What follows belongs to an exercise in optimizing a design on an open flow for small area; a production flow would make more cautious choices.
At most, simulation tests tie the RTL to the original design; equivalence was not proved.
The series may have gaps, and a smaller design here may also do less where the tests do not look.
No functional check of the RTL was part of run 2.
The flow treats the clock pin as an ideal source, which a real chip does not have.

### design/flow/run.sh
#!/bin/bash
# synth_recipe.tcl (not shown) runs the flow's synth.tcl, then flattens the netlist and writes it again
# the make line also repeats each setting of config.mk as NAME=value (left out here)
make -C /OpenROAD-flow-scripts/flow DESIGN_CONFIG=/design/flow/config.mk WORK_HOME=/design/flow/orfs CLKGATE_MAP_FILE= SYNTH_SCRIPT=/design/flow/synth_recipe.tcl finish
### design/flow/config.mk
export PLATFORM = sky130hd
export DESIGN_NAME = jukebox_top
export DESIGN_NICKNAME = jukebox_top
export VERILOG_FILES = /design/flow/design.v
export SDC_FILE = /design/flow/constraint.sdc
export NUM_CORES = 4
export LEC_CHECK = 0
export CAP_MARGIN = 20
export CORE_MARGIN = 2
export CORE_UTILIZATION = 40
export SLEW_MARGIN = 20
### design/flow/constraint.sdc
create_clock -name core_clock -period 80.0 [get_ports {clk}]
set_input_delay 16.0000 -clock core_clock [delete_from_list [all_inputs] [get_ports {clk}]]
set_output_delay 16.0000 -clock core_clock [all_outputs]
set_load 0.01 [all_outputs]
### design/flow/design.v
module jukebox_top (
    input        clk,         
    input        rst_n,       
    input        uart_rx,     
    output       led_blink,
    output       led_pwm,
    output       buzzer,
    output       lcd_rs,
    output       lcd_en,
    output [3:0] lcd_data
);
reg [18:0] counter;
always @(posedge clk) begin
    if (!rst_n) counter <= 19'd0;
    else        counter <= counter + 19'd1;
end
assign led_blink = counter[12];
wire [1:0]  fade_w = counter[17:16];
wire [15:0] fade_x = counter[15:0];
assign led_pwm = (fade_w == 2'd1 && fade_x != 16'hFFFF) ||
                 (fade_w == 2'd2 && fade_x <= 16'd43689) ||
                 (fade_w == 2'd3 && fade_x <= 16'd21844);
wire [6:0] uart_data;
uart_rx u_uart (
    .i_CLK(clk),
    .i_RST_N(rst_n),
    .i_RX(uart_rx),
    .o_DATA(uart_data)
);
localparam [3:0] N_REST = 4'd0, N_C4 = 4'd1, N_D4 = 4'd2, N_E4 = 4'd3,
                 N_F4 = 4'd4, N_G4 = 4'd5, N_A4 = 4'd6, N_B4 = 4'd7, N_C5 = 4'd8;
reg [13:0] jukebox_counter;    
reg [6:0]  jukebox_index;      
reg [3:0]  jukebox_note;       
reg [3:0]  music_note;         
reg [3:0]  divisor_note;       
reg [15:0] music_counter;      
reg [6:0]  line2_char;         
wire period_end = (jukebox_counter == 14'd15000);
function [3:0] song_note(input [6:0] i);
    case (i)
        7'd1: song_note = N_C4;  7'd2: song_note = N_D4;  7'd3: song_note = N_E4;
        7'd4: song_note = N_F4;  7'd5: song_note = N_G4;  7'd6: song_note = N_A4;
        7'd7: song_note = N_B4;  7'd8: song_note = N_C5;
        7'd10: song_note = N_E4; 7'd11: song_note = N_D4; 7'd12: song_note = N_C4;
        7'd13: song_note = N_D4; 7'd14: song_note = N_E4; 7'd15: song_note = N_E4;
        7'd16: song_note = N_E4; 7'd17: song_note = N_REST;
        7'd18: song_note = N_D4; 7'd19: song_note = N_D4; 7'd20: song_note = N_D4;
        7'd21: song_note = N_E4; 7'd22: song_note = N_E4; 7'd23: song_note = N_E4;
        7'd24: song_note = N_REST;
        7'd25: song_note = N_E4; 7'd26: song_note = N_D4; 7'd27: song_note = N_C4;
        7'd28: song_note = N_D4; 7'd29: song_note = N_E4; 7'd30: song_note = N_E4;
        7'd31: song_note = N_E4;
        7'd32: song_note = N_E4; 7'd33: song_note = N_D4; 7'd34: song_note = N_D4;
        7'd35: song_note = N_E4; 7'd36: song_note = N_D4; 7'd37: song_note = N_C4;
        7'd38: song_note = N_REST;
        7'd40: song_note = N_C4; 7'd41: song_note = N_C4; 7'd42: song_note = N_G4;
        7'd43: song_note = N_G4; 7'd44: song_note = N_A4; 7'd45: song_note = N_A4;
        7'd46: song_note = N_G4; 7'd47: song_note = N_REST;
        7'd48: song_note = N_F4; 7'd49: song_note = N_F4; 7'd50: song_note = N_E4;
        7'd51: song_note = N_E4; 7'd52: song_note = N_D4; 7'd53: song_note = N_D4;
        7'd54: song_note = N_C4; 7'd55: song_note = N_REST;
        7'd56: song_note = N_G4; 7'd57: song_note = N_G4; 7'd58: song_note = N_F4;
        7'd59: song_note = N_F4; 7'd60: song_note = N_E4; 7'd61: song_note = N_E4;
        7'd62: song_note = N_D4; 7'd63: song_note = N_REST;
        7'd64: song_note = N_G4; 7'd65: song_note = N_G4; 7'd66: song_note = N_F4;
        7'd67: song_note = N_F4; 7'd68: song_note = N_E4; 7'd69: song_note = N_E4;
        7'd70: song_note = N_D4; 7'd71: song_note = N_REST;
        7'd72: song_note = N_C4; 7'd73: song_note = N_C4; 7'd74: song_note = N_G4;
        7'd75: song_note = N_G4; 7'd76: song_note = N_A4; 7'd77: song_note = N_A4;
        7'd78: song_note = N_G4; 7'd79: song_note = N_REST;
        7'd80: song_note = N_F4; 7'd81: song_note = N_F4; 7'd82: song_note = N_E4;
        7'd83: song_note = N_E4; 7'd84: song_note = N_D4; 7'd85: song_note = N_D4;
        7'd86: song_note = N_C4; 7'd87: song_note = N_REST;
        7'd90: song_note = N_G4; 7'd91: song_note = N_G4; 7'd92: song_note = N_G4;
        7'd93: song_note = N_D4; 7'd94: song_note = N_E4; 7'd95: song_note = N_E4;
        7'd96: song_note = N_D4; 7'd97: song_note = N_REST;
        7'd98: song_note = N_B4; 7'd99: song_note = N_B4; 7'd100: song_note = N_A4;
        7'd101: song_note = N_A4; 7'd102: song_note = N_G4; 7'd103: song_note = N_REST;
        7'd104: song_note = N_D4; 7'd105: song_note = N_G4; 7'd106: song_note = N_G4;
        7'd107: song_note = N_G4; 7'd108: song_note = N_D4; 7'd109: song_note = N_E4;
        7'd110: song_note = N_E4; 7'd111: song_note = N_D4; 7'd112: song_note = N_REST;
        7'd113: song_note = N_B4; 7'd114: song_note = N_B4; 7'd115: song_note = N_A4;
        7'd116: song_note = N_A4; 7'd117: song_note = N_G4; 7'd118: song_note = N_REST;
        default: song_note = N_REST;
    endcase
endfunction
wire index_end = (jukebox_index == 7'd9)  || (jukebox_index == 7'd39) ||
                 (jukebox_index == 7'd88) || (jukebox_index == 7'd119);
reg [6:0] index_next;
always @(*) begin
    index_next = jukebox_index;
    if (period_end) begin
        case (uart_data)
            "A": index_next = (jukebox_index >= 7'd1  && jukebox_index < 7'd10)  ? jukebox_index + 7'd1 : 7'd1;
            "B": index_next = (jukebox_index >= 7'd10 && jukebox_index < 7'd40)  ? jukebox_index + 7'd1 : 7'd10;
            "C": index_next = (jukebox_index >= 7'd40 && jukebox_index < 7'd90)  ? jukebox_index + 7'd1 : 7'd40;
            "D": index_next = (jukebox_index >= 7'd90 && jukebox_index < 7'd120) ? jukebox_index + 7'd1 : 7'd90;
            default: index_next = 7'd0;
        endcase
    end
    if (index_end) index_next = 7'd0;
end
always @(posedge clk) begin
    if (!rst_n) begin
        jukebox_counter <= 14'd0;
        jukebox_index <= 7'd0;
        jukebox_note <= N_REST;
        music_note <= N_REST;
        line2_char <= "X";
    end else begin
        jukebox_index <= index_next;
        if (!index_end) jukebox_note <= song_note(jukebox_index);
        if (period_end) begin
            jukebox_counter <= 14'd0;
            line2_char <= uart_data;
        end else begin
            jukebox_counter <= jukebox_counter + 14'd1;
            music_note <= (jukebox_counter < 14'd12500) ? jukebox_note : N_REST;
        end
    end
end
reg [15:0] div_m1;
reg [15:0] div_half;
always @(*) begin
    case (divisor_note)
        N_C4: begin div_m1 = 16'd189; div_half = 16'd95; end
        N_D4: begin div_m1 = 16'd169; div_half = 16'd85; end
        N_E4: begin div_m1 = 16'd150; div_half = 16'd75; end
        N_F4: begin div_m1 = 16'd142; div_half = 16'd71; end
        N_G4: begin div_m1 = 16'd126; div_half = 16'd63; end
        N_A4: begin div_m1 = 16'd112; div_half = 16'd56; end
        N_B4: begin div_m1 = 16'd100; div_half = 16'd50; end
        N_C5: begin div_m1 = 16'd94;  div_half = 16'd47; end
        default: begin div_m1 = 16'd49999; div_half = 16'd25000; end
    endcase
end
always @(posedge clk) begin
    if (!rst_n) begin
        divisor_note <= N_REST;
        music_counter <= 16'd0;
    end else begin
        divisor_note <= music_note;
        if (music_counter < div_m1) music_counter <= music_counter + 16'd1;
        else                        music_counter <= 16'd0;
    end
end
assign buzzer = (music_note != N_REST) && (music_counter < div_half);
wire lcd_copy = (counter[14:0] == 15'h3FFF);
reg       lcd_valid;
reg [6:0] lcd_char;
always @(posedge clk) begin
    if (!rst_n) begin
        lcd_valid <= 1'b0;
        lcd_char <= "X";
    end else if (lcd_copy) begin
        lcd_valid <= 1'b1;
        lcd_char <= line2_char;
    end
end
lcd u_lcd (
    .CLOCK(clk),
    .SYNC_RST(rst_n),
    .REFRESH(counter[14]),
    .SCROLL(counter[18:15]),
    .VALID(lcd_valid),
    .CHAR2(lcd_char),
    .LCD_RS(lcd_rs),
    .LCD_EN(lcd_en),
    .LCD_DATA(lcd_data)
);
endmodule
module lcd (
    input            CLOCK,
    input            SYNC_RST,
    input            REFRESH,
    input      [3:0] SCROLL,
    input            VALID,
    input      [6:0] CHAR2,
    output reg       LCD_RS,
    output reg       LCD_EN,
    output reg [3:0] LCD_DATA
);
    localparam [2:0] STATE_UPPER_DATA = 3'd0, STATE_UPPER_CLOCK = 3'd1,
                     STATE_LOWER_DATA = 3'd2, STATE_LOWER_CLOCK = 3'd3,
                     STATE_NEXT_INSTRUCTION = 3'd4;
    localparam [127:0] LINE1 = "[Music Jukebox] ";
    localparam [127:0] SONG_A = "Do, Re, Mi...   ";
    localparam [127:0] SONG_B = "Little Lamb     ";
    localparam [127:0] SONG_C = "Twinkle Twinkle ";
    localparam [127:0] SONG_D = "Old MacDonald   ";
    reg [8:0] index;      
    reg [2:0] state;
    reg [3:0] delay;      
    wire [3:0] pos1 = index[3:0] + 4'd5 + SCROLL;    
    wire [3:0] pos2 = index[3:0] + 4'd1 - SCROLL;    
    reg [7:0] char1, char2;
    always @(*) begin
        char1 = LINE1[(15 - pos1) * 8 +: 8];
        case (CHAR2)
            "A": char2 = SONG_A[(15 - pos2) * 8 +: 8];
            "B": char2 = SONG_B[(15 - pos2) * 8 +: 8];
            "C": char2 = SONG_C[(15 - pos2) * 8 +: 8];
            "D": char2 = SONG_D[(15 - pos2) * 8 +: 8];
            default: char2 = (pos2 == 4'd15) ? {1'b0, CHAR2} : "-";
        endcase
        if (!VALID) begin
            char1 = " ";
            char2 = " ";
        end
    end
    reg [8:0] instruction;
    always @(*) begin
        case (index)
            9'd0: instruction = {1'b0, 8'h33};
            9'd1: instruction = {1'b0, 8'h32};
            9'd2: instruction = {1'b0, 8'h28};
            9'd3: instruction = {1'b0, 8'h06};
            9'd4: instruction = {1'b0, 8'h0C};
            9'd5: instruction = {1'b0, 8'h01};
            9'd9: instruction = {1'b0, 8'h01};
            9'd10: instruction = {1'b0, 8'h80};
            9'd30: instruction = {1'b0, 8'hC0};
            default: begin
                if (index >= 9'd11 && index <= 9'd26)      instruction = {1'b1, char1};
                else if (index >= 9'd31 && index <= 9'd46) instruction = {1'b1, char2};
                else                                       instruction = 9'd0;
            end
        endcase
    end
    wire       is_chr = instruction[8];
    wire [3:0] delay_cycles = is_chr ? 4'd2 : 4'd15;
    wire       delay_done = (delay == delay_cycles);
    wire       en_off = is_chr ? (delay > 4'd1) : (delay > 4'd7);
    always @(posedge CLOCK) begin
        if (!SYNC_RST) begin
            index <= 9'd0;
            state <= STATE_UPPER_DATA;
            delay <= 4'd0;
            LCD_RS <= 1'b0;
            LCD_EN <= 1'b0;
            LCD_DATA <= 4'h0;
        end else begin
            case (state)
                STATE_UPPER_DATA: begin
                    LCD_EN <= 1'b1;
                    LCD_RS <= is_chr;
                    LCD_DATA <= instruction[7:4];
                    state <= STATE_UPPER_CLOCK;
                    delay <= 4'd0;
                end
                STATE_UPPER_CLOCK: begin
                    if (!delay_done) begin
                        delay <= delay + 4'd1;
                        if (en_off) LCD_EN <= 1'b0;
                    end else begin
                        state <= STATE_LOWER_DATA;
                        delay <= 4'd0;
                    end
                end
                STATE_LOWER_DATA: begin
                    LCD_EN <= 1'b1;
                    LCD_RS <= is_chr;
                    LCD_DATA <= instruction[3:0];
                    state <= STATE_LOWER_CLOCK;
                    delay <= 4'd0;
                end
                STATE_LOWER_CLOCK: begin
                    if (!delay_done) begin
                        delay <= delay + 4'd1;
                        if (en_off) LCD_EN <= 1'b0;
                    end else begin
                        state <= STATE_NEXT_INSTRUCTION;
                        delay <= 4'd0;
                    end
                end
                default: begin
                    if (!delay_done) begin
                        delay <= delay + 4'd1;
                    end else if (index != 9'd256) begin
                        index <= index + 9'd1;
                        state <= STATE_UPPER_DATA;
                    end else if (REFRESH) begin
                        index <= 9'd10;
                        state <= STATE_UPPER_DATA;
                    end
                end
            endcase
        end
    end
endmodule
module uart_rx (
    input        i_CLK,
    input        i_RST_N,
    input        i_RX,
    output [6:0] o_DATA
);
    localparam [1:0] STATE_IDLE = 2'd0, STATE_START = 2'd1,
                     STATE_DATA = 2'd2, STATE_STOP = 2'd3;
    reg [1:0] state;
    reg [5:0] delay_count;
    reg [2:0] data_index;
    reg [6:0] r_DATA;
    assign o_DATA = r_DATA;
    reg [10:0] rx_pipe;
    wire r_RX = rx_pipe[10];
    always @(posedge i_CLK) begin
        if (!i_RST_N) rx_pipe <= 11'h7FF;
        else          rx_pipe <= {rx_pipe[9:0], i_RX};
    end
    always @(posedge i_CLK) begin
        if (!i_RST_N) begin
            state <= STATE_IDLE;
            delay_count <= 6'd0;
            data_index <= 3'd0;
            r_DATA <= "X";
        end else begin
            case (state)
                STATE_IDLE: begin
                    delay_count <= 6'd0;
                    data_index <= 3'd0;
                    if (!r_RX) state <= STATE_START;
                end
                STATE_START: begin
                    if (delay_count < 6'd20) begin
                        delay_count <= delay_count + 6'd1;
                    end else begin
                        delay_count <= 6'd0;
                        state <= r_RX ? STATE_IDLE : STATE_DATA;
                    end
                end
                STATE_DATA: begin
                    if (delay_count < 6'd42) begin
                        delay_count <= delay_count + 6'd1;
                        if (delay_count == 6'd41 && data_index != 3'd7)
                            r_DATA[data_index] <= r_RX;
                    end else begin
                        delay_count <= 6'd0;
                        if (data_index != 3'd7) data_index <= data_index + 3'd1;
                        else                    state <= STATE_STOP;
                    end
                end
                STATE_STOP: begin
                    if (delay_count < 6'd41) delay_count <= delay_count + 6'd1;
                    else if (r_RX)           state <= STATE_IDLE;
                end
            endcase
        end
    end
endmodule
Run 1, the clock network:
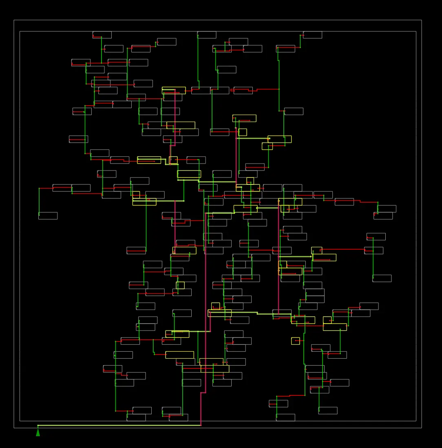
worst skew pair latency: 0.43 ns
total CTS buffers: 17
final-layout clock buffer total: 17
Max Clock Skew: 0.0117 ns

Run 1, sequential cells grouped by signal name:
The bar under the picture is 50 µm long. Other sequential cells in the stronger grey, the rest of the logic in the fainter grey.
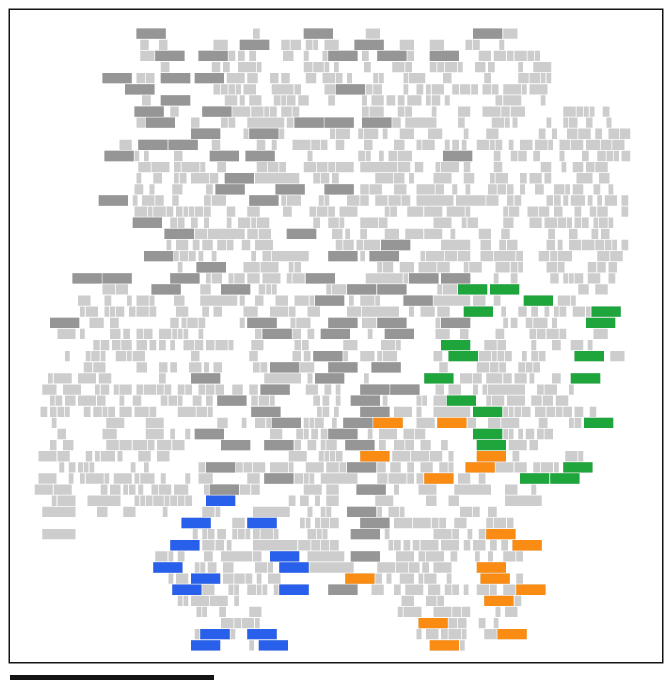
Key: counter = green [placed flops 19, where middle right]; jukebox_counter = blue [placed flops 14]; music_counter = orange [placed flops 16, where lower right]

==> notes.md, run 1 <==
run status=no timing/DRC/antenna violations; invs w/o clock=67; Setup TNS Final=0 ns; measured slew at the worst slew-check pin=0.868 ns; fraction of synthesized area in multiplexers=0.0392; first-pass GRT wire length=37.9 mm; CP endpoint=buzzer; sequential fraction of the synthesis area=0.296; period utilization=0.237; most frequent cells in the layout=dfxtp_1 (143), nor2_1 (125), nand2_1 (95), a21oi_1 (80), ha_1 (73); R2R Setup Slk=76.24 ns; Setup WS post-layout=61.06 ns; Min-Delay Path Class=flip-flop to flip-flop; Sink Count=143; WP buf/inv=1; Fillers=2353; drc violations=0; layout cells sized above 1=0.0589; Non-clock buffers, area share=0.0163; Core ar.=0.0236 mm²; vias per inst=5.57; Adder-Cell Fraction of Synth Area=0.0986; share of the synthesized area in the top cell type=0.296; Starting Density=0.409; CP Depth=8; P&R area growth vs syn=9.64%; Resized Gates After CTS=0; Yosys cell types=85; die boundary width=159 µm; comb_multi_in=944; CP startpoint=music_counter[1]
Run 1, signal wires by layer:
Two of the layers only.
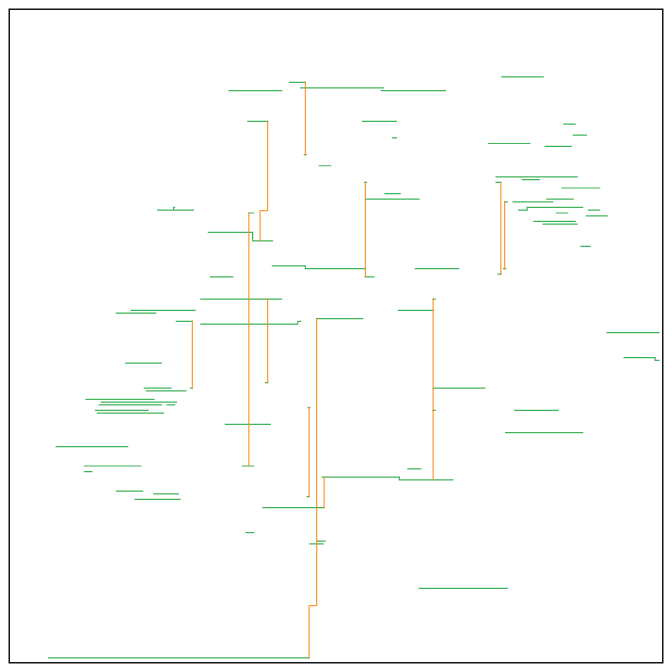
Key: met4 = orange [wire length 368 µm]; met3 = green [wire length 767 µm]

==> run 1: sequential cells by signal, summed over array words and instances (netlist names), named ones only <==
name                cells
counter                19
div_half                8
div_m1                  5
jukebox_counter        14
jukebox_index           7
jukebox_note            4
lcd_char                7
lcd_valid               1
line2_char              7
music_counter          16
music_note              4
u_lcd.LCD_DATA          4
u_lcd.LCD_EN            1
u_lcd.LCD_RS            1
u_lcd.delay             4
u_lcd.index             9
u_lcd.state             3
u_uart.data_index       3
u_uart.delay_count      6
u_uart.r_DATA           7
u_uart.rx_pipe         11
u_uart.state            1
==> run 1: logic make-up after synthesis <==
family,after synthesis
simple gates,459
xor+xnor,59
buf+inv,136
mux,34
flops,143
fa+ha+maj,75
compound gates,317
==> run 1: per-layer routing <==
metal,share of wire,vias up,track usage
li1,-,4349,-
met1,0.50,3959,0.246
met2,0.45,154,0.273
met3,0.034,29,0.0302
met4,0.016,0,0.0599
met5,0,-,0
Run 1, a small window of the routed layout:
The bar under the picture is 10 µm long. Window x 105 to 135, y 25 to 55 µm. Cells in grey, sequential cells in the stronger grey; small squares are vias.
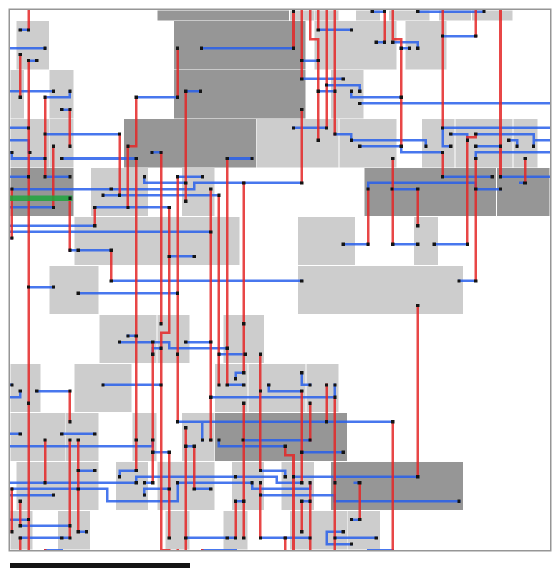

--- run 2 (changed files replaced; the others as in run 1) ---
removed: design/flow/run.sh
==> design/flow/design.v <==
module jukebox_top (
    input        clk,         
    input        rst_n,       
    input        uart_rx,     
    output       led_blink,
    output       led_pwm,
    output       buzzer,
    output       lcd_rs,
    output       lcd_en,
    output [3:0] lcd_data
);
reg [18:0] counter;
always @(posedge clk) begin
    if (!rst_n) counter <= 19'd0;
    else        counter <= counter + 19'd1;
end
assign led_blink = counter[12];
wire [1:0]  fade_w = counter[17:16];
wire [15:0] fade_x = counter[15:0];
assign led_pwm = (fade_w == 2'd1 && fade_x != 16'hFFFF) ||
                 (fade_w == 2'd2 && fade_x <= 16'd43689) ||
                 (fade_w == 2'd3 && fade_x <= 16'd21844);
wire [6:0] uart_data;
uart_rx u_uart (
    .i_CLK(clk),
    .i_RST_N(rst_n),
    .i_RX(uart_rx),
    .o_DATA(uart_data)
);
localparam [3:0] N_REST = 4'd0, N_C4 = 4'd1, N_D4 = 4'd2, N_E4 = 4'd3,
                 N_F4 = 4'd4, N_G4 = 4'd5, N_A4 = 4'd6, N_B4 = 4'd7, N_C5 = 4'd8;
reg [13:0] jukebox_counter;    
reg [6:0]  jukebox_index;      
reg [3:0]  jukebox_note;       
reg [3:0]  music_note;         
reg [6:0]  line2_char;         
wire period_end = (jukebox_counter == 14'd15000);
function [3:0] song_note(input [6:0] i);
    case (i)
        7'd1: song_note = N_C4;  7'd2: song_note = N_D4;  7'd3: song_note = N_E4;
        7'd4: song_note = N_F4;  7'd5: song_note = N_G4;  7'd6: song_note = N_A4;
        7'd7: song_note = N_B4;  7'd8: song_note = N_C5;
        7'd10: song_note = N_E4; 7'd11: song_note = N_D4; 7'd12: song_note = N_C4;
        7'd13: song_note = N_D4; 7'd14: song_note = N_E4; 7'd15: song_note = N_E4;
        7'd16: song_note = N_E4; 7'd17: song_note = N_REST;
        7'd18: song_note = N_D4; 7'd19: song_note = N_D4; 7'd20: song_note = N_D4;
        7'd21: song_note = N_E4; 7'd22: song_note = N_E4; 7'd23: song_note = N_E4;
        7'd24: song_note = N_REST;
        7'd25: song_note = N_E4; 7'd26: song_note = N_D4; 7'd27: song_note = N_C4;
        7'd28: song_note = N_D4; 7'd29: song_note = N_E4; 7'd30: song_note = N_E4;
        7'd31: song_note = N_E4;
        7'd32: song_note = N_E4; 7'd33: song_note = N_D4; 7'd34: song_note = N_D4;
        7'd35: song_note = N_E4; 7'd36: song_note = N_D4; 7'd37: song_note = N_C4;
        7'd38: song_note = N_REST;
        7'd40: song_note = N_C4; 7'd41: song_note = N_C4; 7'd42: song_note = N_G4;
        7'd43: song_note = N_G4; 7'd44: song_note = N_A4; 7'd45: song_note = N_A4;
        7'd46: song_note = N_G4; 7'd47: song_note = N_REST;
        7'd48: song_note = N_F4; 7'd49: song_note = N_F4; 7'd50: song_note = N_E4;
        7'd51: song_note = N_E4; 7'd52: song_note = N_D4; 7'd53: song_note = N_D4;
        7'd54: song_note = N_C4; 7'd55: song_note = N_REST;
        7'd56: song_note = N_G4; 7'd57: song_note = N_G4; 7'd58: song_note = N_F4;
        7'd59: song_note = N_F4; 7'd60: song_note = N_E4; 7'd61: song_note = N_E4;
        7'd62: song_note = N_D4; 7'd63: song_note = N_REST;
        7'd64: song_note = N_G4; 7'd65: song_note = N_G4; 7'd66: song_note = N_F4;
        7'd67: song_note = N_F4; 7'd68: song_note = N_E4; 7'd69: song_note = N_E4;
        7'd70: song_note = N_D4; 7'd71: song_note = N_REST;
        7'd72: song_note = N_C4; 7'd73: song_note = N_C4; 7'd74: song_note = N_G4;
        7'd75: song_note = N_G4; 7'd76: song_note = N_A4; 7'd77: song_note = N_A4;
        7'd78: song_note = N_G4; 7'd79: song_note = N_REST;
        7'd80: song_note = N_F4; 7'd81: song_note = N_F4; 7'd82: song_note = N_E4;
        7'd83: song_note = N_E4; 7'd84: song_note = N_D4; 7'd85: song_note = N_D4;
        7'd86: song_note = N_C4; 7'd87: song_note = N_REST;
        7'd90: song_note = N_G4; 7'd91: song_note = N_G4; 7'd92: song_note = N_G4;
        7'd93: song_note = N_D4; 7'd94: song_note = N_E4; 7'd95: song_note = N_E4;
        7'd96: song_note = N_D4; 7'd97: song_note = N_REST;
        7'd98: song_note = N_B4; 7'd99: song_note = N_B4; 7'd100: song_note = N_A4;
        7'd101: song_note = N_A4; 7'd102: song_note = N_G4; 7'd103: song_note = N_REST;
        7'd104: song_note = N_D4; 7'd105: song_note = N_G4; 7'd106: song_note = N_G4;
        7'd107: song_note = N_G4; 7'd108: song_note = N_D4; 7'd109: song_note = N_E4;
        7'd110: song_note = N_E4; 7'd111: song_note = N_D4; 7'd112: song_note = N_REST;
        7'd113: song_note = N_B4; 7'd114: song_note = N_B4; 7'd115: song_note = N_A4;
        7'd116: song_note = N_A4; 7'd117: song_note = N_G4; 7'd118: song_note = N_REST;
        default: song_note = N_REST;
    endcase
endfunction
wire index_end = (jukebox_index == 7'd9)  || (jukebox_index == 7'd39) ||
                 (jukebox_index == 7'd88) || (jukebox_index == 7'd119);
reg [6:0] index_next;
always @(*) begin
    index_next = jukebox_index;
    if (period_end) begin
        case (uart_data)
            "A": index_next = (jukebox_index >= 7'd1  && jukebox_index < 7'd10)  ? jukebox_index + 7'd1 : 7'd1;
            "B": index_next = (jukebox_index >= 7'd10 && jukebox_index < 7'd40)  ? jukebox_index + 7'd1 : 7'd10;
            "C": index_next = (jukebox_index >= 7'd40 && jukebox_index < 7'd90)  ? jukebox_index + 7'd1 : 7'd40;
            "D": index_next = (jukebox_index >= 7'd90 && jukebox_index < 7'd120) ? jukebox_index + 7'd1 : 7'd90;
            default: index_next = 7'd0;
        endcase
    end
    if (index_end) index_next = 7'd0;
end
wire [3:0] music_note_next = period_end ? music_note :
                             (jukebox_counter < 14'd12500) ? jukebox_note : N_REST;
always @(posedge clk) begin
    if (!rst_n) begin
        jukebox_counter <= 14'd0;
        jukebox_index <= 7'd0;
        jukebox_note <= N_REST;
        music_note <= N_REST;
        line2_char <= "X";
    end else begin
        jukebox_index <= index_next;
        music_note <= music_note_next;
        if (!index_end) jukebox_note <= song_note(jukebox_index);
        if (period_end) begin
            jukebox_counter <= 14'd0;
            line2_char <= uart_data;
        end else begin
            jukebox_counter <= jukebox_counter + 14'd1;
        end
    end
end
reg [15:0] music_counter;      
reg        music_below;
reg        tone_out;
reg [15:0] lim_wrap;
reg [15:0] lim_half;
always @(*) begin
    case (music_note)
        N_C4: begin lim_wrap = 16'd188; lim_half = 16'd94; end
        N_D4: begin lim_wrap = 16'd168; lim_half = 16'd84; end
        N_E4: begin lim_wrap = 16'd149; lim_half = 16'd74; end
        N_F4: begin lim_wrap = 16'd141; lim_half = 16'd70; end
        N_G4: begin lim_wrap = 16'd125; lim_half = 16'd62; end
        N_A4: begin lim_wrap = 16'd111; lim_half = 16'd55; end
        N_B4: begin lim_wrap = 16'd99;  lim_half = 16'd49; end
        N_C5: begin lim_wrap = 16'd93;  lim_half = 16'd46; end
        default: begin lim_wrap = 16'd49998; lim_half = 16'd24999; end
    endcase
end
always @(posedge clk) begin
    if (!rst_n) begin
        music_counter <= 16'd0;
        music_below <= 1'b1;
        tone_out <= 1'b0;
    end else begin
        music_counter <= music_below ? music_counter + 16'd1 : 16'd0;
        music_below <= !music_below || (music_counter < lim_wrap);
        tone_out <= (music_note_next != N_REST) && (!music_below || (music_counter < lim_half));
    end
end
assign buzzer = tone_out;
wire lcd_copy = (counter[14:0] == 15'h3FFF);
reg       lcd_valid;
reg [6:0] lcd_char;
always @(posedge clk) begin
    if (!rst_n) begin
        lcd_valid <= 1'b0;
        lcd_char <= "X";
    end else if (lcd_copy) begin
        lcd_valid <= 1'b1;
        lcd_char <= line2_char;
    end
end
lcd u_lcd (
    .CLOCK(clk),
    .SYNC_RST(rst_n),
    .REFRESH(counter[14]),
    .SCROLL(counter[18:15]),
    .VALID(lcd_valid),
    .CHAR2(lcd_char),
    .LCD_RS(lcd_rs),
    .LCD_EN(lcd_en),
    .LCD_DATA(lcd_data)
);
endmodule
module lcd (
    input            CLOCK,
    input            SYNC_RST,
    input            REFRESH,
    input      [3:0] SCROLL,
    input            VALID,
    input      [6:0] CHAR2,
    output reg       LCD_RS,
    output reg       LCD_EN,
    output reg [3:0] LCD_DATA
);
    reg [8:0] index;      
    reg [5:0] step;       
    wire [3:0] pos1 = index[3:0] + 4'd5 + SCROLL;    
    wire [3:0] pos2 = index[3:0] + 4'd1 - SCROLL;    
    reg [6:0] line1_rom;
    always @(*) begin
        case (pos1)
            4'd0: line1_rom = 7'h5b;
            4'd1: line1_rom = 7'h4d;
            4'd2: line1_rom = 7'h75;
            4'd3: line1_rom = 7'h73;
            4'd4: line1_rom = 7'h69;
            4'd5: line1_rom = 7'h63;
            4'd6: line1_rom = 7'h20;
            4'd7: line1_rom = 7'h4a;
            4'd8: line1_rom = 7'h75;
            4'd9: line1_rom = 7'h6b;
            4'd10: line1_rom = 7'h65;
            4'd11: line1_rom = 7'h62;
            4'd12: line1_rom = 7'h6f;
            4'd13: line1_rom = 7'h78;
            4'd14: line1_rom = 7'h5d;
            4'd15: line1_rom = 7'h20;
        endcase
    end
    reg [6:0] title_rom;
    always @(*) begin
        case ({title, pos2})
            6'd0: title_rom = 7'h44;
            6'd1: title_rom = 7'h6f;
            6'd2: title_rom = 7'h2c;
            6'd3: title_rom = 7'h20;
            6'd4: title_rom = 7'h52;
            6'd5: title_rom = 7'h65;
            6'd6: title_rom = 7'h2c;
            6'd7: title_rom = 7'h20;
            6'd8: title_rom = 7'h4d;
            6'd9: title_rom = 7'h69;
            6'd10: title_rom = 7'h2e;
            6'd11: title_rom = 7'h2e;
            6'd12: title_rom = 7'h2e;
            6'd13: title_rom = 7'h20;
            6'd14: title_rom = 7'h20;
            6'd15: title_rom = 7'h20;
            6'd16: title_rom = 7'h4c;
            6'd17: title_rom = 7'h69;
            6'd18: title_rom = 7'h74;
            6'd19: title_rom = 7'h74;
            6'd20: title_rom = 7'h6c;
            6'd21: title_rom = 7'h65;
            6'd22: title_rom = 7'h20;
            6'd23: title_rom = 7'h4c;
            6'd24: title_rom = 7'h61;
            6'd25: title_rom = 7'h6d;
            6'd26: title_rom = 7'h62;
            6'd27: title_rom = 7'h20;
            6'd28: title_rom = 7'h20;
            6'd29: title_rom = 7'h20;
            6'd30: title_rom = 7'h20;
            6'd31: title_rom = 7'h20;
            6'd32: title_rom = 7'h54;
            6'd33: title_rom = 7'h77;
            6'd34: title_rom = 7'h69;
            6'd35: title_rom = 7'h6e;
            6'd36: title_rom = 7'h6b;
            6'd37: title_rom = 7'h6c;
            6'd38: title_rom = 7'h65;
            6'd39: title_rom = 7'h20;
            6'd40: title_rom = 7'h54;
            6'd41: title_rom = 7'h77;
            6'd42: title_rom = 7'h69;
            6'd43: title_rom = 7'h6e;
            6'd44: title_rom = 7'h6b;
            6'd45: title_rom = 7'h6c;
            6'd46: title_rom = 7'h65;
            6'd47: title_rom = 7'h20;
            6'd48: title_rom = 7'h4f;
            6'd49: title_rom = 7'h6c;
            6'd50: title_rom = 7'h64;
            6'd51: title_rom = 7'h20;
            6'd52: title_rom = 7'h4d;
            6'd53: title_rom = 7'h61;
            6'd54: title_rom = 7'h63;
            6'd55: title_rom = 7'h44;
            6'd56: title_rom = 7'h6f;
            6'd57: title_rom = 7'h6e;
            6'd58: title_rom = 7'h61;
            6'd59: title_rom = 7'h6c;
            6'd60: title_rom = 7'h64;
            6'd61: title_rom = 7'h20;
            6'd62: title_rom = 7'h20;
            6'd63: title_rom = 7'h20;
        endcase
    end
    wire       is_title = (CHAR2 == "A") || (CHAR2 == "B") || (CHAR2 == "C") || (CHAR2 == "D");
    wire [1:0] title = CHAR2[2] ? 2'd3 : CHAR2[1:0] - 2'd1;
    reg [7:0] char1, char2;
    always @(*) begin
        char1 = {1'b0, line1_rom};
        if (is_title)           char2 = {1'b0, title_rom};
        else if (pos2 == 4'd15) char2 = {1'b0, CHAR2};
        else                    char2 = "-";
        if (!VALID) begin
            char1 = " ";
            char2 = " ";
        end
    end
    reg [8:0] instruction;
    always @(*) begin
        case (index)
            9'd0: instruction = {1'b0, 8'h33};
            9'd1: instruction = {1'b0, 8'h32};
            9'd2: instruction = {1'b0, 8'h28};
            9'd3: instruction = {1'b0, 8'h06};
            9'd4: instruction = {1'b0, 8'h0C};
            9'd5: instruction = {1'b0, 8'h01};
            9'd9: instruction = {1'b0, 8'h01};
            9'd10: instruction = {1'b0, 8'h80};
            9'd30: instruction = {1'b0, 8'hC0};
            default: begin
                if (index >= 9'd11 && index <= 9'd26)      instruction = {1'b1, char1};
                else if (index >= 9'd31 && index <= 9'd46) instruction = {1'b1, char2};
                else                                       instruction = 9'd0;
            end
        endcase
    end
    wire is_chr    = instruction[8];
    wire step_hi   = (step == 6'd0);
    wire step_lo   = is_chr ? (step == 6'd4) : (step == 6'd17);
    wire step_last = is_chr ? (step == 6'd10) : (step == 6'd49);
    wire step_off  = !is_chr && (step == 6'd9 || step == 6'd26);
    always @(posedge CLOCK) begin
        if (!SYNC_RST) begin
            index <= 9'd0;
            step <= 6'd0;
            LCD_RS <= 1'b0;
            LCD_EN <= 1'b0;
            LCD_DATA <= 4'h0;
        end else begin
            if (step_hi || step_lo) begin
                LCD_EN <= 1'b1;
                LCD_RS <= is_chr;
                LCD_DATA <= step_hi ? instruction[7:4] : instruction[3:0];
            end else if (step_off) begin
                LCD_EN <= 1'b0;
            end
            if (!step_last) begin
                step <= step + 6'd1;
            end else if (index != 9'd256) begin
                index <= index + 9'd1;
                step <= 6'd0;
            end else if (REFRESH) begin
                index <= 9'd10;
                step <= 6'd0;
            end
        end
    end
endmodule
module uart_rx (
    input        i_CLK,
    input        i_RST_N,
    input        i_RX,
    output [6:0] o_DATA
);
    localparam [1:0] STATE_IDLE = 2'd0, STATE_START = 2'd1,
                     STATE_DATA = 2'd2, STATE_STOP = 2'd3;
    reg [1:0] state;
    reg [5:0] delay_count;
    reg [2:0] data_index;
    reg [6:0] r_DATA;
    assign o_DATA = r_DATA;
    reg [10:0] rx_pipe;
    wire r_RX = rx_pipe[10];
    always @(posedge i_CLK) begin
        if (!i_RST_N) rx_pipe <= 11'h7FF;
        else          rx_pipe <= {rx_pipe[9:0], i_RX};
    end
    always @(posedge i_CLK) begin
        if (!i_RST_N) begin
            state <= STATE_IDLE;
            delay_count <= 6'd0;
            data_index <= 3'd0;
            r_DATA <= "X";
        end else begin
            case (state)
                STATE_IDLE: begin
                    delay_count <= 6'd0;
                    data_index <= 3'd0;
                    if (!r_RX) state <= STATE_START;
                end
                STATE_START: begin
                    if (delay_count < 6'd20) begin
                        delay_count <= delay_count + 6'd1;
                    end else begin
                        delay_count <= 6'd0;
                        state <= r_RX ? STATE_IDLE : STATE_DATA;
                    end
                end
                STATE_DATA: begin
                    if (delay_count < 6'd42) begin
                        delay_count <= delay_count + 6'd1;
                        if (delay_count == 6'd41 && data_index != 3'd7)
                            r_DATA[data_index] <= r_RX;
                    end else begin
                        delay_count <= 6'd0;
                        if (data_index != 3'd7) data_index <= data_index + 3'd1;
                        else                    state <= STATE_STOP;
                    end
                end
                STATE_STOP: begin
                    if (delay_count < 6'd41) delay_count <= delay_count + 6'd1;
                    else if (r_RX)           state <= STATE_IDLE;
                end
            endcase
        end
    end
endmodule
==> design/flow/flow/run.sh <==
#!/bin/bash
# Layout flow: the standard synthesis, then the combinational logic between
# the registers is re-mapped for area with ABC (registers, their names and cell
# types are kept), then the standard layout from floorplan to finish.
set -euo pipefail
W=$(pwd)
F=$W/flow
R=$W/orfs/results/$FLOW_PLATFORM/jukebox_top/base
YOSYS=$(command -v yosys || echo "$FLOW_HOME/../tools/install/yosys/bin/yosys")

bash standard.sh synth > "$W/log_1_standard_synth.txt" 2>&1

cp "$R/1_2_yosys.v" "$W/standard_synth.v"
export LIBFILE="$FLOW_HOME/platforms/$FLOW_PLATFORM/lib/sky130_fd_sc_hd__tt_025C_1v80.lib"
export STD_NETLIST="$W/standard_synth.v"
export OUT_NETLIST="$W/resynth.v"
export ABC_SCRIPT="$F/area.abc"
"$YOSYS" -c "$F/resynth.tcl" > "$W/log_2_resynth.txt" 2>&1

cp "$OUT_NETLIST" "$R/1_2_yosys.v"
rm -f "$R/1_synth.odb" "$R/1_synth.sdc"
bash standard.sh > "$W/log_3_standard_layout.txt" 2>&1
==> design/flow/flow/area.abc <==
strash
&get -n
&deepsyn -T 60
&put
dch -f
amap
topo
==> design/flow/flow/resynth.tcl <==
# Re-map the combinational logic of the standard synthesis netlist for area.
# Sequential cells stay as they are (same instances, names and cell types).
yosys -import
set lib $::env(LIBFILE)
read_liberty -ignore_miss_func $lib
read_verilog $::env(STD_NETLIST)
setattr -mod -set blackbox 1 sky130_fd_sc_hd__df* sky130_fd_sc_hd__edf* sky130_fd_sc_hd__sdf* sky130_fd_sc_hd__dl*
hierarchy -top $::env(FLOW_TOP)
flatten
opt_clean -purge
abc -script $::env(ABC_SCRIPT) -liberty $lib -dont_use *lpflow* -dont_use *probe*
setundef -zero
hilomap -singleton -hicell sky130_fd_sc_hd__conb_1 HI -locell sky130_fd_sc_hd__conb_1 LO
splitnets
opt_clean -purge
insbuf -buf sky130_fd_sc_hd__buf_1 A X
stat -liberty $lib
write_verilog -noattr -nohex -nodec $::env(OUT_NETLIST)
==> design/flow/standard.sh <==
#!/bin/bash
# synth_recipe.tcl (not shown) runs the flow's synth.tcl, then flattens the netlist and writes it again
# the make line also repeats each setting of config.mk as NAME=value (left out here)
make -C /OpenROAD-flow-scripts/flow DESIGN_CONFIG=/design/flow/config.mk WORK_HOME=/design/flow/orfs CLKGATE_MAP_FILE= SYNTH_SCRIPT=/design/flow/synth_recipe.tcl "${@:-finish}"
Run 2, a small window of the routed layout:
The bar under the picture is 10 µm long. Window x 86 to 116, y 19 to 49 µm. Cells in grey, sequential cells in the stronger grey; small squares are vias.
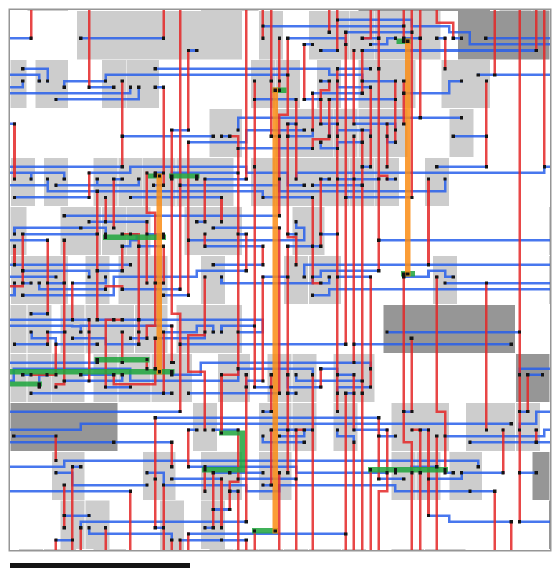
Key: met4 = orange; met2 = red; met3 = green; met1 = blue
Most frequent: nor2_1 (23), clkinv_1 (11). Sequential cells in the window: 3. Netlist names of flops here include u_lcd.index (2), u_lcd.step (1). 80 logic cells have their middle in the window.

Run 2, metal 3:
The bar under the picture is 50 µm long.
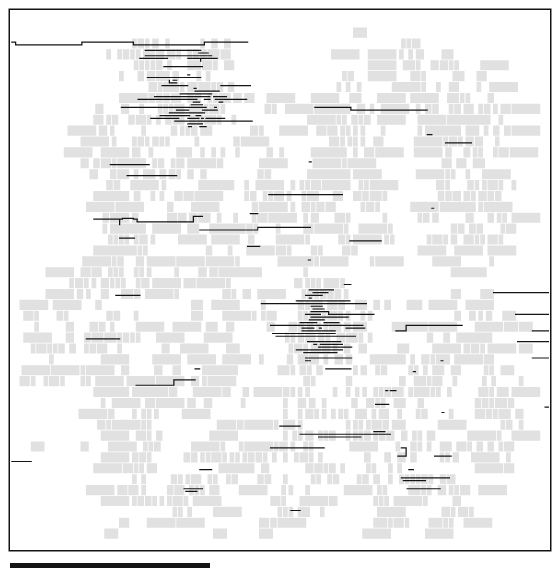
The layer holds 5.5% of the routed length. 89 nets have wire on it. The wires run mostly horizontal. The layer carries 887 µm of wire.

Run 2, sequential cells grouped by signal name:
The bar under the picture is 50 µm long. Other sequential cells in the stronger grey, the rest of the logic in the fainter grey.
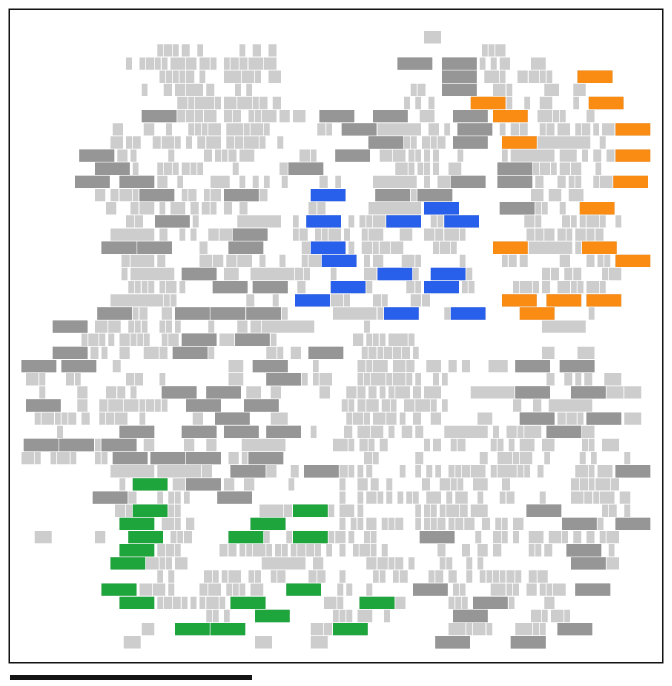
Util after Layout: 0.473
proportion of cell area occupied by registers: 0.356
register area: 0.00280 mm²

Run 2, signal wires by layer:
Two of the layers only.
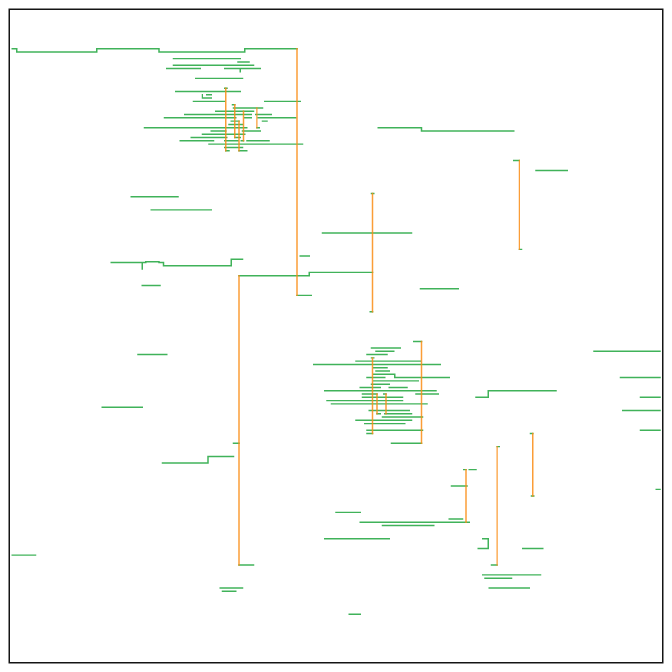
Total Routing Usage GR: 0.184
routed len/inst: 13.3 µm
drt total wl: 16.0 mm
routed vias: 6581

==> run 2 against run 1 <==
- global-route usage rose by 0.82 points
- clock-buffer cell count rose by 4
- synthesized cell count fell by 23%
- synthesized area fell by 29%
- design area fell by 26%
- largest cell class unchanged
- flip-flop and latch count fell by 3
- hold slack got worse by 0.0020 ns
- setup slack got worse by 0.83 ns
- via count fell by 22%
- utilization rose by 2.4 points
- clock skew fell by 0.0032 ns
==> notes.md, run 2 <==
root cell of the clock tree=clkbuf_16; P&R area growth vs syn=14.9%; fraction of area in multi-input gates=0.455; Largest Register=counter; worst skew pair latency=0.42 ns; clock period minus worst slack=19.76 ns; die boundary width=135 µm; invs w/o clock=120; Fillers=1622; biggest regs=counter: 19 flops, music_counter: 16 flops, jukebox_counter: 14 flops; Buffers, non-clock=14; run status=no timing/DRC/antenna violations; met1 Use GR=0.255; period utilization=0.247; met2 WL post-DR=6.81 mm; final-layout clock buffer total=21; Resized Gates After CTS=0; DP Cell Count=1174; CP startpoint=counter[0]; comb_multi_in=680; first-pass GRT wire length=27.6 mm; Longest Clk Path Bufs=2; GRT busiest layer=met2; Setup TNS Final=0 ns; DPL Wire Length=11.4 mm; final instance area=0.00787 mm²; measured slew at the worst slew-check pin=0.909 ns; total CTS buffers=17; Min-Delay Path Class=flip-flop to flip-flop; vias per inst=5.46; setup bufs post-CTS=0; top routing layer used=met4; wire length on met1=8.04 mm; layout cells sized above 1=0.0325; Starting Density=0.411; Max Clock Skew=0.00841 ns; max reg flops=19; met3 global-route usage=0.0390; RSZ-0062 raised after global routing=no; Non-clock buffers, area share=0.0169; most frequent cells in the layout=nor2_1 (212), dfxtp_1 (140), clkinv_1 (120), nand2_1 (79), o21ai_0 (53); clock-pin slew on the worst setup and hold paths=0.06 ns; drc violations=0; Sink Count=140; met2 Usage GRT=0.279; IO Port Bufs=11; met3 WL=886 µm; Core ar.=0.0166 mm²
run 2: worst max-delay path, cell delays in order, from the launching register on:
cell and delay [ns]:
dfxtp_1 0.35, nand2_1 0.09, nor2_1 0.21, nand2_1 0.10, nor2_1 0.20, nand2_1 0.11, nor2_1 0.20, nand2_1 0.10
nor2_1 0.19, nand2_1 0.10, nor2_1 0.19, nand2_1 0.10, nor2_1 0.16, nand2_1 0.11, nor2_1 0.15, nand2_1 0.10
nor2_1 0.17, nor2_1 0.08, a21o_1 0.17, clkdlybuf4s50_1 0.47
run 2: through the flow:
step	setup slack, ns	hold slack [ns]	utilization
5_1_grt	59.77	0.439	0.473
2_1_floorplan	61.44	0.391	-
3_5_place_dp	60.70	0.399	0.435
3_3_place_gp	60.81	0.395	0.435
4_1_cts	60.25	0.416	0.473
6_report	60.24	0.409	0.473
run 2: worst paths after layout:
check                                    endpoint  slack [ns]  cells after the start
worst min register to register  u_uart.rx_pipe[3]        0.41                      1
worst max-delay path                      led_pwm       60.24                     19
worst min-delay path            u_uart.rx_pipe[3]        0.41                      1
worst max register to register  u_lcd.LCD_DATA[0]       74.62                     24
==> run 3: a larger rewrite; changed files in full <==
==> design/flow/design.v <==
module jukebox_top (
    input        clk,         
    input        rst_n,       
    input        uart_rx,     
    output       led_blink,
    output       led_pwm,
    output       buzzer,
    output       lcd_rs,
    output       lcd_en,
    output [3:0] lcd_data
);
reg [18:0] counter;
always @(posedge clk) begin
    if (!rst_n) counter <= 19'd0;
    else        counter <= counter + 19'd1;
end
assign led_blink = counter[12];
wire [1:0]  fade_w = counter[17:16];
wire [15:0] fade_x = counter[15:0];
assign led_pwm = (fade_w == 2'd1 && fade_x != 16'hFFFF) ||
                 (fade_w == 2'd2 && fade_x <= 16'd43689) ||
                 (fade_w == 2'd3 && fade_x <= 16'd21844);
wire [6:0] uart_data;
uart_rx u_uart (
    .i_CLK(clk),
    .i_RST_N(rst_n),
    .i_RX(uart_rx),
    .o_DATA(uart_data)
);
localparam [3:0] N_REST = 4'd0, N_C4 = 4'd1, N_D4 = 4'd2, N_E4 = 4'd3,
                 N_F4 = 4'd4, N_G4 = 4'd5, N_A4 = 4'd6, N_B4 = 4'd7, N_C5 = 4'd8;
localparam [13:0] JC_1     = 14'b00000000000001;
localparam [13:0] JC_12500 = 14'b10110000010010;
localparam [13:0] JC_15000 = 14'b01101100110111;
reg [13:0] jukebox_counter;    
reg        jukebox_late;       
reg [6:0]  jukebox_index;      
reg [3:0]  jukebox_note;       
reg [6:0]  line2_char;         
wire period_end = (jukebox_counter == JC_15000);
wire counter_0  = (jukebox_counter == 14'd0);
wire counter_1  = (jukebox_counter == JC_1);
wire note_end   = (jukebox_counter == JC_12500);
wire resting      = counter_0 || jukebox_late;
wire resting_next = note_end || jukebox_late;
localparam [511:0] NOTE_TABLE = 512'h00000000005667702332555205667702332555000122334405665511023344550233445501223344056655110012322333321230333222033321230876543210;
wire [3:0] index_note = NOTE_TABLE[{jukebox_index, 2'b00} +: 4];
wire index_end = (jukebox_index == 7'd9)  || (jukebox_index == 7'd39) ||
                 (jukebox_index == 7'd88) || (jukebox_index == 7'd119);
reg [6:0] index_next;
always @(*) begin
    index_next = jukebox_index;
    if (period_end) begin
        case (uart_data)
            "A": index_next = (jukebox_index >= 7'd1  && jukebox_index < 7'd10)  ? jukebox_index + 7'd1 : 7'd1;
            "B": index_next = (jukebox_index >= 7'd10 && jukebox_index < 7'd40)  ? jukebox_index + 7'd1 : 7'd10;
            "C": index_next = (jukebox_index >= 7'd40 && jukebox_index < 7'd90)  ? jukebox_index + 7'd1 : 7'd40;
            "D": index_next = (jukebox_index >= 7'd90 && jukebox_index < 7'd120) ? jukebox_index + 7'd1 : 7'd90;
            default: index_next = 7'd0;
        endcase
    end
    if (index_end && counter_1) index_next = 7'd0;
end
wire [3:0] note_next = (!resting && !resting_next && !index_end) ? index_note : jukebox_note;
wire [3:0] music_note      = resting ? N_REST : jukebox_note;
wire [3:0] music_note_next = resting_next ? N_REST : note_next;
always @(posedge clk) begin
    if (!rst_n) begin
        jukebox_counter <= 14'd0;
        jukebox_late <= 1'b0;
        jukebox_index <= 7'd0;
        jukebox_note <= N_REST;
    end else begin
        jukebox_index <= index_next;
        jukebox_note <= note_next;
        if (period_end) begin
            jukebox_counter <= 14'd0;
            jukebox_late <= 1'b0;
        end else begin
            jukebox_counter <= {jukebox_counter[12:0],
                                ~^{jukebox_counter[13], jukebox_counter[1], jukebox_counter[0]}};
            if (note_end) jukebox_late <= 1'b1;
        end
    end
end
always @(posedge clk) begin
    if (period_end) line2_char <= uart_data;
end
reg [15:0] music_counter;      
reg        music_below;
reg        tone_out;
reg [15:0] lim_wrap;
reg [15:0] lim_half;
always @(*) begin
    case (music_note)
        N_C4: begin lim_wrap = 16'd188; lim_half = 16'd94; end
        N_D4: begin lim_wrap = 16'd168; lim_half = 16'd84; end
        N_E4: begin lim_wrap = 16'd149; lim_half = 16'd74; end
        N_F4: begin lim_wrap = 16'd141; lim_half = 16'd70; end
        N_G4: begin lim_wrap = 16'd125; lim_half = 16'd62; end
        N_A4: begin lim_wrap = 16'd111; lim_half = 16'd55; end
        N_B4: begin lim_wrap = 16'd99;  lim_half = 16'd49; end
        N_C5: begin lim_wrap = 16'd93;  lim_half = 16'd46; end
        default: begin lim_wrap = 16'd49998; lim_half = 16'd24999; end
    endcase
end
always @(posedge clk) begin
    if (!rst_n) begin
        music_counter <= 16'd0;
        music_below <= 1'b1;
        tone_out <= 1'b0;
    end else begin
        music_counter <= music_below ? music_counter + 16'd1 : 16'd0;
        music_below <= !music_below || (music_counter < lim_wrap);
        tone_out <= (music_note_next != N_REST) && (!music_below || (music_counter < lim_half));
    end
end
assign buzzer = tone_out;
wire lcd_copy = (counter[14:0] == 15'h3FFF);
reg       lcd_valid;
reg [6:0] lcd_char;
always @(posedge clk) begin
    if (!rst_n)        lcd_valid <= 1'b0;
    else if (lcd_copy) lcd_valid <= 1'b1;
end
always @(posedge clk) begin
    if (lcd_copy) lcd_char <= line2_char;
end
lcd u_lcd (
    .CLOCK(clk),
    .SYNC_RST(rst_n),
    .REFRESH(counter[14]),
    .SCROLL(counter[18:15]),
    .VALID(lcd_valid),
    .CHAR2(lcd_char),
    .LCD_RS(lcd_rs),
    .LCD_EN(lcd_en),
    .LCD_DATA(lcd_data)
);
endmodule
module lcd (
    input            CLOCK,
    input            SYNC_RST,
    input            REFRESH,
    input      [3:0] SCROLL,
    input            VALID,
    input      [6:0] CHAR2,
    output reg       LCD_RS,
    output reg       LCD_EN,
    output reg [3:0] LCD_DATA
);
    reg [8:0] index;      
    reg [5:0] step;       
    wire in_line1 = (index >= 9'd11) && (index <= 9'd26);
    wire in_line2 = (index >= 9'd31) && (index <= 9'd46);
    wire [3:0] addr = index[3:0] + (in_line2 ? ~SCROLL : SCROLL);
    wire       is_title = (CHAR2 == "A") || (CHAR2 == "B") || (CHAR2 == "C") || (CHAR2 == "D");
    wire [1:0] title = CHAR2[2] ? 2'd3 : CHAR2[1:0] - 2'd1;
    reg [6:0] text_rom;
    always @(*) begin
        casez ({in_line2, title, addr})
            7'b0_??_0000: text_rom = 7'h63;
            7'b0_??_0001: text_rom = 7'h20;
            7'b0_??_0010: text_rom = 7'h4a;
            7'b0_??_0011: text_rom = 7'h75;
            7'b0_??_0100: text_rom = 7'h6b;
            7'b0_??_0101: text_rom = 7'h65;
            7'b0_??_0110: text_rom = 7'h62;
            7'b0_??_0111: text_rom = 7'h6f;
            7'b0_??_1000: text_rom = 7'h78;
            7'b0_??_1001: text_rom = 7'h5d;
            7'b0_??_1010: text_rom = 7'h20;
            7'b0_??_1011: text_rom = 7'h5b;
            7'b0_??_1100: text_rom = 7'h4d;
            7'b0_??_1101: text_rom = 7'h75;
            7'b0_??_1110: text_rom = 7'h73;
            7'b0_??_1111: text_rom = 7'h69;
            7'b1_00_0000: text_rom = 7'h2c;
            7'b1_00_0001: text_rom = 7'h20;
            7'b1_00_0010: text_rom = 7'h52;
            7'b1_00_0011: text_rom = 7'h65;
            7'b1_00_0100: text_rom = 7'h2c;
            7'b1_00_0101: text_rom = 7'h20;
            7'b1_00_0110: text_rom = 7'h4d;
            7'b1_00_0111: text_rom = 7'h69;
            7'b1_00_1000: text_rom = 7'h2e;
            7'b1_00_1001: text_rom = 7'h2e;
            7'b1_00_1010: text_rom = 7'h2e;
            7'b1_00_1011: text_rom = 7'h20;
            7'b1_00_1100: text_rom = 7'h20;
            7'b1_00_1101: text_rom = 7'h20;
            7'b1_00_1110: text_rom = 7'h44;
            7'b1_00_1111: text_rom = 7'h6f;
            7'b1_01_0000: text_rom = 7'h74;
            7'b1_01_0001: text_rom = 7'h74;
            7'b1_01_0010: text_rom = 7'h6c;
            7'b1_01_0011: text_rom = 7'h65;
            7'b1_01_0100: text_rom = 7'h20;
            7'b1_01_0101: text_rom = 7'h4c;
            7'b1_01_0110: text_rom = 7'h61;
            7'b1_01_0111: text_rom = 7'h6d;
            7'b1_01_1000: text_rom = 7'h62;
            7'b1_01_1001: text_rom = 7'h20;
            7'b1_01_1010: text_rom = 7'h20;
            7'b1_01_1011: text_rom = 7'h20;
            7'b1_01_1100: text_rom = 7'h20;
            7'b1_01_1101: text_rom = 7'h20;
            7'b1_01_1110: text_rom = 7'h4c;
            7'b1_01_1111: text_rom = 7'h69;
            7'b1_10_0000: text_rom = 7'h69;
            7'b1_10_0001: text_rom = 7'h6e;
            7'b1_10_0010: text_rom = 7'h6b;
            7'b1_10_0011: text_rom = 7'h6c;
            7'b1_10_0100: text_rom = 7'h65;
            7'b1_10_0101: text_rom = 7'h20;
            7'b1_10_0110: text_rom = 7'h54;
            7'b1_10_0111: text_rom = 7'h77;
            7'b1_10_1000: text_rom = 7'h69;
            7'b1_10_1001: text_rom = 7'h6e;
            7'b1_10_1010: text_rom = 7'h6b;
            7'b1_10_1011: text_rom = 7'h6c;
            7'b1_10_1100: text_rom = 7'h65;
            7'b1_10_1101: text_rom = 7'h20;
            7'b1_10_1110: text_rom = 7'h54;
            7'b1_10_1111: text_rom = 7'h77;
            7'b1_11_0000: text_rom = 7'h64;
            7'b1_11_0001: text_rom = 7'h20;
            7'b1_11_0010: text_rom = 7'h4d;
            7'b1_11_0011: text_rom = 7'h61;
            7'b1_11_0100: text_rom = 7'h63;
            7'b1_11_0101: text_rom = 7'h44;
            7'b1_11_0110: text_rom = 7'h6f;
            7'b1_11_0111: text_rom = 7'h6e;
            7'b1_11_1000: text_rom = 7'h61;
            7'b1_11_1001: text_rom = 7'h6c;
            7'b1_11_1010: text_rom = 7'h64;
            7'b1_11_1011: text_rom = 7'h20;
            7'b1_11_1100: text_rom = 7'h20;
            7'b1_11_1101: text_rom = 7'h20;
            7'b1_11_1110: text_rom = 7'h4f;
            7'b1_11_1111: text_rom = 7'h6c;
            default: text_rom = 7'h00;
        endcase
    end
    reg [7:0] char;
    always @(*) begin
        if (!VALID)                         char = " ";
        else if (!in_line2 || is_title)     char = {1'b0, text_rom};
        else if (addr == 4'd13)             char = {1'b0, CHAR2};
        else                                char = "-";
    end
    reg [8:0] instruction;
    always @(*) begin
        case (index)
            9'd0: instruction = {1'b0, 8'h33};
            9'd1: instruction = {1'b0, 8'h32};
            9'd2: instruction = {1'b0, 8'h28};
            9'd3: instruction = {1'b0, 8'h06};
            9'd4: instruction = {1'b0, 8'h0C};
            9'd5: instruction = {1'b0, 8'h01};
            9'd9: instruction = {1'b0, 8'h01};
            9'd10: instruction = {1'b0, 8'h80};
            9'd30: instruction = {1'b0, 8'hC0};
            default: instruction = (in_line1 || in_line2) ? {1'b1, char} : 9'd0;
        endcase
    end
    wire is_chr    = instruction[8];
    localparam [5:0] S4 = 6'b001111, S9 = 6'b110111, S10 = 6'b101111,
                     S17 = 6'b011101, S26 = 6'b000010, S49 = 6'b001001;
    wire step_hi   = (step == 6'd0);
    wire step_lo   = is_chr ? (step == S4) : (step == S17);
    wire step_last = is_chr ? (step == S10) : (step == S49);
    wire step_off  = !is_chr && (step == S9 || step == S26);
    always @(posedge CLOCK) begin
        if (!SYNC_RST) begin
            index <= 9'd0;
            step <= 6'd0;
            LCD_RS <= 1'b0;
            LCD_EN <= 1'b0;
            LCD_DATA <= 4'h0;
        end else begin
            if (step_hi || step_lo) begin
                LCD_EN <= 1'b1;
                LCD_RS <= is_chr;
                LCD_DATA <= step_hi ? instruction[7:4] : instruction[3:0];
            end else if (step_off) begin
                LCD_EN <= 1'b0;
            end
            if (!step_last) begin
                step <= {step[4:0], ~^{step[5], step[4]}};
            end else if (index != 9'd256) begin
                index <= index + 9'd1;
                step <= 6'd0;
            end else if (REFRESH) begin
                index <= 9'd10;
                step <= 6'd0;
            end
        end
    end
endmodule
module uart_rx (
    input        i_CLK,
    input        i_RST_N,
    input        i_RX,
    output [6:0] o_DATA
);
    localparam [1:0] STATE_IDLE = 2'd0, STATE_START = 2'd1,
                     STATE_DATA = 2'd2, STATE_STOP = 2'd3;
    reg [1:0] state;
    reg [5:0] delay_count;    
    reg [2:0] data_index;
    reg [6:0] r_DATA;
    assign o_DATA = r_DATA;
    reg [10:0] rx_pipe;
    wire r_RX = rx_pipe[10];
    always @(posedge i_CLK) begin
        if (!i_RST_N) rx_pipe <= 11'h7FF;
        else          rx_pipe <= {rx_pipe[9:0], i_RX};
    end
    localparam [5:0] D20 = 6'b101011, D41 = 6'b110100, D42 = 6'b101001;
    wire [5:0] delay_next = {delay_count[4:0], ~^{delay_count[5], delay_count[4]}};
    always @(posedge i_CLK) begin
        if (!i_RST_N) begin
            state <= STATE_IDLE;
            r_DATA <= "X";
        end else begin
            case (state)
                STATE_IDLE: begin
                    delay_count <= 6'd0;
                    data_index <= 3'd0;
                    if (!r_RX) state <= STATE_START;
                end
                STATE_START: begin
                    if (delay_count != D20) begin
                        delay_count <= delay_next;
                    end else begin
                        delay_count <= 6'd0;
                        state <= r_RX ? STATE_IDLE : STATE_DATA;
                    end
                end
                STATE_DATA: begin
                    if (delay_count != D42) begin
                        delay_count <= delay_next;
                        if (delay_count == D41 && data_index != 3'd7)
                            r_DATA[data_index] <= r_RX;
                    end else begin
                        delay_count <= 6'd0;
                        if (data_index != 3'd7) data_index <= data_index + 3'd1;
                        else                    state <= STATE_STOP;
                    end
                end
                STATE_STOP: begin
                    if (delay_count != D41)  delay_count <= delay_next;
                    else if (r_RX)           state <= STATE_IDLE;
                end
            endcase
        end
    end
endmodule
==> design/flow/flow/run.sh <==
#!/bin/bash
# Layout flow: the standard synthesis, then the combinational logic between
# the registers is re-mapped for area with ABC (registers, their names and cell
# types are kept), then the standard layout from floorplan to finish with a
# smaller clock tree (small buffers, no dummy loads) and small port buffers.
set -euo pipefail
W=$(pwd)
F=$W/flow
R=$W/orfs/results/$FLOW_PLATFORM/jukebox_top/base
YOSYS=$(command -v yosys || echo "$FLOW_HOME/../tools/install/yosys/bin/yosys")

bash standard.sh synth > "$W/log_1_standard_synth.txt" 2>&1

cp "$R/1_2_yosys.v" "$W/standard_synth.v"
export LIBFILE="$FLOW_HOME/platforms/$FLOW_PLATFORM/lib/sky130_fd_sc_hd__tt_025C_1v80.lib"
export CELLMAP="$W/cellmap.v"
export STD_NETLIST="$W/standard_synth.v"
export OUT_NETLIST="$W/resynth.v"
export ABC_SCRIPT="$F/area.abc"
"$YOSYS" -c "$F/cellmap.tcl" > "$W/log_2_cellmap.txt" 2>&1
"$YOSYS" -c "$F/resynth.tcl" > "$W/log_3_resynth.txt" 2>&1

cp "$OUT_NETLIST" "$R/1_2_yosys.v"
rm -f "$R/1_synth.odb" "$R/1_synth.sdc"
bash standard.sh \
  "CTS_ARGS=$(cat "$F/cts_args.txt")" \
  "BUFFER_PORTS_ARGS=-buffer_cell sky130_fd_sc_hd__buf_1" \
  finish > "$W/log_4_standard_layout.txt" 2>&1
==> design/flow/flow/cellmap.tcl <==
# Combinational cells of the library as techmap rules (cell -> its function).
yosys -import
read_liberty -ignore_miss_func $::env(LIBFILE)
delete sky130_fd_sc_hd__df* sky130_fd_sc_hd__edf* sky130_fd_sc_hd__sdf* sky130_fd_sc_hd__dl* sky130_fd_sc_hd__lpflow* sky130_fd_sc_hd__probe*
write_verilog -noattr $::env(CELLMAP)
==> design/flow/flow/cts_args.txt <==
-sink_clustering_enable -repair_clock_nets -dont_use_dummy_load -buf_list sky130_fd_sc_hd__clkbuf_4 -root_buf sky130_fd_sc_hd__clkbuf_16
==> design/flow/flow/resynth.tcl <==
# Re-map the combinational logic of the standard synthesis netlist for area.
# Sequential cells stay as they are (same instances, names and cell types).
yosys -import
set lib $::env(LIBFILE)
read_liberty -lib $lib
read_verilog $::env(STD_NETLIST)
hierarchy -top $::env(FLOW_TOP)
techmap -map $::env(CELLMAP)
simplemap
opt_clean
abc -script $::env(ABC_SCRIPT) -liberty $lib -dont_use *lpflow* -dont_use *probe*
setundef -zero
hilomap -singleton -hicell sky130_fd_sc_hd__conb_1 HI -locell sky130_fd_sc_hd__conb_1 LO
splitnets
opt_clean -purge
insbuf -buf sky130_fd_sc_hd__buf_1 A X
stat -liberty $lib
write_verilog -noattr -nohex -nodec $::env(OUT_NETLIST)
==> design/flow/config.mk <==
export PLATFORM = sky130hd
export DESIGN_NAME = jukebox_top
export DESIGN_NICKNAME = jukebox_top
export VERILOG_FILES = /design/flow/design.v
export SDC_FILE = /design/flow/constraint.sdc
export NUM_CORES = 4
export LEC_CHECK = 0
export CAP_MARGIN = 20
export CORE_MARGIN = 2
export CORE_UTILIZATION = 65
export SLEW_MARGIN = 20
Run 3, signal wires by layer:
Two of the layers only.
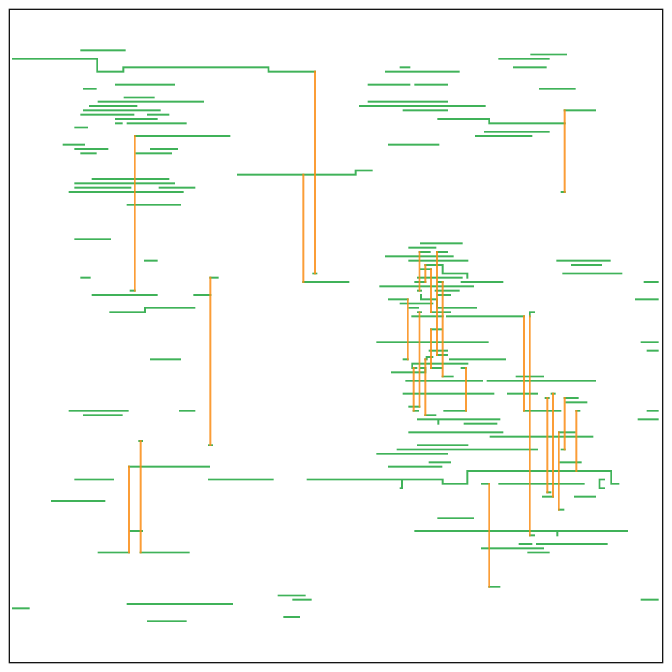
Key: met4 = orange [wire length 371 µm]; met3 = green [wire length 1100 µm]

Run 3, the clock network:
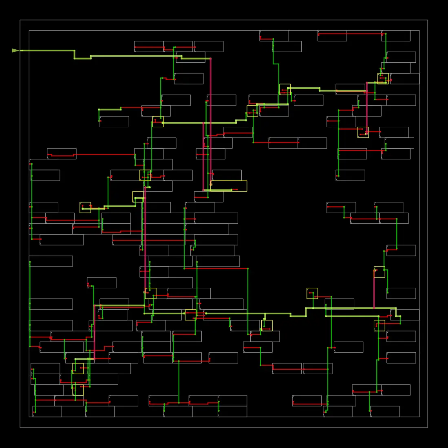
Max Clock Skew: 0.0424 ns
seq_cells: 128

Run 3, sequential cells grouped by signal name:
The bar under the picture is 20 µm long. Other sequential cells in the stronger grey, the rest of the logic in the fainter grey.
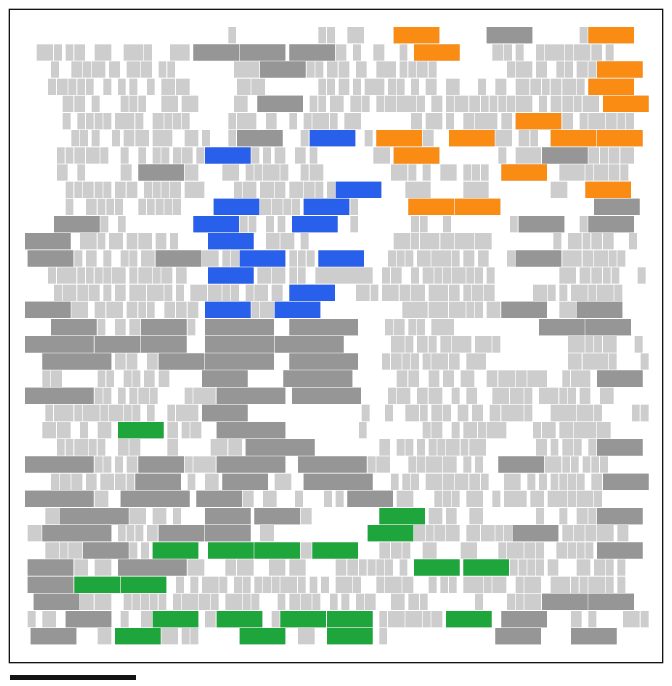
Key: music_counter = orange [placed flops 16, where upper right]; jukebox_counter = blue [placed flops 14]; counter = green [placed flops 19]

Run 3, a small window of the routed layout:
The bar under the picture is 10 µm long. Window x 62 to 92, y 11 to 41 µm. Cells in grey, sequential cells in the stronger grey; small squares are vias.
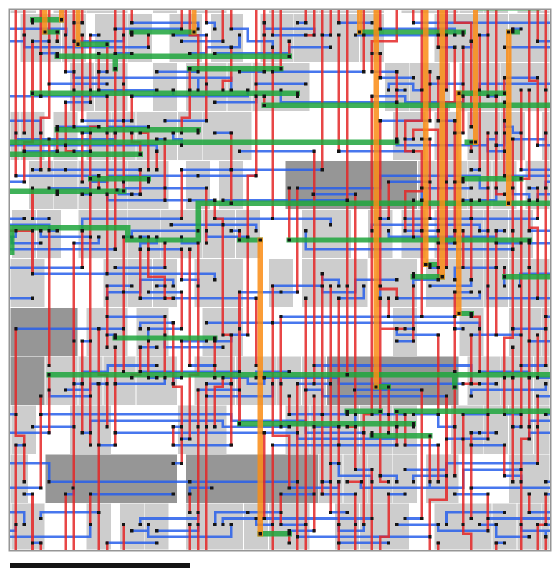

==> run 3 against run 2 <==
- setup slack improved by 0.15 ns
- hold slack improved by 0.013 ns
- synthesized area down 6.4%
- first-iteration DRC count fell by 25%
- maximum frequency increased by 0.77%
- via count down 5.7%
- global-route usage is 11 points higher
- design area decreased by 14%
- critical path type unchanged
==> notes.md, run 3 <==
drt total wl=14.7 mm; Core ar.=0.00968 mm²; layout cells sized above 1=0.0236; P&R area growth vs syn=5.98%; met1 Use GR=0.364; met2 WL post-DR=6.93 mm; final instance area=0.00679 mm²; Fin. Hold Viols=0; Longest Clk Path Bufs=2; proportion of cell area occupied by registers=0.411; period utilization=0.245; Worst path max stage delay=0.37 ns; met3 WL=1.10 mm; GRT busiest layer=met2; top routing layer used=met4; met3 global-route usage=0.0759; setup bufs post-CTS=0; worst skew pair latency=0.38 ns; DP Worst Slack=60.77 ns; final-layout clock buffer total=17; clock-pin slew on the worst setup and hold paths=0.10 ns; run status=no timing/DRC/antenna violations; register area=0.00279 mm²; met2 Usage GRT=0.479; max reg flops=19; routed len/inst=14.4 µm; Util after Layout=0.701; DP Cell Count=1004; Hold Path Stages=1; DPL Wire Length=10.8 mm; hold slack final=0.422 ns; clock period minus worst slack=19.61 ns; most frequent cells in the layout=nor2_1 (195), clkinv_1 (121), dfxtp_1 (105), nand2_1 (64), o21ai_0 (56); delay-heaviest family, CP=simple AND/OR/NAND/NOR gates; routed vias=6208; FP Rows=36; CP Depth=19; invs w/o clock=121; Crit Path Class=flip-flop to output pin; Buffers, non-clock=15; CP Cell Sequence=clkinv_1, nor2_1, nand2_1, nor2_1, nand2_1, nor2_1, nand2_1, nor2_1, nand2_1, nor2_1, nand2_1, nor2_1, nand2_1, nor2_1, nand2_1, nor2_1, nor2_1, a21o_1, buf_1; Fillers=793; first-pass GRT wire length=24.4 mm; CP max stage cell=dfxtp_1; Total Routing Usage GR=0.289; RSZ-0062 raised after global routing=no; Non-clock buffers, area share=0.0105; Setup TNS Final=0 ns; Setup WS post-layout=60.39 ns; comb_multi_in=607; Sink Count=128; Resized Gates After CTS=0; Largest Register=counter; Starting Density=0.661; wire length on met1=6.35 mm; drc violations=0; WP buf/inv=2; measured slew at the worst slew-check pin=0.973 ns
==> run 3: changes by cell type in the layout (fill, tap and decap cells not counted), moves of 9 or more <==
| cell | previous run | this run |
|---|---|---|
| a211oi_1 | 44 | 26 |
| a31oi_1 | 9 | 19 |
| buf_1 | 0 | 11 |
| clkbuf_16 | 17 | 1 |
| clkbuf_4 | 0 | 16 |
| clkdlybuf4s50_1 | 11 | 0 |
| dfxtp_1 | 140 | 105 |
| edfxtp_1 | 0 | 23 |
| nand2_1 | 79 | 64 |
| nand3_1 | 14 | 5 |
| nor2_1 | 212 | 195 |
==> run 3: final timing paths <==
kind                startpoint  slack, ns                end
max                 counter[2]      60.39            led_pwm
min          u_uart.rx_pipe[4]       0.42  u_uart.rx_pipe[5]
max reg2reg     u_lcd.index[3]      74.15  u_lcd.LCD_DATA[1]
min reg2reg  u_uart.rx_pipe[4]       0.42  u_uart.rx_pipe[5]
Run 3, metal 3:
The bar under the picture is 20 µm long.
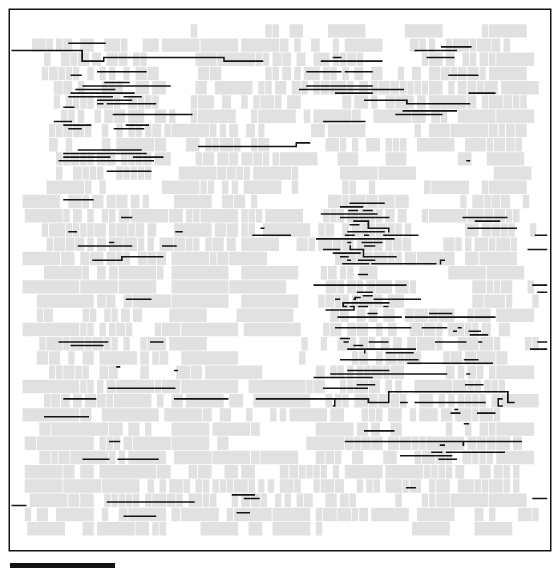

==> inputs of run 4 (changes only) <==
==> design/flow/flow/cts_args.txt (replaced) <==
-sink_clustering_enable -repair_clock_nets -dont_use_dummy_load -buf_list sky130_fd_sc_hd__clkbuf_8 -root_buf sky130_fd_sc_hd__clkbuf_8 -sink_clustering_size 40 -sink_clustering_max_diameter 200
--- a/design/flow/config.mk
+++ b/design/flow/config.mk
@@ -9,3 +9,3 @@
 export CORE_MARGIN = 2
-export CORE_UTILIZATION = 65
+export CORE_UTILIZATION = 40
 export SLEW_MARGIN = 20
Run 4, metal 3:
The bar under the picture is 50 µm long.
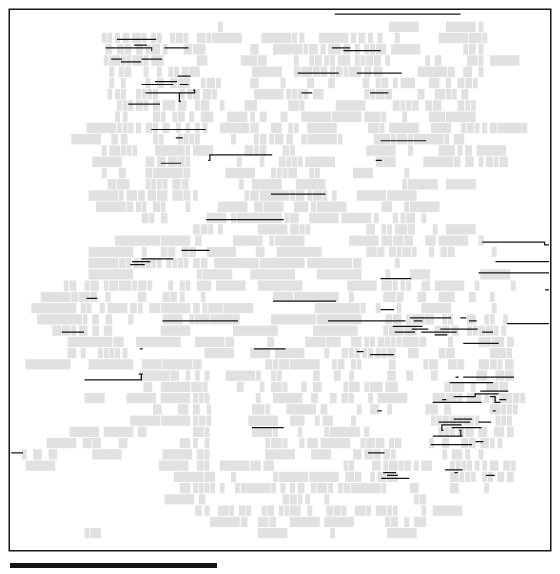
The wires run mostly horizontal. The layer holds 4.0% of the routed length. 64 nets have wire on it.

Run 4, sequential cells grouped by signal name:
The bar under the picture is 50 µm long. Other sequential cells in the stronger grey, the rest of the logic in the fainter grey.
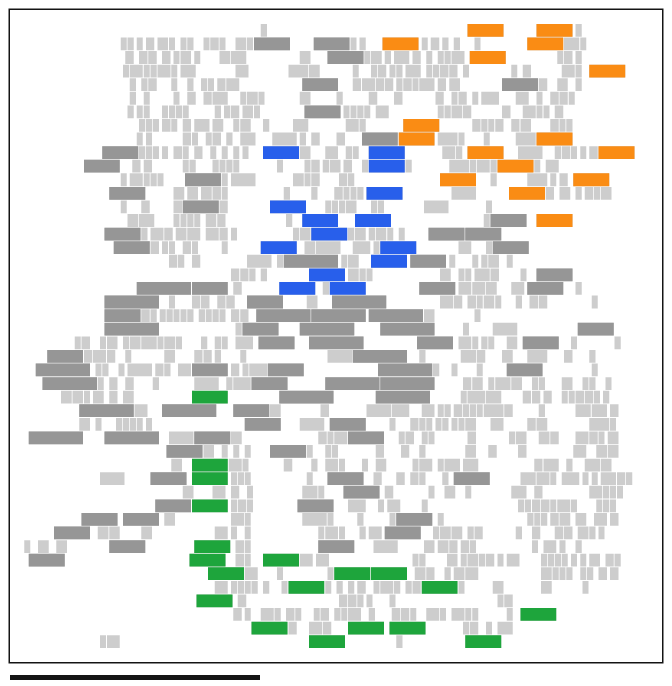
proportion of cell area occupied by registers: 0.400
Util after Layout: 0.443
register area: 0.00279 mm²

Run 4, a small window of the routed layout:
The bar under the picture is 10 µm long. Window x 83 to 113, y 18 to 48 µm. Cells in grey, sequential cells in the stronger grey; small squares are vias.
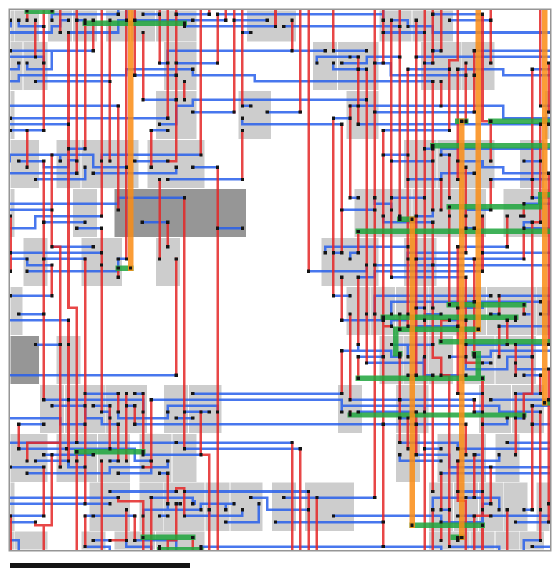
Key: met4 = orange; met3 = green; met1 = blue; met2 = red
Most frequent: nor2_1 (19), clkinv_1 (12). Netlist names of flops here include u_lcd.LCD_DATA (1). 80 logic cells have their middle in the window. Sequential cells in the window: 1.

Run 4, the clock network:
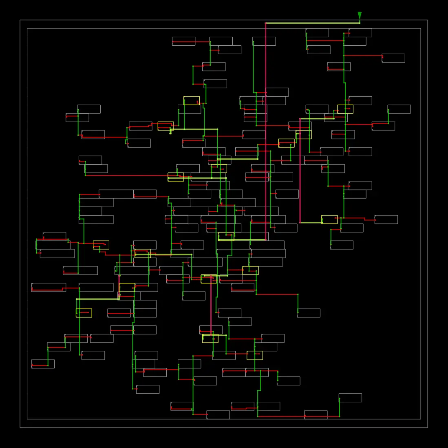
Max Clock Skew: 0.0303 ns
Sink Count: 128
worst skew pair latency: 0.44 ns

==> run 4 against run 3 <==
- largest cell class unchanged
- die area is 60% higher
- critical path depth is the same
- first-iteration DRC count is 32% higher
- utilization decreased by 26 points
==> notes.md, run 4 <==
Core ar.=0.0158 mm²; met2 Usage GRT=0.273; Setup TNS Final=0 ns; wire length on met1=7.56 mm; FP Rows=46; Hold Path Stages=1; R2R Setup Slk=74.13 ns; hold path start=u_uart.rx_pipe[7]; setup bufs post-CTS=0; Longest Clk Path Bufs=2; IO Port Bufs=11; drt total wl=14.9 mm; Hold Path End=u_uart.rx_pipe[8]; met2 WL post-DR=6.47 mm; drc violations=0; max reg flops=19; DPL Wire Length=10.7 mm; total CTS buffers=17; top routing layer used=met4; run status=no timing/DRC/antenna violations; Worst path max stage delay=0.35 ns; launching point of the worst reg2reg path=u_lcd.index[3]; first-pass GRT wire length=24.6 mm; Worst Reg-to-Reg Cells=23; clock period minus worst slack=19.51 ns; RSZ-0062 raised after global routing=no; routed len/inst=13.5 µm; biggest regs=counter: 19 flops, music_counter: 16 flops, jukebox_counter: 14 flops; met1 Use GR=0.250; CP max stage cell=dfxtp_1; hold slack final=0.395 ns; Min-Delay Path Class=flip-flop to flip-flop; met3 WL=600 µm; GRT busiest layer=met2; routed vias=5982; die boundary width=131 µm; clock-pin slew on the worst setup and hold paths=0.08 ns; period utilization=0.244; Starting Density=0.406; Total Routing Usage GR=0.180; vias per inst=5.42; Largest Register=counter; Setup WS post-layout=60.49 ns; CP Cell Sequence=nand2_1, nor2_1, nand2_1, nor2_1, nand2_1, nor2_1, nand2_1, nor2_1, nand2_1, nor2_1, nand2_1, nor2_1, nand2_1, nor2_1, nand2_1, nor2_1, nor2_1, a21o_1, buf_1
==> run 4: worst max path at each step <==
stage	from	to	slack, ns	cells past startpoint
after floorplan	counter[2]	led_pwm	61.38	18
after global placement	counter[2]	led_pwm	61.09	19
after detailed placement	counter[1]	led_pwm	60.96	19
after CTS	counter[0]	led_pwm	60.48	19
after global routing	counter[0]	led_pwm	59.98	19
final	counter[0]	led_pwm	60.49	19
==> run 4: area by class of cell <==
type / instances / area [µm²]
flip-flops and latches: 128 / 2790
inverters: 121 / 454
clock buffers: 17 / 234
well taps: 216 / 270
multi-input cells: 607 / 3160
fillers: 1611 / 8780
repair buffers: 15 / 71.3
==> run 4: critical path, delay by kind of cell, from the launching register on <==
kind,cells,cell delay (ns)
flip-flops,1,0.35
AND/OR/NAND/NOR,17,2.42
buffers and inverters,1,0.12
AO/OA/AOI/OAI,1,0.18
==> inputs of run 5 (changes only) <==
--- a/design/flow/design.v
+++ b/design/flow/design.v
@@ -36,3 +36,3 @@
 reg        jukebox_late;       
-reg [6:0]  jukebox_index;      
+reg [7:0]  jukebox_index;      
 reg [3:0]  jukebox_note;       
@@ -45,7 +45,14 @@
 wire resting_next = note_end || jukebox_late;
-localparam [511:0] NOTE_TABLE = 512'h00000000005667702332555205667702332555000122334405665511023344550233445501223344056655110012322333321230333222033321230876543210;
+localparam [7:0] SILENCE = 8'h3F;
+localparam [1023:0] NOTE_TABLE = 1024'h0000000000000000012233440566551102334455023344550122334405665511000000000000000000000000000000000000123223333212303332220333212300000000000000000000000000000000000000000000000000000000876543210000000000000000000000000000000000005667702332555205667702332555;
 wire [3:0] index_note = NOTE_TABLE[{jukebox_index, 2'b00} +: 4];
-wire index_end = (jukebox_index == 7'd9)  || (jukebox_index == 7'd39) ||
-                 (jukebox_index == 7'd88) || (jukebox_index == 7'd119);
-reg [6:0] index_next;
+wire [1:0] song     = jukebox_index[7:6];
+wire [5:0] position = jukebox_index[5:0];
+wire index_end = (jukebox_index == {2'd1, 6'd8})  || (jukebox_index == {2'd2, 6'd29}) ||
+                 (jukebox_index == {2'd3, 6'd48}) || (jukebox_index == {2'd0, 6'd29});
+wire       song_char = (uart_data[6:3] == 4'b1000) && (uart_data[2:0] != 3'd0) &&
+                       (uart_data[2:0] <= 3'd4);       
+wire [1:0] char_song = uart_data[1:0];
+wire       same_song = (song == char_song) && (char_song != 2'd0 || !position[5]);
+reg [7:0] index_next;
 always @(*) begin
@@ -53,11 +60,7 @@
     if (period_end) begin
-        case (uart_data)
-            "A": index_next = (jukebox_index >= 7'd1  && jukebox_index < 7'd10)  ? jukebox_index + 7'd1 : 7'd1;
-            "B": index_next = (jukebox_index >= 7'd10 && jukebox_index < 7'd40)  ? jukebox_index + 7'd1 : 7'd10;
-            "C": index_next = (jukebox_index >= 7'd40 && jukebox_index < 7'd90)  ? jukebox_index + 7'd1 : 7'd40;
-            "D": index_next = (jukebox_index >= 7'd90 && jukebox_index < 7'd120) ? jukebox_index + 7'd1 : 7'd90;
-            default: index_next = 7'd0;
-        endcase
+        if (!song_char)     index_next = SILENCE;
+        else if (same_song) index_next = {song, position + 6'd1};
+        else                index_next = {char_song, 6'd0};
     end
-    if (index_end && counter_1) index_next = 7'd0;
+    if (index_end && counter_1) index_next = SILENCE;
 end
@@ -70,3 +73,3 @@
         jukebox_late <= 1'b0;
-        jukebox_index <= 7'd0;
+        jukebox_index <= SILENCE;
         jukebox_note <= N_REST;
@@ -119,9 +122,4 @@
 wire lcd_copy = (counter[14:0] == 15'h3FFF);
-reg       lcd_valid;
 reg [6:0] lcd_char;
 always @(posedge clk) begin
-    if (!rst_n)        lcd_valid <= 1'b0;
-    else if (lcd_copy) lcd_valid <= 1'b1;
-end
-always @(posedge clk) begin
     if (lcd_copy) lcd_char <= line2_char;
@@ -133,3 +131,3 @@
     .SCROLL(counter[18:15]),
-    .VALID(lcd_valid),
+    .VALID(counter[14]),
     .CHAR2(lcd_char),
@@ -153,4 +151,4 @@
     reg [5:0] step;       
-    wire in_line1 = (index >= 9'd11) && (index <= 9'd26);
-    wire in_line2 = (index >= 9'd31) && (index <= 9'd46);
+    wire in_line1 = (index[7:0] >= 8'd11) && (index[7:0] <= 8'd26);
+    wire in_line2 = (index[7:0] >= 8'd31) && (index[7:0] <= 8'd46);
     wire [3:0] addr = index[3:0] + (in_line2 ? ~SCROLL : SCROLL);
@@ -253,12 +251,12 @@
     always @(*) begin
-        case (index)
-            9'd0: instruction = {1'b0, 8'h33};
-            9'd1: instruction = {1'b0, 8'h32};
-            9'd2: instruction = {1'b0, 8'h28};
-            9'd3: instruction = {1'b0, 8'h06};
-            9'd4: instruction = {1'b0, 8'h0C};
-            9'd5: instruction = {1'b0, 8'h01};
-            9'd9: instruction = {1'b0, 8'h01};
-            9'd10: instruction = {1'b0, 8'h80};
-            9'd30: instruction = {1'b0, 8'hC0};
+        case (index[7:0])
+            8'd0: instruction = index[8] ? 9'd0 : {1'b0, 8'h33};
+            8'd1: instruction = {1'b0, 8'h32};
+            8'd2: instruction = {1'b0, 8'h28};
+            8'd3: instruction = {1'b0, 8'h06};
+            8'd4: instruction = {1'b0, 8'h0C};
+            8'd5: instruction = {1'b0, 8'h01};
+            8'd9: instruction = {1'b0, 8'h01};
+            8'd10: instruction = {1'b0, 8'h80};
+            8'd30: instruction = {1'b0, 8'hC0};
             default: instruction = (in_line1 || in_line2) ? {1'b1, char} : 9'd0;
@@ -281,5 +279,5 @@
         end else begin
+            if (step_hi) LCD_RS <= is_chr;
             if (step_hi || step_lo) begin
                 LCD_EN <= 1'b1;
-                LCD_RS <= is_chr;
                 LCD_DATA <= step_hi ? instruction[7:4] : instruction[3:0];
@@ -290,3 +288,3 @@
                 step <= {step[4:0], ~^{step[5], step[4]}};
-            end else if (index != 9'd256) begin
+            end else if (!index[8]) begin       
                 index <= index + 9'd1;
@@ -306,7 +304,7 @@
 );
-    localparam [1:0] STATE_IDLE = 2'd0, STATE_START = 2'd1,
-                     STATE_DATA = 2'd2, STATE_STOP = 2'd3;
-    reg [1:0] state;
-    reg [5:0] delay_count;    
-    reg [2:0] data_index;
+    localparam [8:0] S21  = 9'b000111010, S407 = 9'b001101000;
+    localparam [8:0] B0 = 9'b000011000, B1 = 9'b101010001, B2 = 9'b111101100,
+                     B3 = 9'b011101011, B4 = 9'b000000110, B5 = 9'b011100101,
+                     B6 = 9'b001100001;
+    reg [8:0] step;
     reg [6:0] r_DATA;
@@ -319,39 +317,27 @@
     end
-    localparam [5:0] D20 = 6'b101011, D41 = 6'b110100, D42 = 6'b101001;
-    wire [5:0] delay_next = {delay_count[4:0], ~^{delay_count[5], delay_count[4]}};
+    wire [8:0] step_next = {step[7:0], ~^{step[8], step[4]}};
+    always @(posedge i_CLK) begin
+        if (!i_RST_N) begin
+            step <= 9'd0;
+        end else if (step == 9'd0) begin
+            if (!r_RX) step <= step_next;         
+        end else if (step == S21) begin
+            step <= r_RX ? 9'd0 : step_next;      
+        end else if (step == S407) begin
+            if (r_RX) step <= 9'd0;               
+        end else begin
+            step <= step_next;
+        end
+    end
     always @(posedge i_CLK) begin
         if (!i_RST_N) begin
-            state <= STATE_IDLE;
             r_DATA <= "X";
         end else begin
-            case (state)
-                STATE_IDLE: begin
-                    delay_count <= 6'd0;
-                    data_index <= 3'd0;
-                    if (!r_RX) state <= STATE_START;
-                end
-                STATE_START: begin
-                    if (delay_count != D20) begin
-                        delay_count <= delay_next;
-                    end else begin
-                        delay_count <= 6'd0;
-                        state <= r_RX ? STATE_IDLE : STATE_DATA;
-                    end
-                end
-                STATE_DATA: begin
-                    if (delay_count != D42) begin
-                        delay_count <= delay_next;
-                        if (delay_count == D41 && data_index != 3'd7)
-                            r_DATA[data_index] <= r_RX;
-                    end else begin
-                        delay_count <= 6'd0;
-                        if (data_index != 3'd7) data_index <= data_index + 3'd1;
-                        else                    state <= STATE_STOP;
-                    end
-                end
-                STATE_STOP: begin
-                    if (delay_count != D41)  delay_count <= delay_next;
-                    else if (r_RX)           state <= STATE_IDLE;
-                end
-            endcase
+            if (step == B0) r_DATA[0] <= r_RX;
+            if (step == B1) r_DATA[1] <= r_RX;
+            if (step == B2) r_DATA[2] <= r_RX;
+            if (step == B3) r_DATA[3] <= r_RX;
+            if (step == B4) r_DATA[4] <= r_RX;
+            if (step == B5) r_DATA[5] <= r_RX;
+            if (step == B6) r_DATA[6] <= r_RX;
         end
--- a/design/flow/flow/run.sh
+++ b/design/flow/flow/run.sh
@@ -4,3 +4,4 @@
 # types are kept), then the standard layout from floorplan to finish with a
-# smaller clock tree (small buffers, no dummy loads) and small port buffers.
+# smaller clock tree (small buffers, no dummy loads, leaf buffers upsized only
+# where the flip-flops' clock edge is slow) and small port buffers.
 set -euo pipefail
@@ -27,2 +28,3 @@
   "BUFFER_PORTS_ARGS=-buffer_cell sky130_fd_sc_hd__buf_1" \
+  "POST_CTS_TCL=$F/post_cts.tcl" \
   finish > "$W/log_4_standard_layout.txt" 2>&1
==> design/flow/flow/cts_args.txt (replaced) <==
-sink_clustering_enable -repair_clock_nets -dont_use_dummy_load -buf_list sky130_fd_sc_hd__clkbuf_4 -root_buf sky130_fd_sc_hd__clkbuf_8
==> design/flow/flow/post_cts.tcl (new file) <==
# Upsize the clock buffers that drive flip-flops with a slow clock edge.
estimate_parasitics -placement
set up [dict create]
foreach pin [get_pins -hierarchical */CLK] {
  set s [get_property $pin slew_max_rise]
  set s2 [get_property $pin slew_max_fall]
  if {$s2 > $s} { set s $s2 }
  if {$s > 0.105} {
    foreach drv [get_pins -of_objects [get_nets -of_objects $pin] -filter "direction==output"] {
      set inst [get_cells -of_objects $drv]
      if {[get_property $inst ref_name] == "sky130_fd_sc_hd__clkbuf_4"} {
        dict set up [get_full_name $inst] 1
      }
    }
  }
}
foreach name [dict keys $up] {
  replace_cell [get_cells $name] sky130_fd_sc_hd__clkbuf_8
}
puts "post_cts: upsized [dict size $up] clock buffers"
if {[dict size $up] > 0} {
  detailed_placement
  check_placement -verbose
  estimate_parasitics -placement
}
--- a/design/flow/config.mk
+++ b/design/flow/config.mk
@@ -9,3 +9,3 @@
 export CORE_MARGIN = 2
-export CORE_UTILIZATION = 40
+export CORE_UTILIZATION = 65
 export SLEW_MARGIN = 20
==> run 5 against run 4 <==
- clock-buffer cell count did not move
- critical endpoint unchanged
- via count increased by 0.55%
- die area fell by 40%
- still clean
- synthesized cell count is 4.7% lower
- utilization up 26 points
- largest cell class unchanged
==> notes.md, run 5 <==
run status=no timing/DRC/antenna violations; layout cells sized above 1=0.0236; DPL Wire Length=11.1 mm; Core ar.=0.00920 mm²; Fillers=764; first-pass GRT wire length=25.3 mm; register area=0.00266 mm²; clock-pin slew on the worst setup and hold paths=0.09 ns; Starting Density=0.667; most frequent cells in the layout=nor2_1 (175), clkinv_1 (117), dfxtp_1 (112), nand2_1 (60), a21oi_1 (49); period utilization=0.247; Min-Delay Path Class=flip-flop to flip-flop; CP max stage cell=nor3_1; met2 Usage GRT=0.532; routed len/inst=15.5 µm; GRT busiest layer=met2; RSZ-0062 raised after global routing=no; vias per inst=6.28; Setup TNS Final=0 ns; delay-heaviest family, CP=simple AND/OR/NAND/NOR gates; R2R Setup Slk=72.92 ns; Largest Register=counter; footprint of the multi-input gates=0.00303 mm²; max reg flops=19; WP buf/inv=1; die boundary width=101 µm
run 5: final timing paths:
check	to	startpoint	depth (start not counted)
max	led_pwm	counter[1]	17
min	lcd_char[6]	line2_char[6]	0
max reg2reg	u_lcd.LCD_DATA[1]	u_lcd.index[0]	29
min reg2reg	lcd_char[6]	line2_char[6]	0
run 5: metrics by stage:
stage / cell area, µm² / cells / hold WS (ns) / setup WS [ns]
2_1_floorplan: 6130 / 816 / 0.391 / 61.48
3_3_place_gp: 6340 / 941 / 0.393 / 61.13
3_5_place_dp: 6340 / 941 / 0.405 / 60.77
5_1_grt: 6490 / 958 / 0.412 / 59.79
6_report: 6490 / 958 / 0.401 / 60.27
run 5: layer usage:
| metal | vias to the layer above | wire length (µm) |
|---|---|---|
| met4 | 0 | 429 |
| met3 | 53 | 921 |
| met5 | - | 0 |
| met1 | 2745 | 6090 |
| met2 | 257 | 7400 |
| li1 | 2960 | - |
run 5: cell type report:
type	count	share of cell area
clock buffers	17	0.0245
inverters	117	0.0676
multi-input cells	573	0.467
flip-flops and latches	126	0.410
well taps	111	0.0214
repair buffers	14	0.00982
Run 5, sequential cells grouped by signal name:
The bar under the picture is 20 µm long. Other sequential cells in the stronger grey, the rest of the logic in the fainter grey.
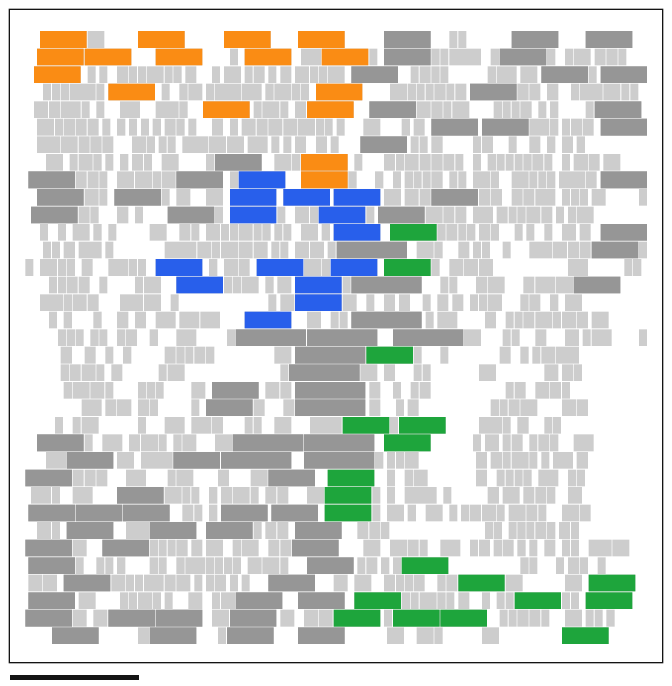
proportion of cell area occupied by registers: 0.410

Run 5, a small window of the routed layout:
The bar under the picture is 10 µm long. Window x 61 to 91, y 10 to 40 µm. Cells in grey, sequential cells in the stronger grey; small squares are vias.
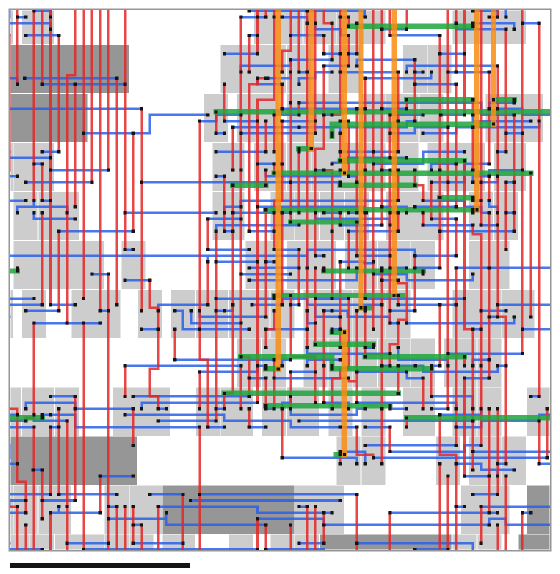
Key: met3 = green; met1 = blue; met4 = orange; met2 = red
Most frequent: nor2_1 (25), clkinv_1 (15), a21oi_1 (10). 95 logic cells have their middle in the window. Netlist names of flops here include counter (4). Sequential cells in the window: 4.

Run 5, the clock network:
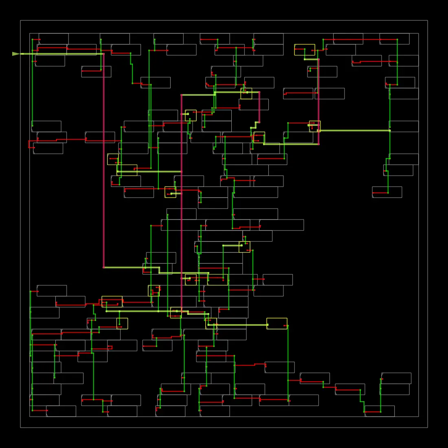
Sink Count: 126
worst skew pair latency: 0.40 ns
Max Clock Skew: 0.0272 ns

Run 5, metal 3:
The bar under the picture is 20 µm long.
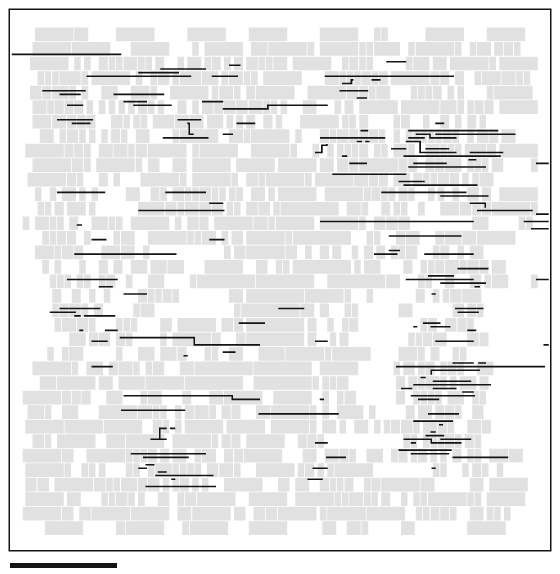
drt total wl: 14.8 mm
met3 global-route usage: 0.0600
routed vias: 6015

Run 5, signal wires by layer:
Two of the layers only.
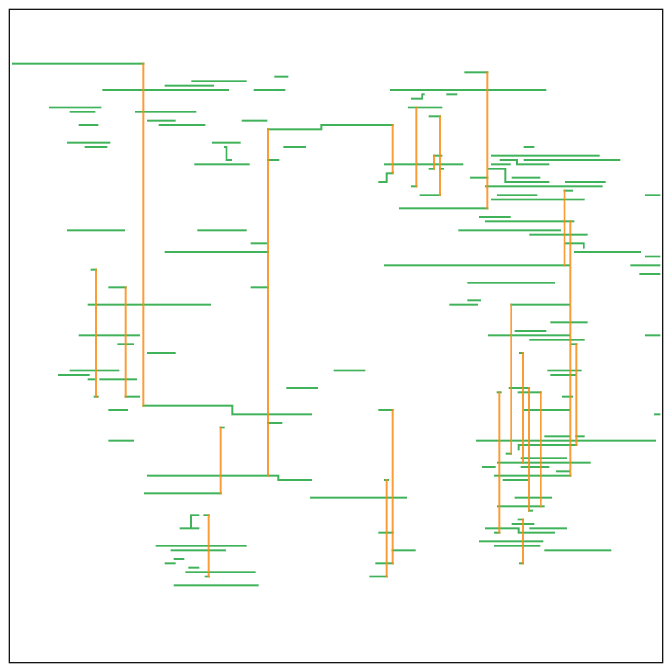

==> inputs of run 6 (changes only) <==
--- a/design/flow/design.v
+++ b/design/flow/design.v
@@ -17,7 +17,16 @@
 assign led_blink = counter[12];
-wire [1:0]  fade_w = counter[17:16];
+reg pwm_on;
+wire [1:0] fade_w = counter[17:16];
 wire [15:0] fade_x = counter[15:0];
-assign led_pwm = (fade_w == 2'd1 && fade_x != 16'hFFFF) ||
-                 (fade_w == 2'd2 && fade_x <= 16'd43689) ||
-                 (fade_w == 2'd3 && fade_x <= 16'd21844);
+always @(posedge clk) begin
+    if (!rst_n)
+        pwm_on <= 1'b0;
+    else if (fade_x == 16'hFFFF)
+        pwm_on <= (fade_w != 2'd3);
+    else if ((fade_w == 2'd1 && fade_x == 16'hFFFE) ||
+             (fade_w == 2'd2 && fade_x == 16'd43689) ||
+             (fade_w == 2'd3 && fade_x == 16'd21844))
+        pwm_on <= 1'b0;
+end
+assign led_pwm = pwm_on;
 wire [6:0] uart_data;
@@ -32,2 +41,3 @@
 localparam [13:0] JC_1     = 14'b00000000000001;
+localparam [13:0] JC_2     = 14'b00000000000010;
 localparam [13:0] JC_12500 = 14'b10110000010010;
@@ -37,3 +47,2 @@
 reg [7:0]  jukebox_index;      
-reg [3:0]  jukebox_note;       
 reg [6:0]  line2_char;         
@@ -42,7 +51,6 @@
 wire counter_1  = (jukebox_counter == JC_1);
+wire counter_2  = (jukebox_counter == JC_2);
 wire note_end   = (jukebox_counter == JC_12500);
-wire resting      = counter_0 || jukebox_late;
-wire resting_next = note_end || jukebox_late;
 localparam [7:0] SILENCE = 8'h3F;
-localparam [1023:0] NOTE_TABLE = 1024'h0000000000000000012233440566551102334455023344550122334405665511000000000000000000000000000000000000123223333212303332220333212300000000000000000000000000000000000000000000000000000000876543210000000000000000000000000000000000005667702332555205667702332555;
+localparam [1023:0] NOTE_TABLE = 1024'h0000000000000000012233440566551102334455023344550122334405665511000000000000000000000000000000000000123223333212303332220333212300000000000000000000000000000000000000000000000000000008876543210000000000000000000000000000000000005667702332555205667702332555;
 wire [3:0] index_note = NOTE_TABLE[{jukebox_index, 2'b00} +: 4];
@@ -52,5 +60,5 @@
                  (jukebox_index == {2'd3, 6'd48}) || (jukebox_index == {2'd0, 6'd29});
-wire       song_char = (uart_data[6:3] == 4'b1000) && (uart_data[2:0] != 3'd0) &&
-                       (uart_data[2:0] <= 3'd4);       
-wire [1:0] char_song = uart_data[1:0];
+wire       song_char = (line2_char[6:3] == 4'b1000) && (line2_char[2:0] != 3'd0) &&
+                       (line2_char[2:0] <= 3'd4);       
+wire [1:0] char_song = line2_char[1:0];
 wire       same_song = (song == char_song) && (char_song != 2'd0 || !position[5]);
@@ -59,3 +67,3 @@
     index_next = jukebox_index;
-    if (period_end) begin
+    if (counter_1) begin
         if (!song_char)     index_next = SILENCE;
@@ -64,7 +72,6 @@
     end
-    if (index_end && counter_1) index_next = SILENCE;
+    if (index_end && counter_2) index_next = SILENCE;
 end
-wire [3:0] note_next = (!resting && !resting_next && !index_end) ? index_note : jukebox_note;
-wire [3:0] music_note      = resting ? N_REST : jukebox_note;
-wire [3:0] music_note_next = resting_next ? N_REST : note_next;
+wire       resting    = counter_0 || jukebox_late;
+wire [3:0] music_note = resting ? N_REST : index_note;
 always @(posedge clk) begin
@@ -74,6 +81,5 @@
         jukebox_index <= SILENCE;
-        jukebox_note <= N_REST;
+        line2_char <= "X";
     end else begin
         jukebox_index <= index_next;
-        jukebox_note <= note_next;
         if (period_end) begin
@@ -81,2 +87,3 @@
             jukebox_late <= 1'b0;
+            line2_char <= uart_data;
         end else begin
@@ -88,5 +95,2 @@
 end
-always @(posedge clk) begin
-    if (period_end) line2_char <= uart_data;
-end
 reg [15:0] music_counter;      
@@ -117,6 +121,6 @@
         music_below <= !music_below || (music_counter < lim_wrap);
-        tone_out <= (music_note_next != N_REST) && (!music_below || (music_counter < lim_half));
+        tone_out <= !music_below || (music_counter < lim_half);
     end
 end
-assign buzzer = tone_out;
+assign buzzer = tone_out && (music_note != N_REST);
 wire lcd_copy = (counter[14:0] == 15'h3FFF);
Run 6, signal wires by layer:
Two of the layers only.
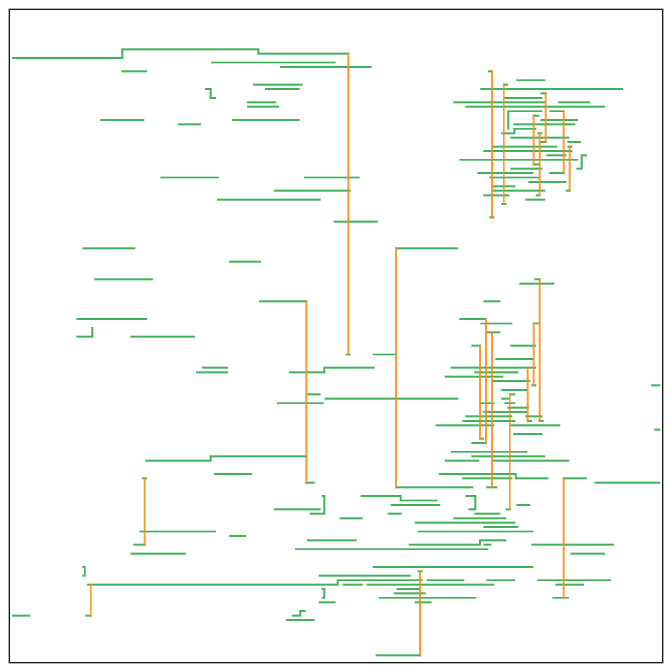
Key: met4 = orange [wire length 353 µm]; met3 = green [wire length 1130 µm]

Run 6, metal 3:
The bar under the picture is 20 µm long.
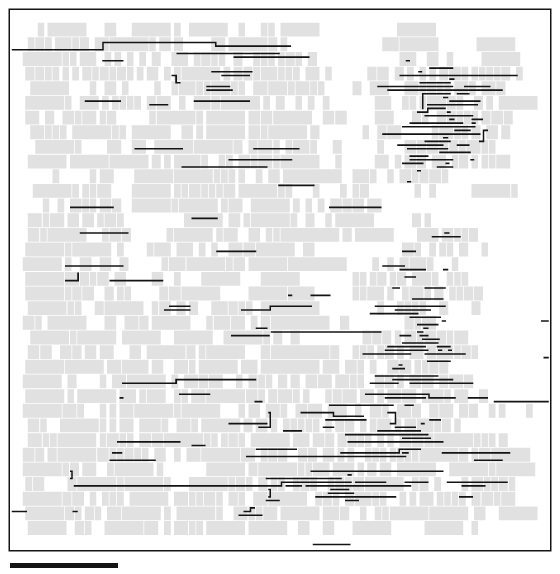
The layer holds 7.6% of the routed length. The longest straight run is 38.4 µm.

Run 6, sequential cells grouped by signal name:
The bar under the picture is 20 µm long. Other sequential cells in the stronger grey, the rest of the logic in the fainter grey.
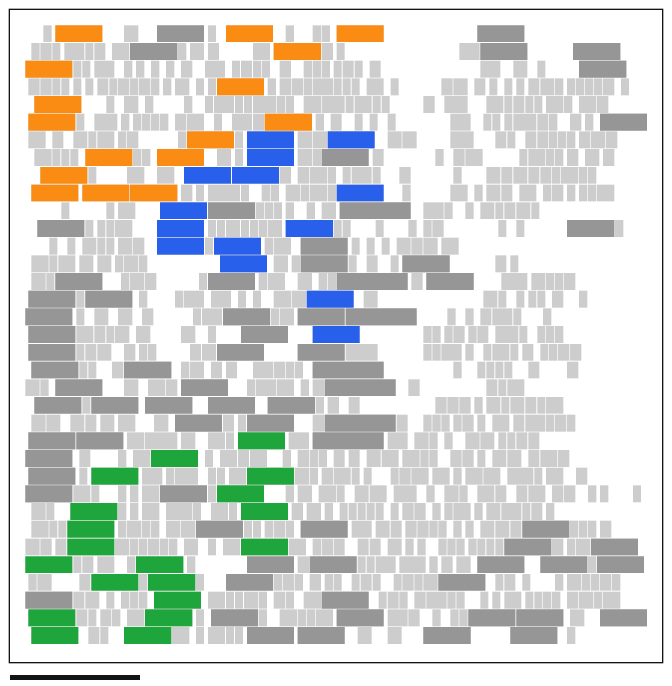
Key: music_counter = orange [placed flops 16, where upper left]; jukebox_counter = blue [placed flops 14]; counter = green [placed flops 19, where lower left]

Run 6, the clock network:
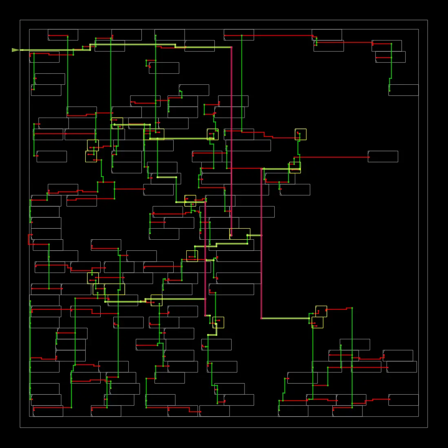
Sink Count: 123
seq_cells: 123

==> run 6 against run 5 <==
- non-clock buffer count is 1 higher
- die area fell by 1.8%
- sequential share of layout area fell by 1.3 points
- synthesized cell count is 0.98% higher
- final cell count rose by 0.94%
- register-to-register slack gained 1.1 ns
- flip-flop and latch count decreased by 3
- global-route usage rose by 0.27 points
- maximum frequency about the same
- clock-buffer cell count is the same
- highest routed layer unchanged
==> notes.md, run 6 <==
Fillers=716; Crit Path Class=flip-flop to output pin; final instance area=0.00637 mm²; CP most frequent cell=nor2_1; routed len/inst=15.3 µm; Starting Density=0.660; routed vias=6119; layout cells sized above 1=0.0245; Min-Delay Path Class=flip-flop to flip-flop; run status=no timing/DRC/antenna violations; Setup TNS Final=0 ns; post-place instance area=0.00623 mm²; most frequent cells in the layout=nor2_1 (165), clkinv_1 (117), dfxtp_1 (116), nand2_1 (82), nor3_1 (52); vias per inst=6.33; delay-heaviest family, CP=compound AO/OA/AOI/OAI gates; die boundary width=100 µm; drc violations=0; max reg flops=19; measured slew at the worst slew-check pin=0.920 ns; WP buf/inv=2; Worst path max stage delay=0.56 ns; DPL Wire Length=11.2 mm; clock period minus worst slack=19.71 ns; biggest regs=counter: 19 flops, music_counter: 16 flops, jukebox_counter: 14 flops; IO Port Bufs=11; Fin. Hold Viols=0; RSZ-0062 raised after global routing=no; Largest Register=counter; FP Rows=35; period utilization=0.246; first-pass GRT wire length=25.2 mm
## run 6: cell type report
type | count | share of cell area
tap | 111 | 0.0218
sequential | 123 | 0.397
inverter | 117 | 0.0689
multi-input combinational | 584 | 0.478
timing repair buffer | 15 | 0.0112
clock buffer | 17 | 0.0230
## run 6: final timing paths
check,endpoint,cells past startpoint,slack (ns),start
max reg2reg,u_lcd.LCD_DATA[1],26,74.07,u_lcd.index[3]
min reg2reg,u_uart.rx_pipe[6],1,0.42,u_uart.rx_pipe[5]
min,u_uart.rx_pipe[6],1,0.42,u_uart.rx_pipe[5]
max,buzzer,13,60.29,jukebox_index[0]
## run 6: stage by stage
stage          setup WS, ns  std cells  hold slack [ns]  utilization
2_1_floorplan         61.35        824            0.391            -
3_3_place_gp          60.89        950            0.394        0.684
5_1_grt               59.97        967            0.435        0.700
3_5_place_dp          60.78        950            0.403        0.684
6_report              60.29        967            0.422        0.700
## run 6: metal layers
layer | vias to the layer above | wire, µm | track usage
met3 | 46 | 1130 | 0.0508
met4 | 0 | 352 | 0.128
met5 | - | 0 | 0
li1 | 2995 | - | -
met1 | 2767 | 6510 | 0.399
met2 | 311 | 6850 | 0.506
Run 6, a small window of the routed layout:
The bar under the picture is 10 µm long. Window x 60 to 90, y 10 to 40 µm. Cells in grey, sequential cells in the stronger grey; small squares are vias.
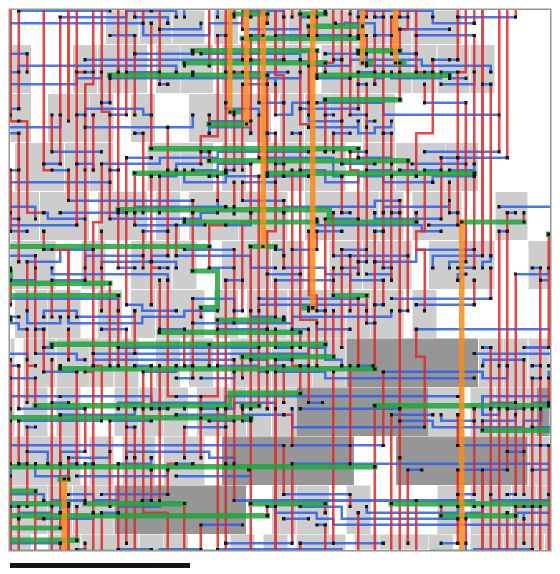

==> inputs of run 7 (changes only) <==
--- a/design/flow/design.v
+++ b/design/flow/design.v
@@ -17,16 +17,7 @@
 assign led_blink = counter[12];
-reg pwm_on;
-wire [1:0] fade_w = counter[17:16];
+wire [1:0]  fade_w = counter[17:16];
 wire [15:0] fade_x = counter[15:0];
-always @(posedge clk) begin
-    if (!rst_n)
-        pwm_on <= 1'b0;
-    else if (fade_x == 16'hFFFF)
-        pwm_on <= (fade_w != 2'd3);
-    else if ((fade_w == 2'd1 && fade_x == 16'hFFFE) ||
-             (fade_w == 2'd2 && fade_x == 16'd43689) ||
-             (fade_w == 2'd3 && fade_x == 16'd21844))
-        pwm_on <= 1'b0;
-end
-assign led_pwm = pwm_on;
+assign led_pwm = (fade_w == 2'd1 && fade_x != 16'hFFFF) ||
+                 (fade_w == 2'd2 && fade_x <= 16'd43689) ||
+                 (fade_w == 2'd3 && fade_x <= 16'd21844);
 wire [6:0] uart_data;
@@ -149,3 +140,3 @@
     input      [6:0] CHAR2,
-    output reg       LCD_RS,
+    output           LCD_RS,
     output reg       LCD_EN,
@@ -269,2 +260,5 @@
     wire is_chr    = instruction[8];
+    wire prev_chr = ((index[7:0] >= 8'd12) && (index[7:0] <= 8'd27)) ||
+                    ((index[7:0] >= 8'd32) && (index[7:0] <= 8'd47));
+    assign LCD_RS = step_hi ? prev_chr : is_chr;
     localparam [5:0] S4 = 6'b001111, S9 = 6'b110111, S10 = 6'b101111,
@@ -279,3 +273,2 @@
             step <= 6'd0;
-            LCD_RS <= 1'b0;
             LCD_EN <= 1'b0;
@@ -283,3 +276,2 @@
         end else begin
-            if (step_hi) LCD_RS <= is_chr;
             if (step_hi || step_lo) begin
--- a/design/flow/flow/run.sh
+++ b/design/flow/flow/run.sh
@@ -2,5 +2,6 @@
 # Layout flow: the standard synthesis, then the combinational logic between
-# the registers is re-mapped for area with ABC (registers, their names and cell
-# types are kept), then the standard layout from floorplan to finish with a
-# smaller clock tree (small buffers, no dummy loads, leaf buffers upsized only
+# the registers is re-mapped for area with ABC, best of four seeds (registers,
+# their names and cell types are kept), then the standard layout from
+# floorplan to finish with a
+# smaller clock tree (small buffers, no dummy loads, buffers upsized only
 # where the flip-flops' clock edge is slow) and small port buffers.
@@ -19,5 +20,23 @@
 export OUT_NETLIST="$W/resynth.v"
-export ABC_SCRIPT="$F/area.abc"
 "$YOSYS" -c "$F/cellmap.tcl" > "$W/log_2_cellmap.txt" 2>&1
-"$YOSYS" -c "$F/resynth.tcl" > "$W/log_3_resynth.txt" 2>&1
+
+# Four ABC runs with different random seeds; the smallest netlist is used.
+best=""
+for seed in 0 3 4 5; do
+  sed "s/@SEED@/$seed/" "$F/area.abc.in" > "$W/area_$seed.abc"
+  ABC_SCRIPT="$W/area_$seed.abc" OUT_NETLIST="$W/resynth_$seed.v" \
+    "$YOSYS" -c "$F/resynth.tcl" > "$W/log_3_resynth_$seed.txt" 2>&1 &
+done
+wait
+for seed in 0 3 4 5; do
+  a=$(awk '/Chip area/ {print $NF}' "$W/log_3_resynth_$seed.txt" | tail -1)
+  echo "seed $seed: $a" >> "$W/log_3_resynth_pick.txt"
+  if [[ -s "$W/resynth_$seed.v" && -n "$a" ]]; then
+    if [[ -z "$best" ]] || awk -v a="$a" -v b="$best_area" 'BEGIN {exit !(a < b)}'; then
+      best=$seed; best_area=$a
+    fi
+  fi
+done
+echo "picked seed $best" >> "$W/log_3_resynth_pick.txt"
+cp "$W/resynth_$best.v" "$OUT_NETLIST"
 
==> design/flow/flow/area.abc.in (new file) <==
strash
&get -n
&deepsyn -T 60 -S @SEED@
&put
dch -f
amap
topo
==> design/flow/flow/cts_args.txt (replaced) <==
-sink_clustering_enable -repair_clock_nets -dont_use_dummy_load -buf_list sky130_fd_sc_hd__clkbuf_4 -root_buf sky130_fd_sc_hd__clkbuf_4
==> design/flow/flow/post_cts.tcl (replaced) <==
# Upsize the clock buffers that drive flip-flops with a slow clock edge
# (estimated slew over 105 ps), up to three rounds, then legalize again.
estimate_parasitics -placement
proc slow_clock_drivers { limit } {
  set drivers [dict create]
  foreach pin [get_pins -hierarchical */CLK] {
    set slew [get_property $pin slew_max_rise]
    set fall [get_property $pin slew_max_fall]
    if { $fall > $slew } { set slew $fall }
    if { $slew > $limit } {
      foreach drv [get_pins -of_objects [get_nets -of_objects $pin] -filter "direction==output"] {
        dict set drivers [get_full_name [get_cells -of_objects $drv]] 1
      }
    }
  }
  return [dict keys $drivers]
}
set bigger [dict create \
  sky130_fd_sc_hd__clkbuf_2 sky130_fd_sc_hd__clkbuf_4 \
  sky130_fd_sc_hd__clkbuf_4 sky130_fd_sc_hd__clkbuf_8 \
  sky130_fd_sc_hd__clkbuf_8 sky130_fd_sc_hd__clkbuf_16]
set upsized 0
for { set round 0 } { $round < 3 } { incr round } {
  foreach name [slow_clock_drivers 0.105] {
    set inst [get_cells $name]
    set master [get_property $inst ref_name]
    if { [dict exists $bigger $master] } {
      replace_cell $inst [dict get $bigger $master]
      incr upsized
    }
  }
  estimate_parasitics -placement
}
puts "post_cts: upsized $upsized clock buffers"
if { $upsized > 0 } {
  detailed_placement
  check_placement -verbose
  estimate_parasitics -placement
}
--- a/design/flow/config.mk
+++ b/design/flow/config.mk
@@ -7,5 +7,5 @@
 export LEC_CHECK = 0
-export CAP_MARGIN = 20
+export CAP_MARGIN = 0
 export CORE_MARGIN = 2
 export CORE_UTILIZATION = 65
-export SLEW_MARGIN = 20
+export SLEW_MARGIN = 0
removed: design/flow/flow/area.abc
Run 7, a small window of the routed layout:
The bar under the picture is 10 µm long. Window x 60 to 90, y 10 to 40 µm. Cells in grey, sequential cells in the stronger grey; small squares are vias.
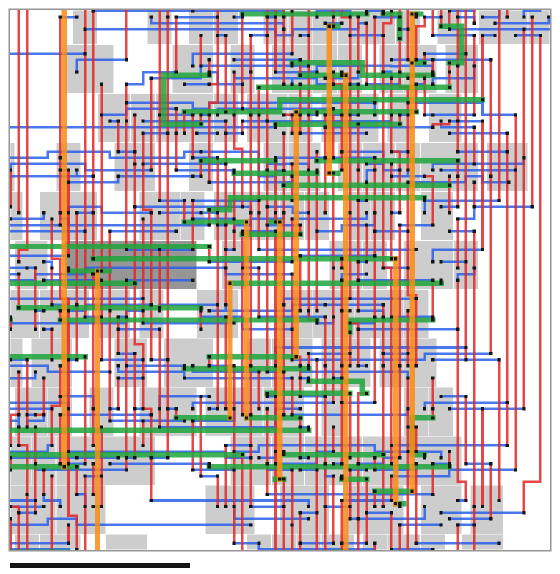
Key: met2 = red; met4 = orange; met1 = blue; met3 = green
Most frequent: nor2_1 (22), clkinv_1 (14). Netlist names of flops here include u_lcd.LCD_DATA (1). Sequential cells in the window: 1. 102 logic cells have their middle in the window.

Run 7, metal 3:
The bar under the picture is 20 µm long.
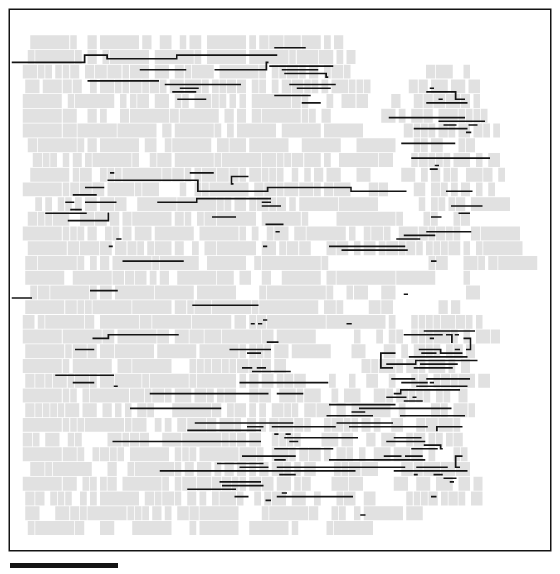
The wires run mostly horizontal. The layer holds 7.5% of the routed length. 111 nets have wire on it. The layer carries 1090 µm of wire.

Run 7, the clock network:
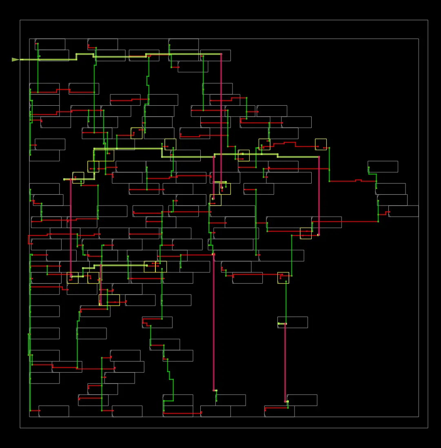
Sink Count: 121
seq_cells: 121

Run 7, signal wires by layer:
Two of the layers only.
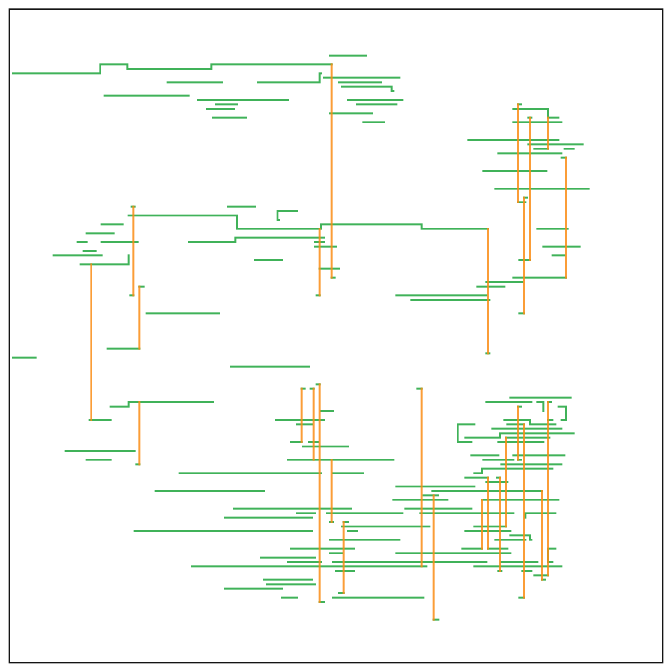
Key: met4 = orange [wire length 436 µm]; met3 = green [wire length 1090 µm]

==> run 7 against run 6 <==
- sequential share of layout area down 0.20 points
- register-to-register slack worse by 0.79 ns
- non-clock buffer count down 1
- critical path depth up 3
- final cell count down 1.9%
- die area down 0.83%
- wire length down 2.0%
- synthesized area down 0.85%
- largest cell class unchanged
==> notes.md, run 7 <==
run status=no timing/DRC/antenna violations; max reg flops=19; delay-heaviest family, CP=simple AND/OR/NAND/NOR gates; clock-pin slew on the worst setup and hold paths=0.10 ns; vias per inst=6.34; Max Clock Skew=0.0228 ns; die boundary width=99.8 µm; WP buf/inv=3; register area=0.00249 mm²; Min-Delay Path Class=flip-flop to flip-flop; routed vias=6015; Core ar.=0.00881 mm²; routed len/inst=15.3 µm; drc violations=0; P&R area growth vs syn=5.68%; DP Cell Count=932; Starting Density=0.677; period utilization=0.252; CP max stage cell=dfxtp_1; IO Port Bufs=11
run 7: final cells by class:
class,instances,share of cell area
Clock buffer,17,0.0222
Timing Repair Buffer,14,0.0101
Inverter,120,0.0715
Sequential cell,121,0.395
Tap cell,108,0.0214
Multi-Input combinational cell,569,0.479
run 7: layer usage:
metal  up-vias  global-route usage  routed length [µm]
li1       2939                   -                   -
met1      2737               0.391                6290
met2       283               0.495                6730
met3        56              0.0529                1090
met4         0               0.116                 435
met5         -                   0                   0
run 7: path summary, 6_finish.rpt:
check,start,to
min,u_uart.rx_pipe[7],u_uart.rx_pipe[8]
max,jukebox_index[2],buzzer
max reg2reg,u_lcd.index[0],u_lcd.LCD_DATA[0]
min reg2reg,u_uart.rx_pipe[7],u_uart.rx_pipe[8]
run 7: worst reg2reg max path, delay by kind of cell (launching register included):
kind            cells  cell delay, ns
compound gates     11            2.59
simple gates       13            2.55
buf+inv             4            1.10
flops               1            0.38
run 7: metrics by stage:
stage               setup slack [ns]  utilization  instance area, µm²
finish                         59.87        0.716                6300
global route                   59.55        0.716                6300
floorplan                      61.29            -                5960
detailed placement             60.51        0.700                6160
global placement               60.69        0.700                6160

==> afterwards: timing with drivers on the ports <==
The results above use ideal ports. As a check the final layouts listed here were re-extracted and re-timed, cells and wires unchanged.
Step 1: set_driving_cell puts a clkbuf_16 on clk and a buf_2 on each other input, an assumption about the parent block.
Step 2, shift: input delay + t, output delay - t, t = (earliest + latest rising clock arrival at the registers) / 2. This alone moves slack from input paths to output paths.
a / b / c = no drivers / after step 1 / after step 2; a / b = the first two.
run | shift t [ns] | setup WS [ns] | worst data-port slew with drivers (ns) | cell pins on the clock port's net
run 1 | 0.468 | 61.064 / 61.017 / 61.485 | 0.03 | 1
run 2 | 0.459 | 60.238 / 60.195 / 60.654 | 0.03 | 1
run 3 | 0.393 | 60.389 / 60.352 / 60.745 | 0.03 | 1
run 4 | 0.458 | 60.491 / 60.457 / 60.915 | 0.03 | 1
run 5 | 0.427 | 60.269 / 60.233 / 60.660 | 0.04 | 1
run 6 | 0.422 | 60.288 / 60.252 / 60.674 | 0.03 | 1
run 7 | 0.510 | 59.872 / 59.839 / 60.349 | 0.03 | 1
After both steps setup and hold are still met in every run listed.
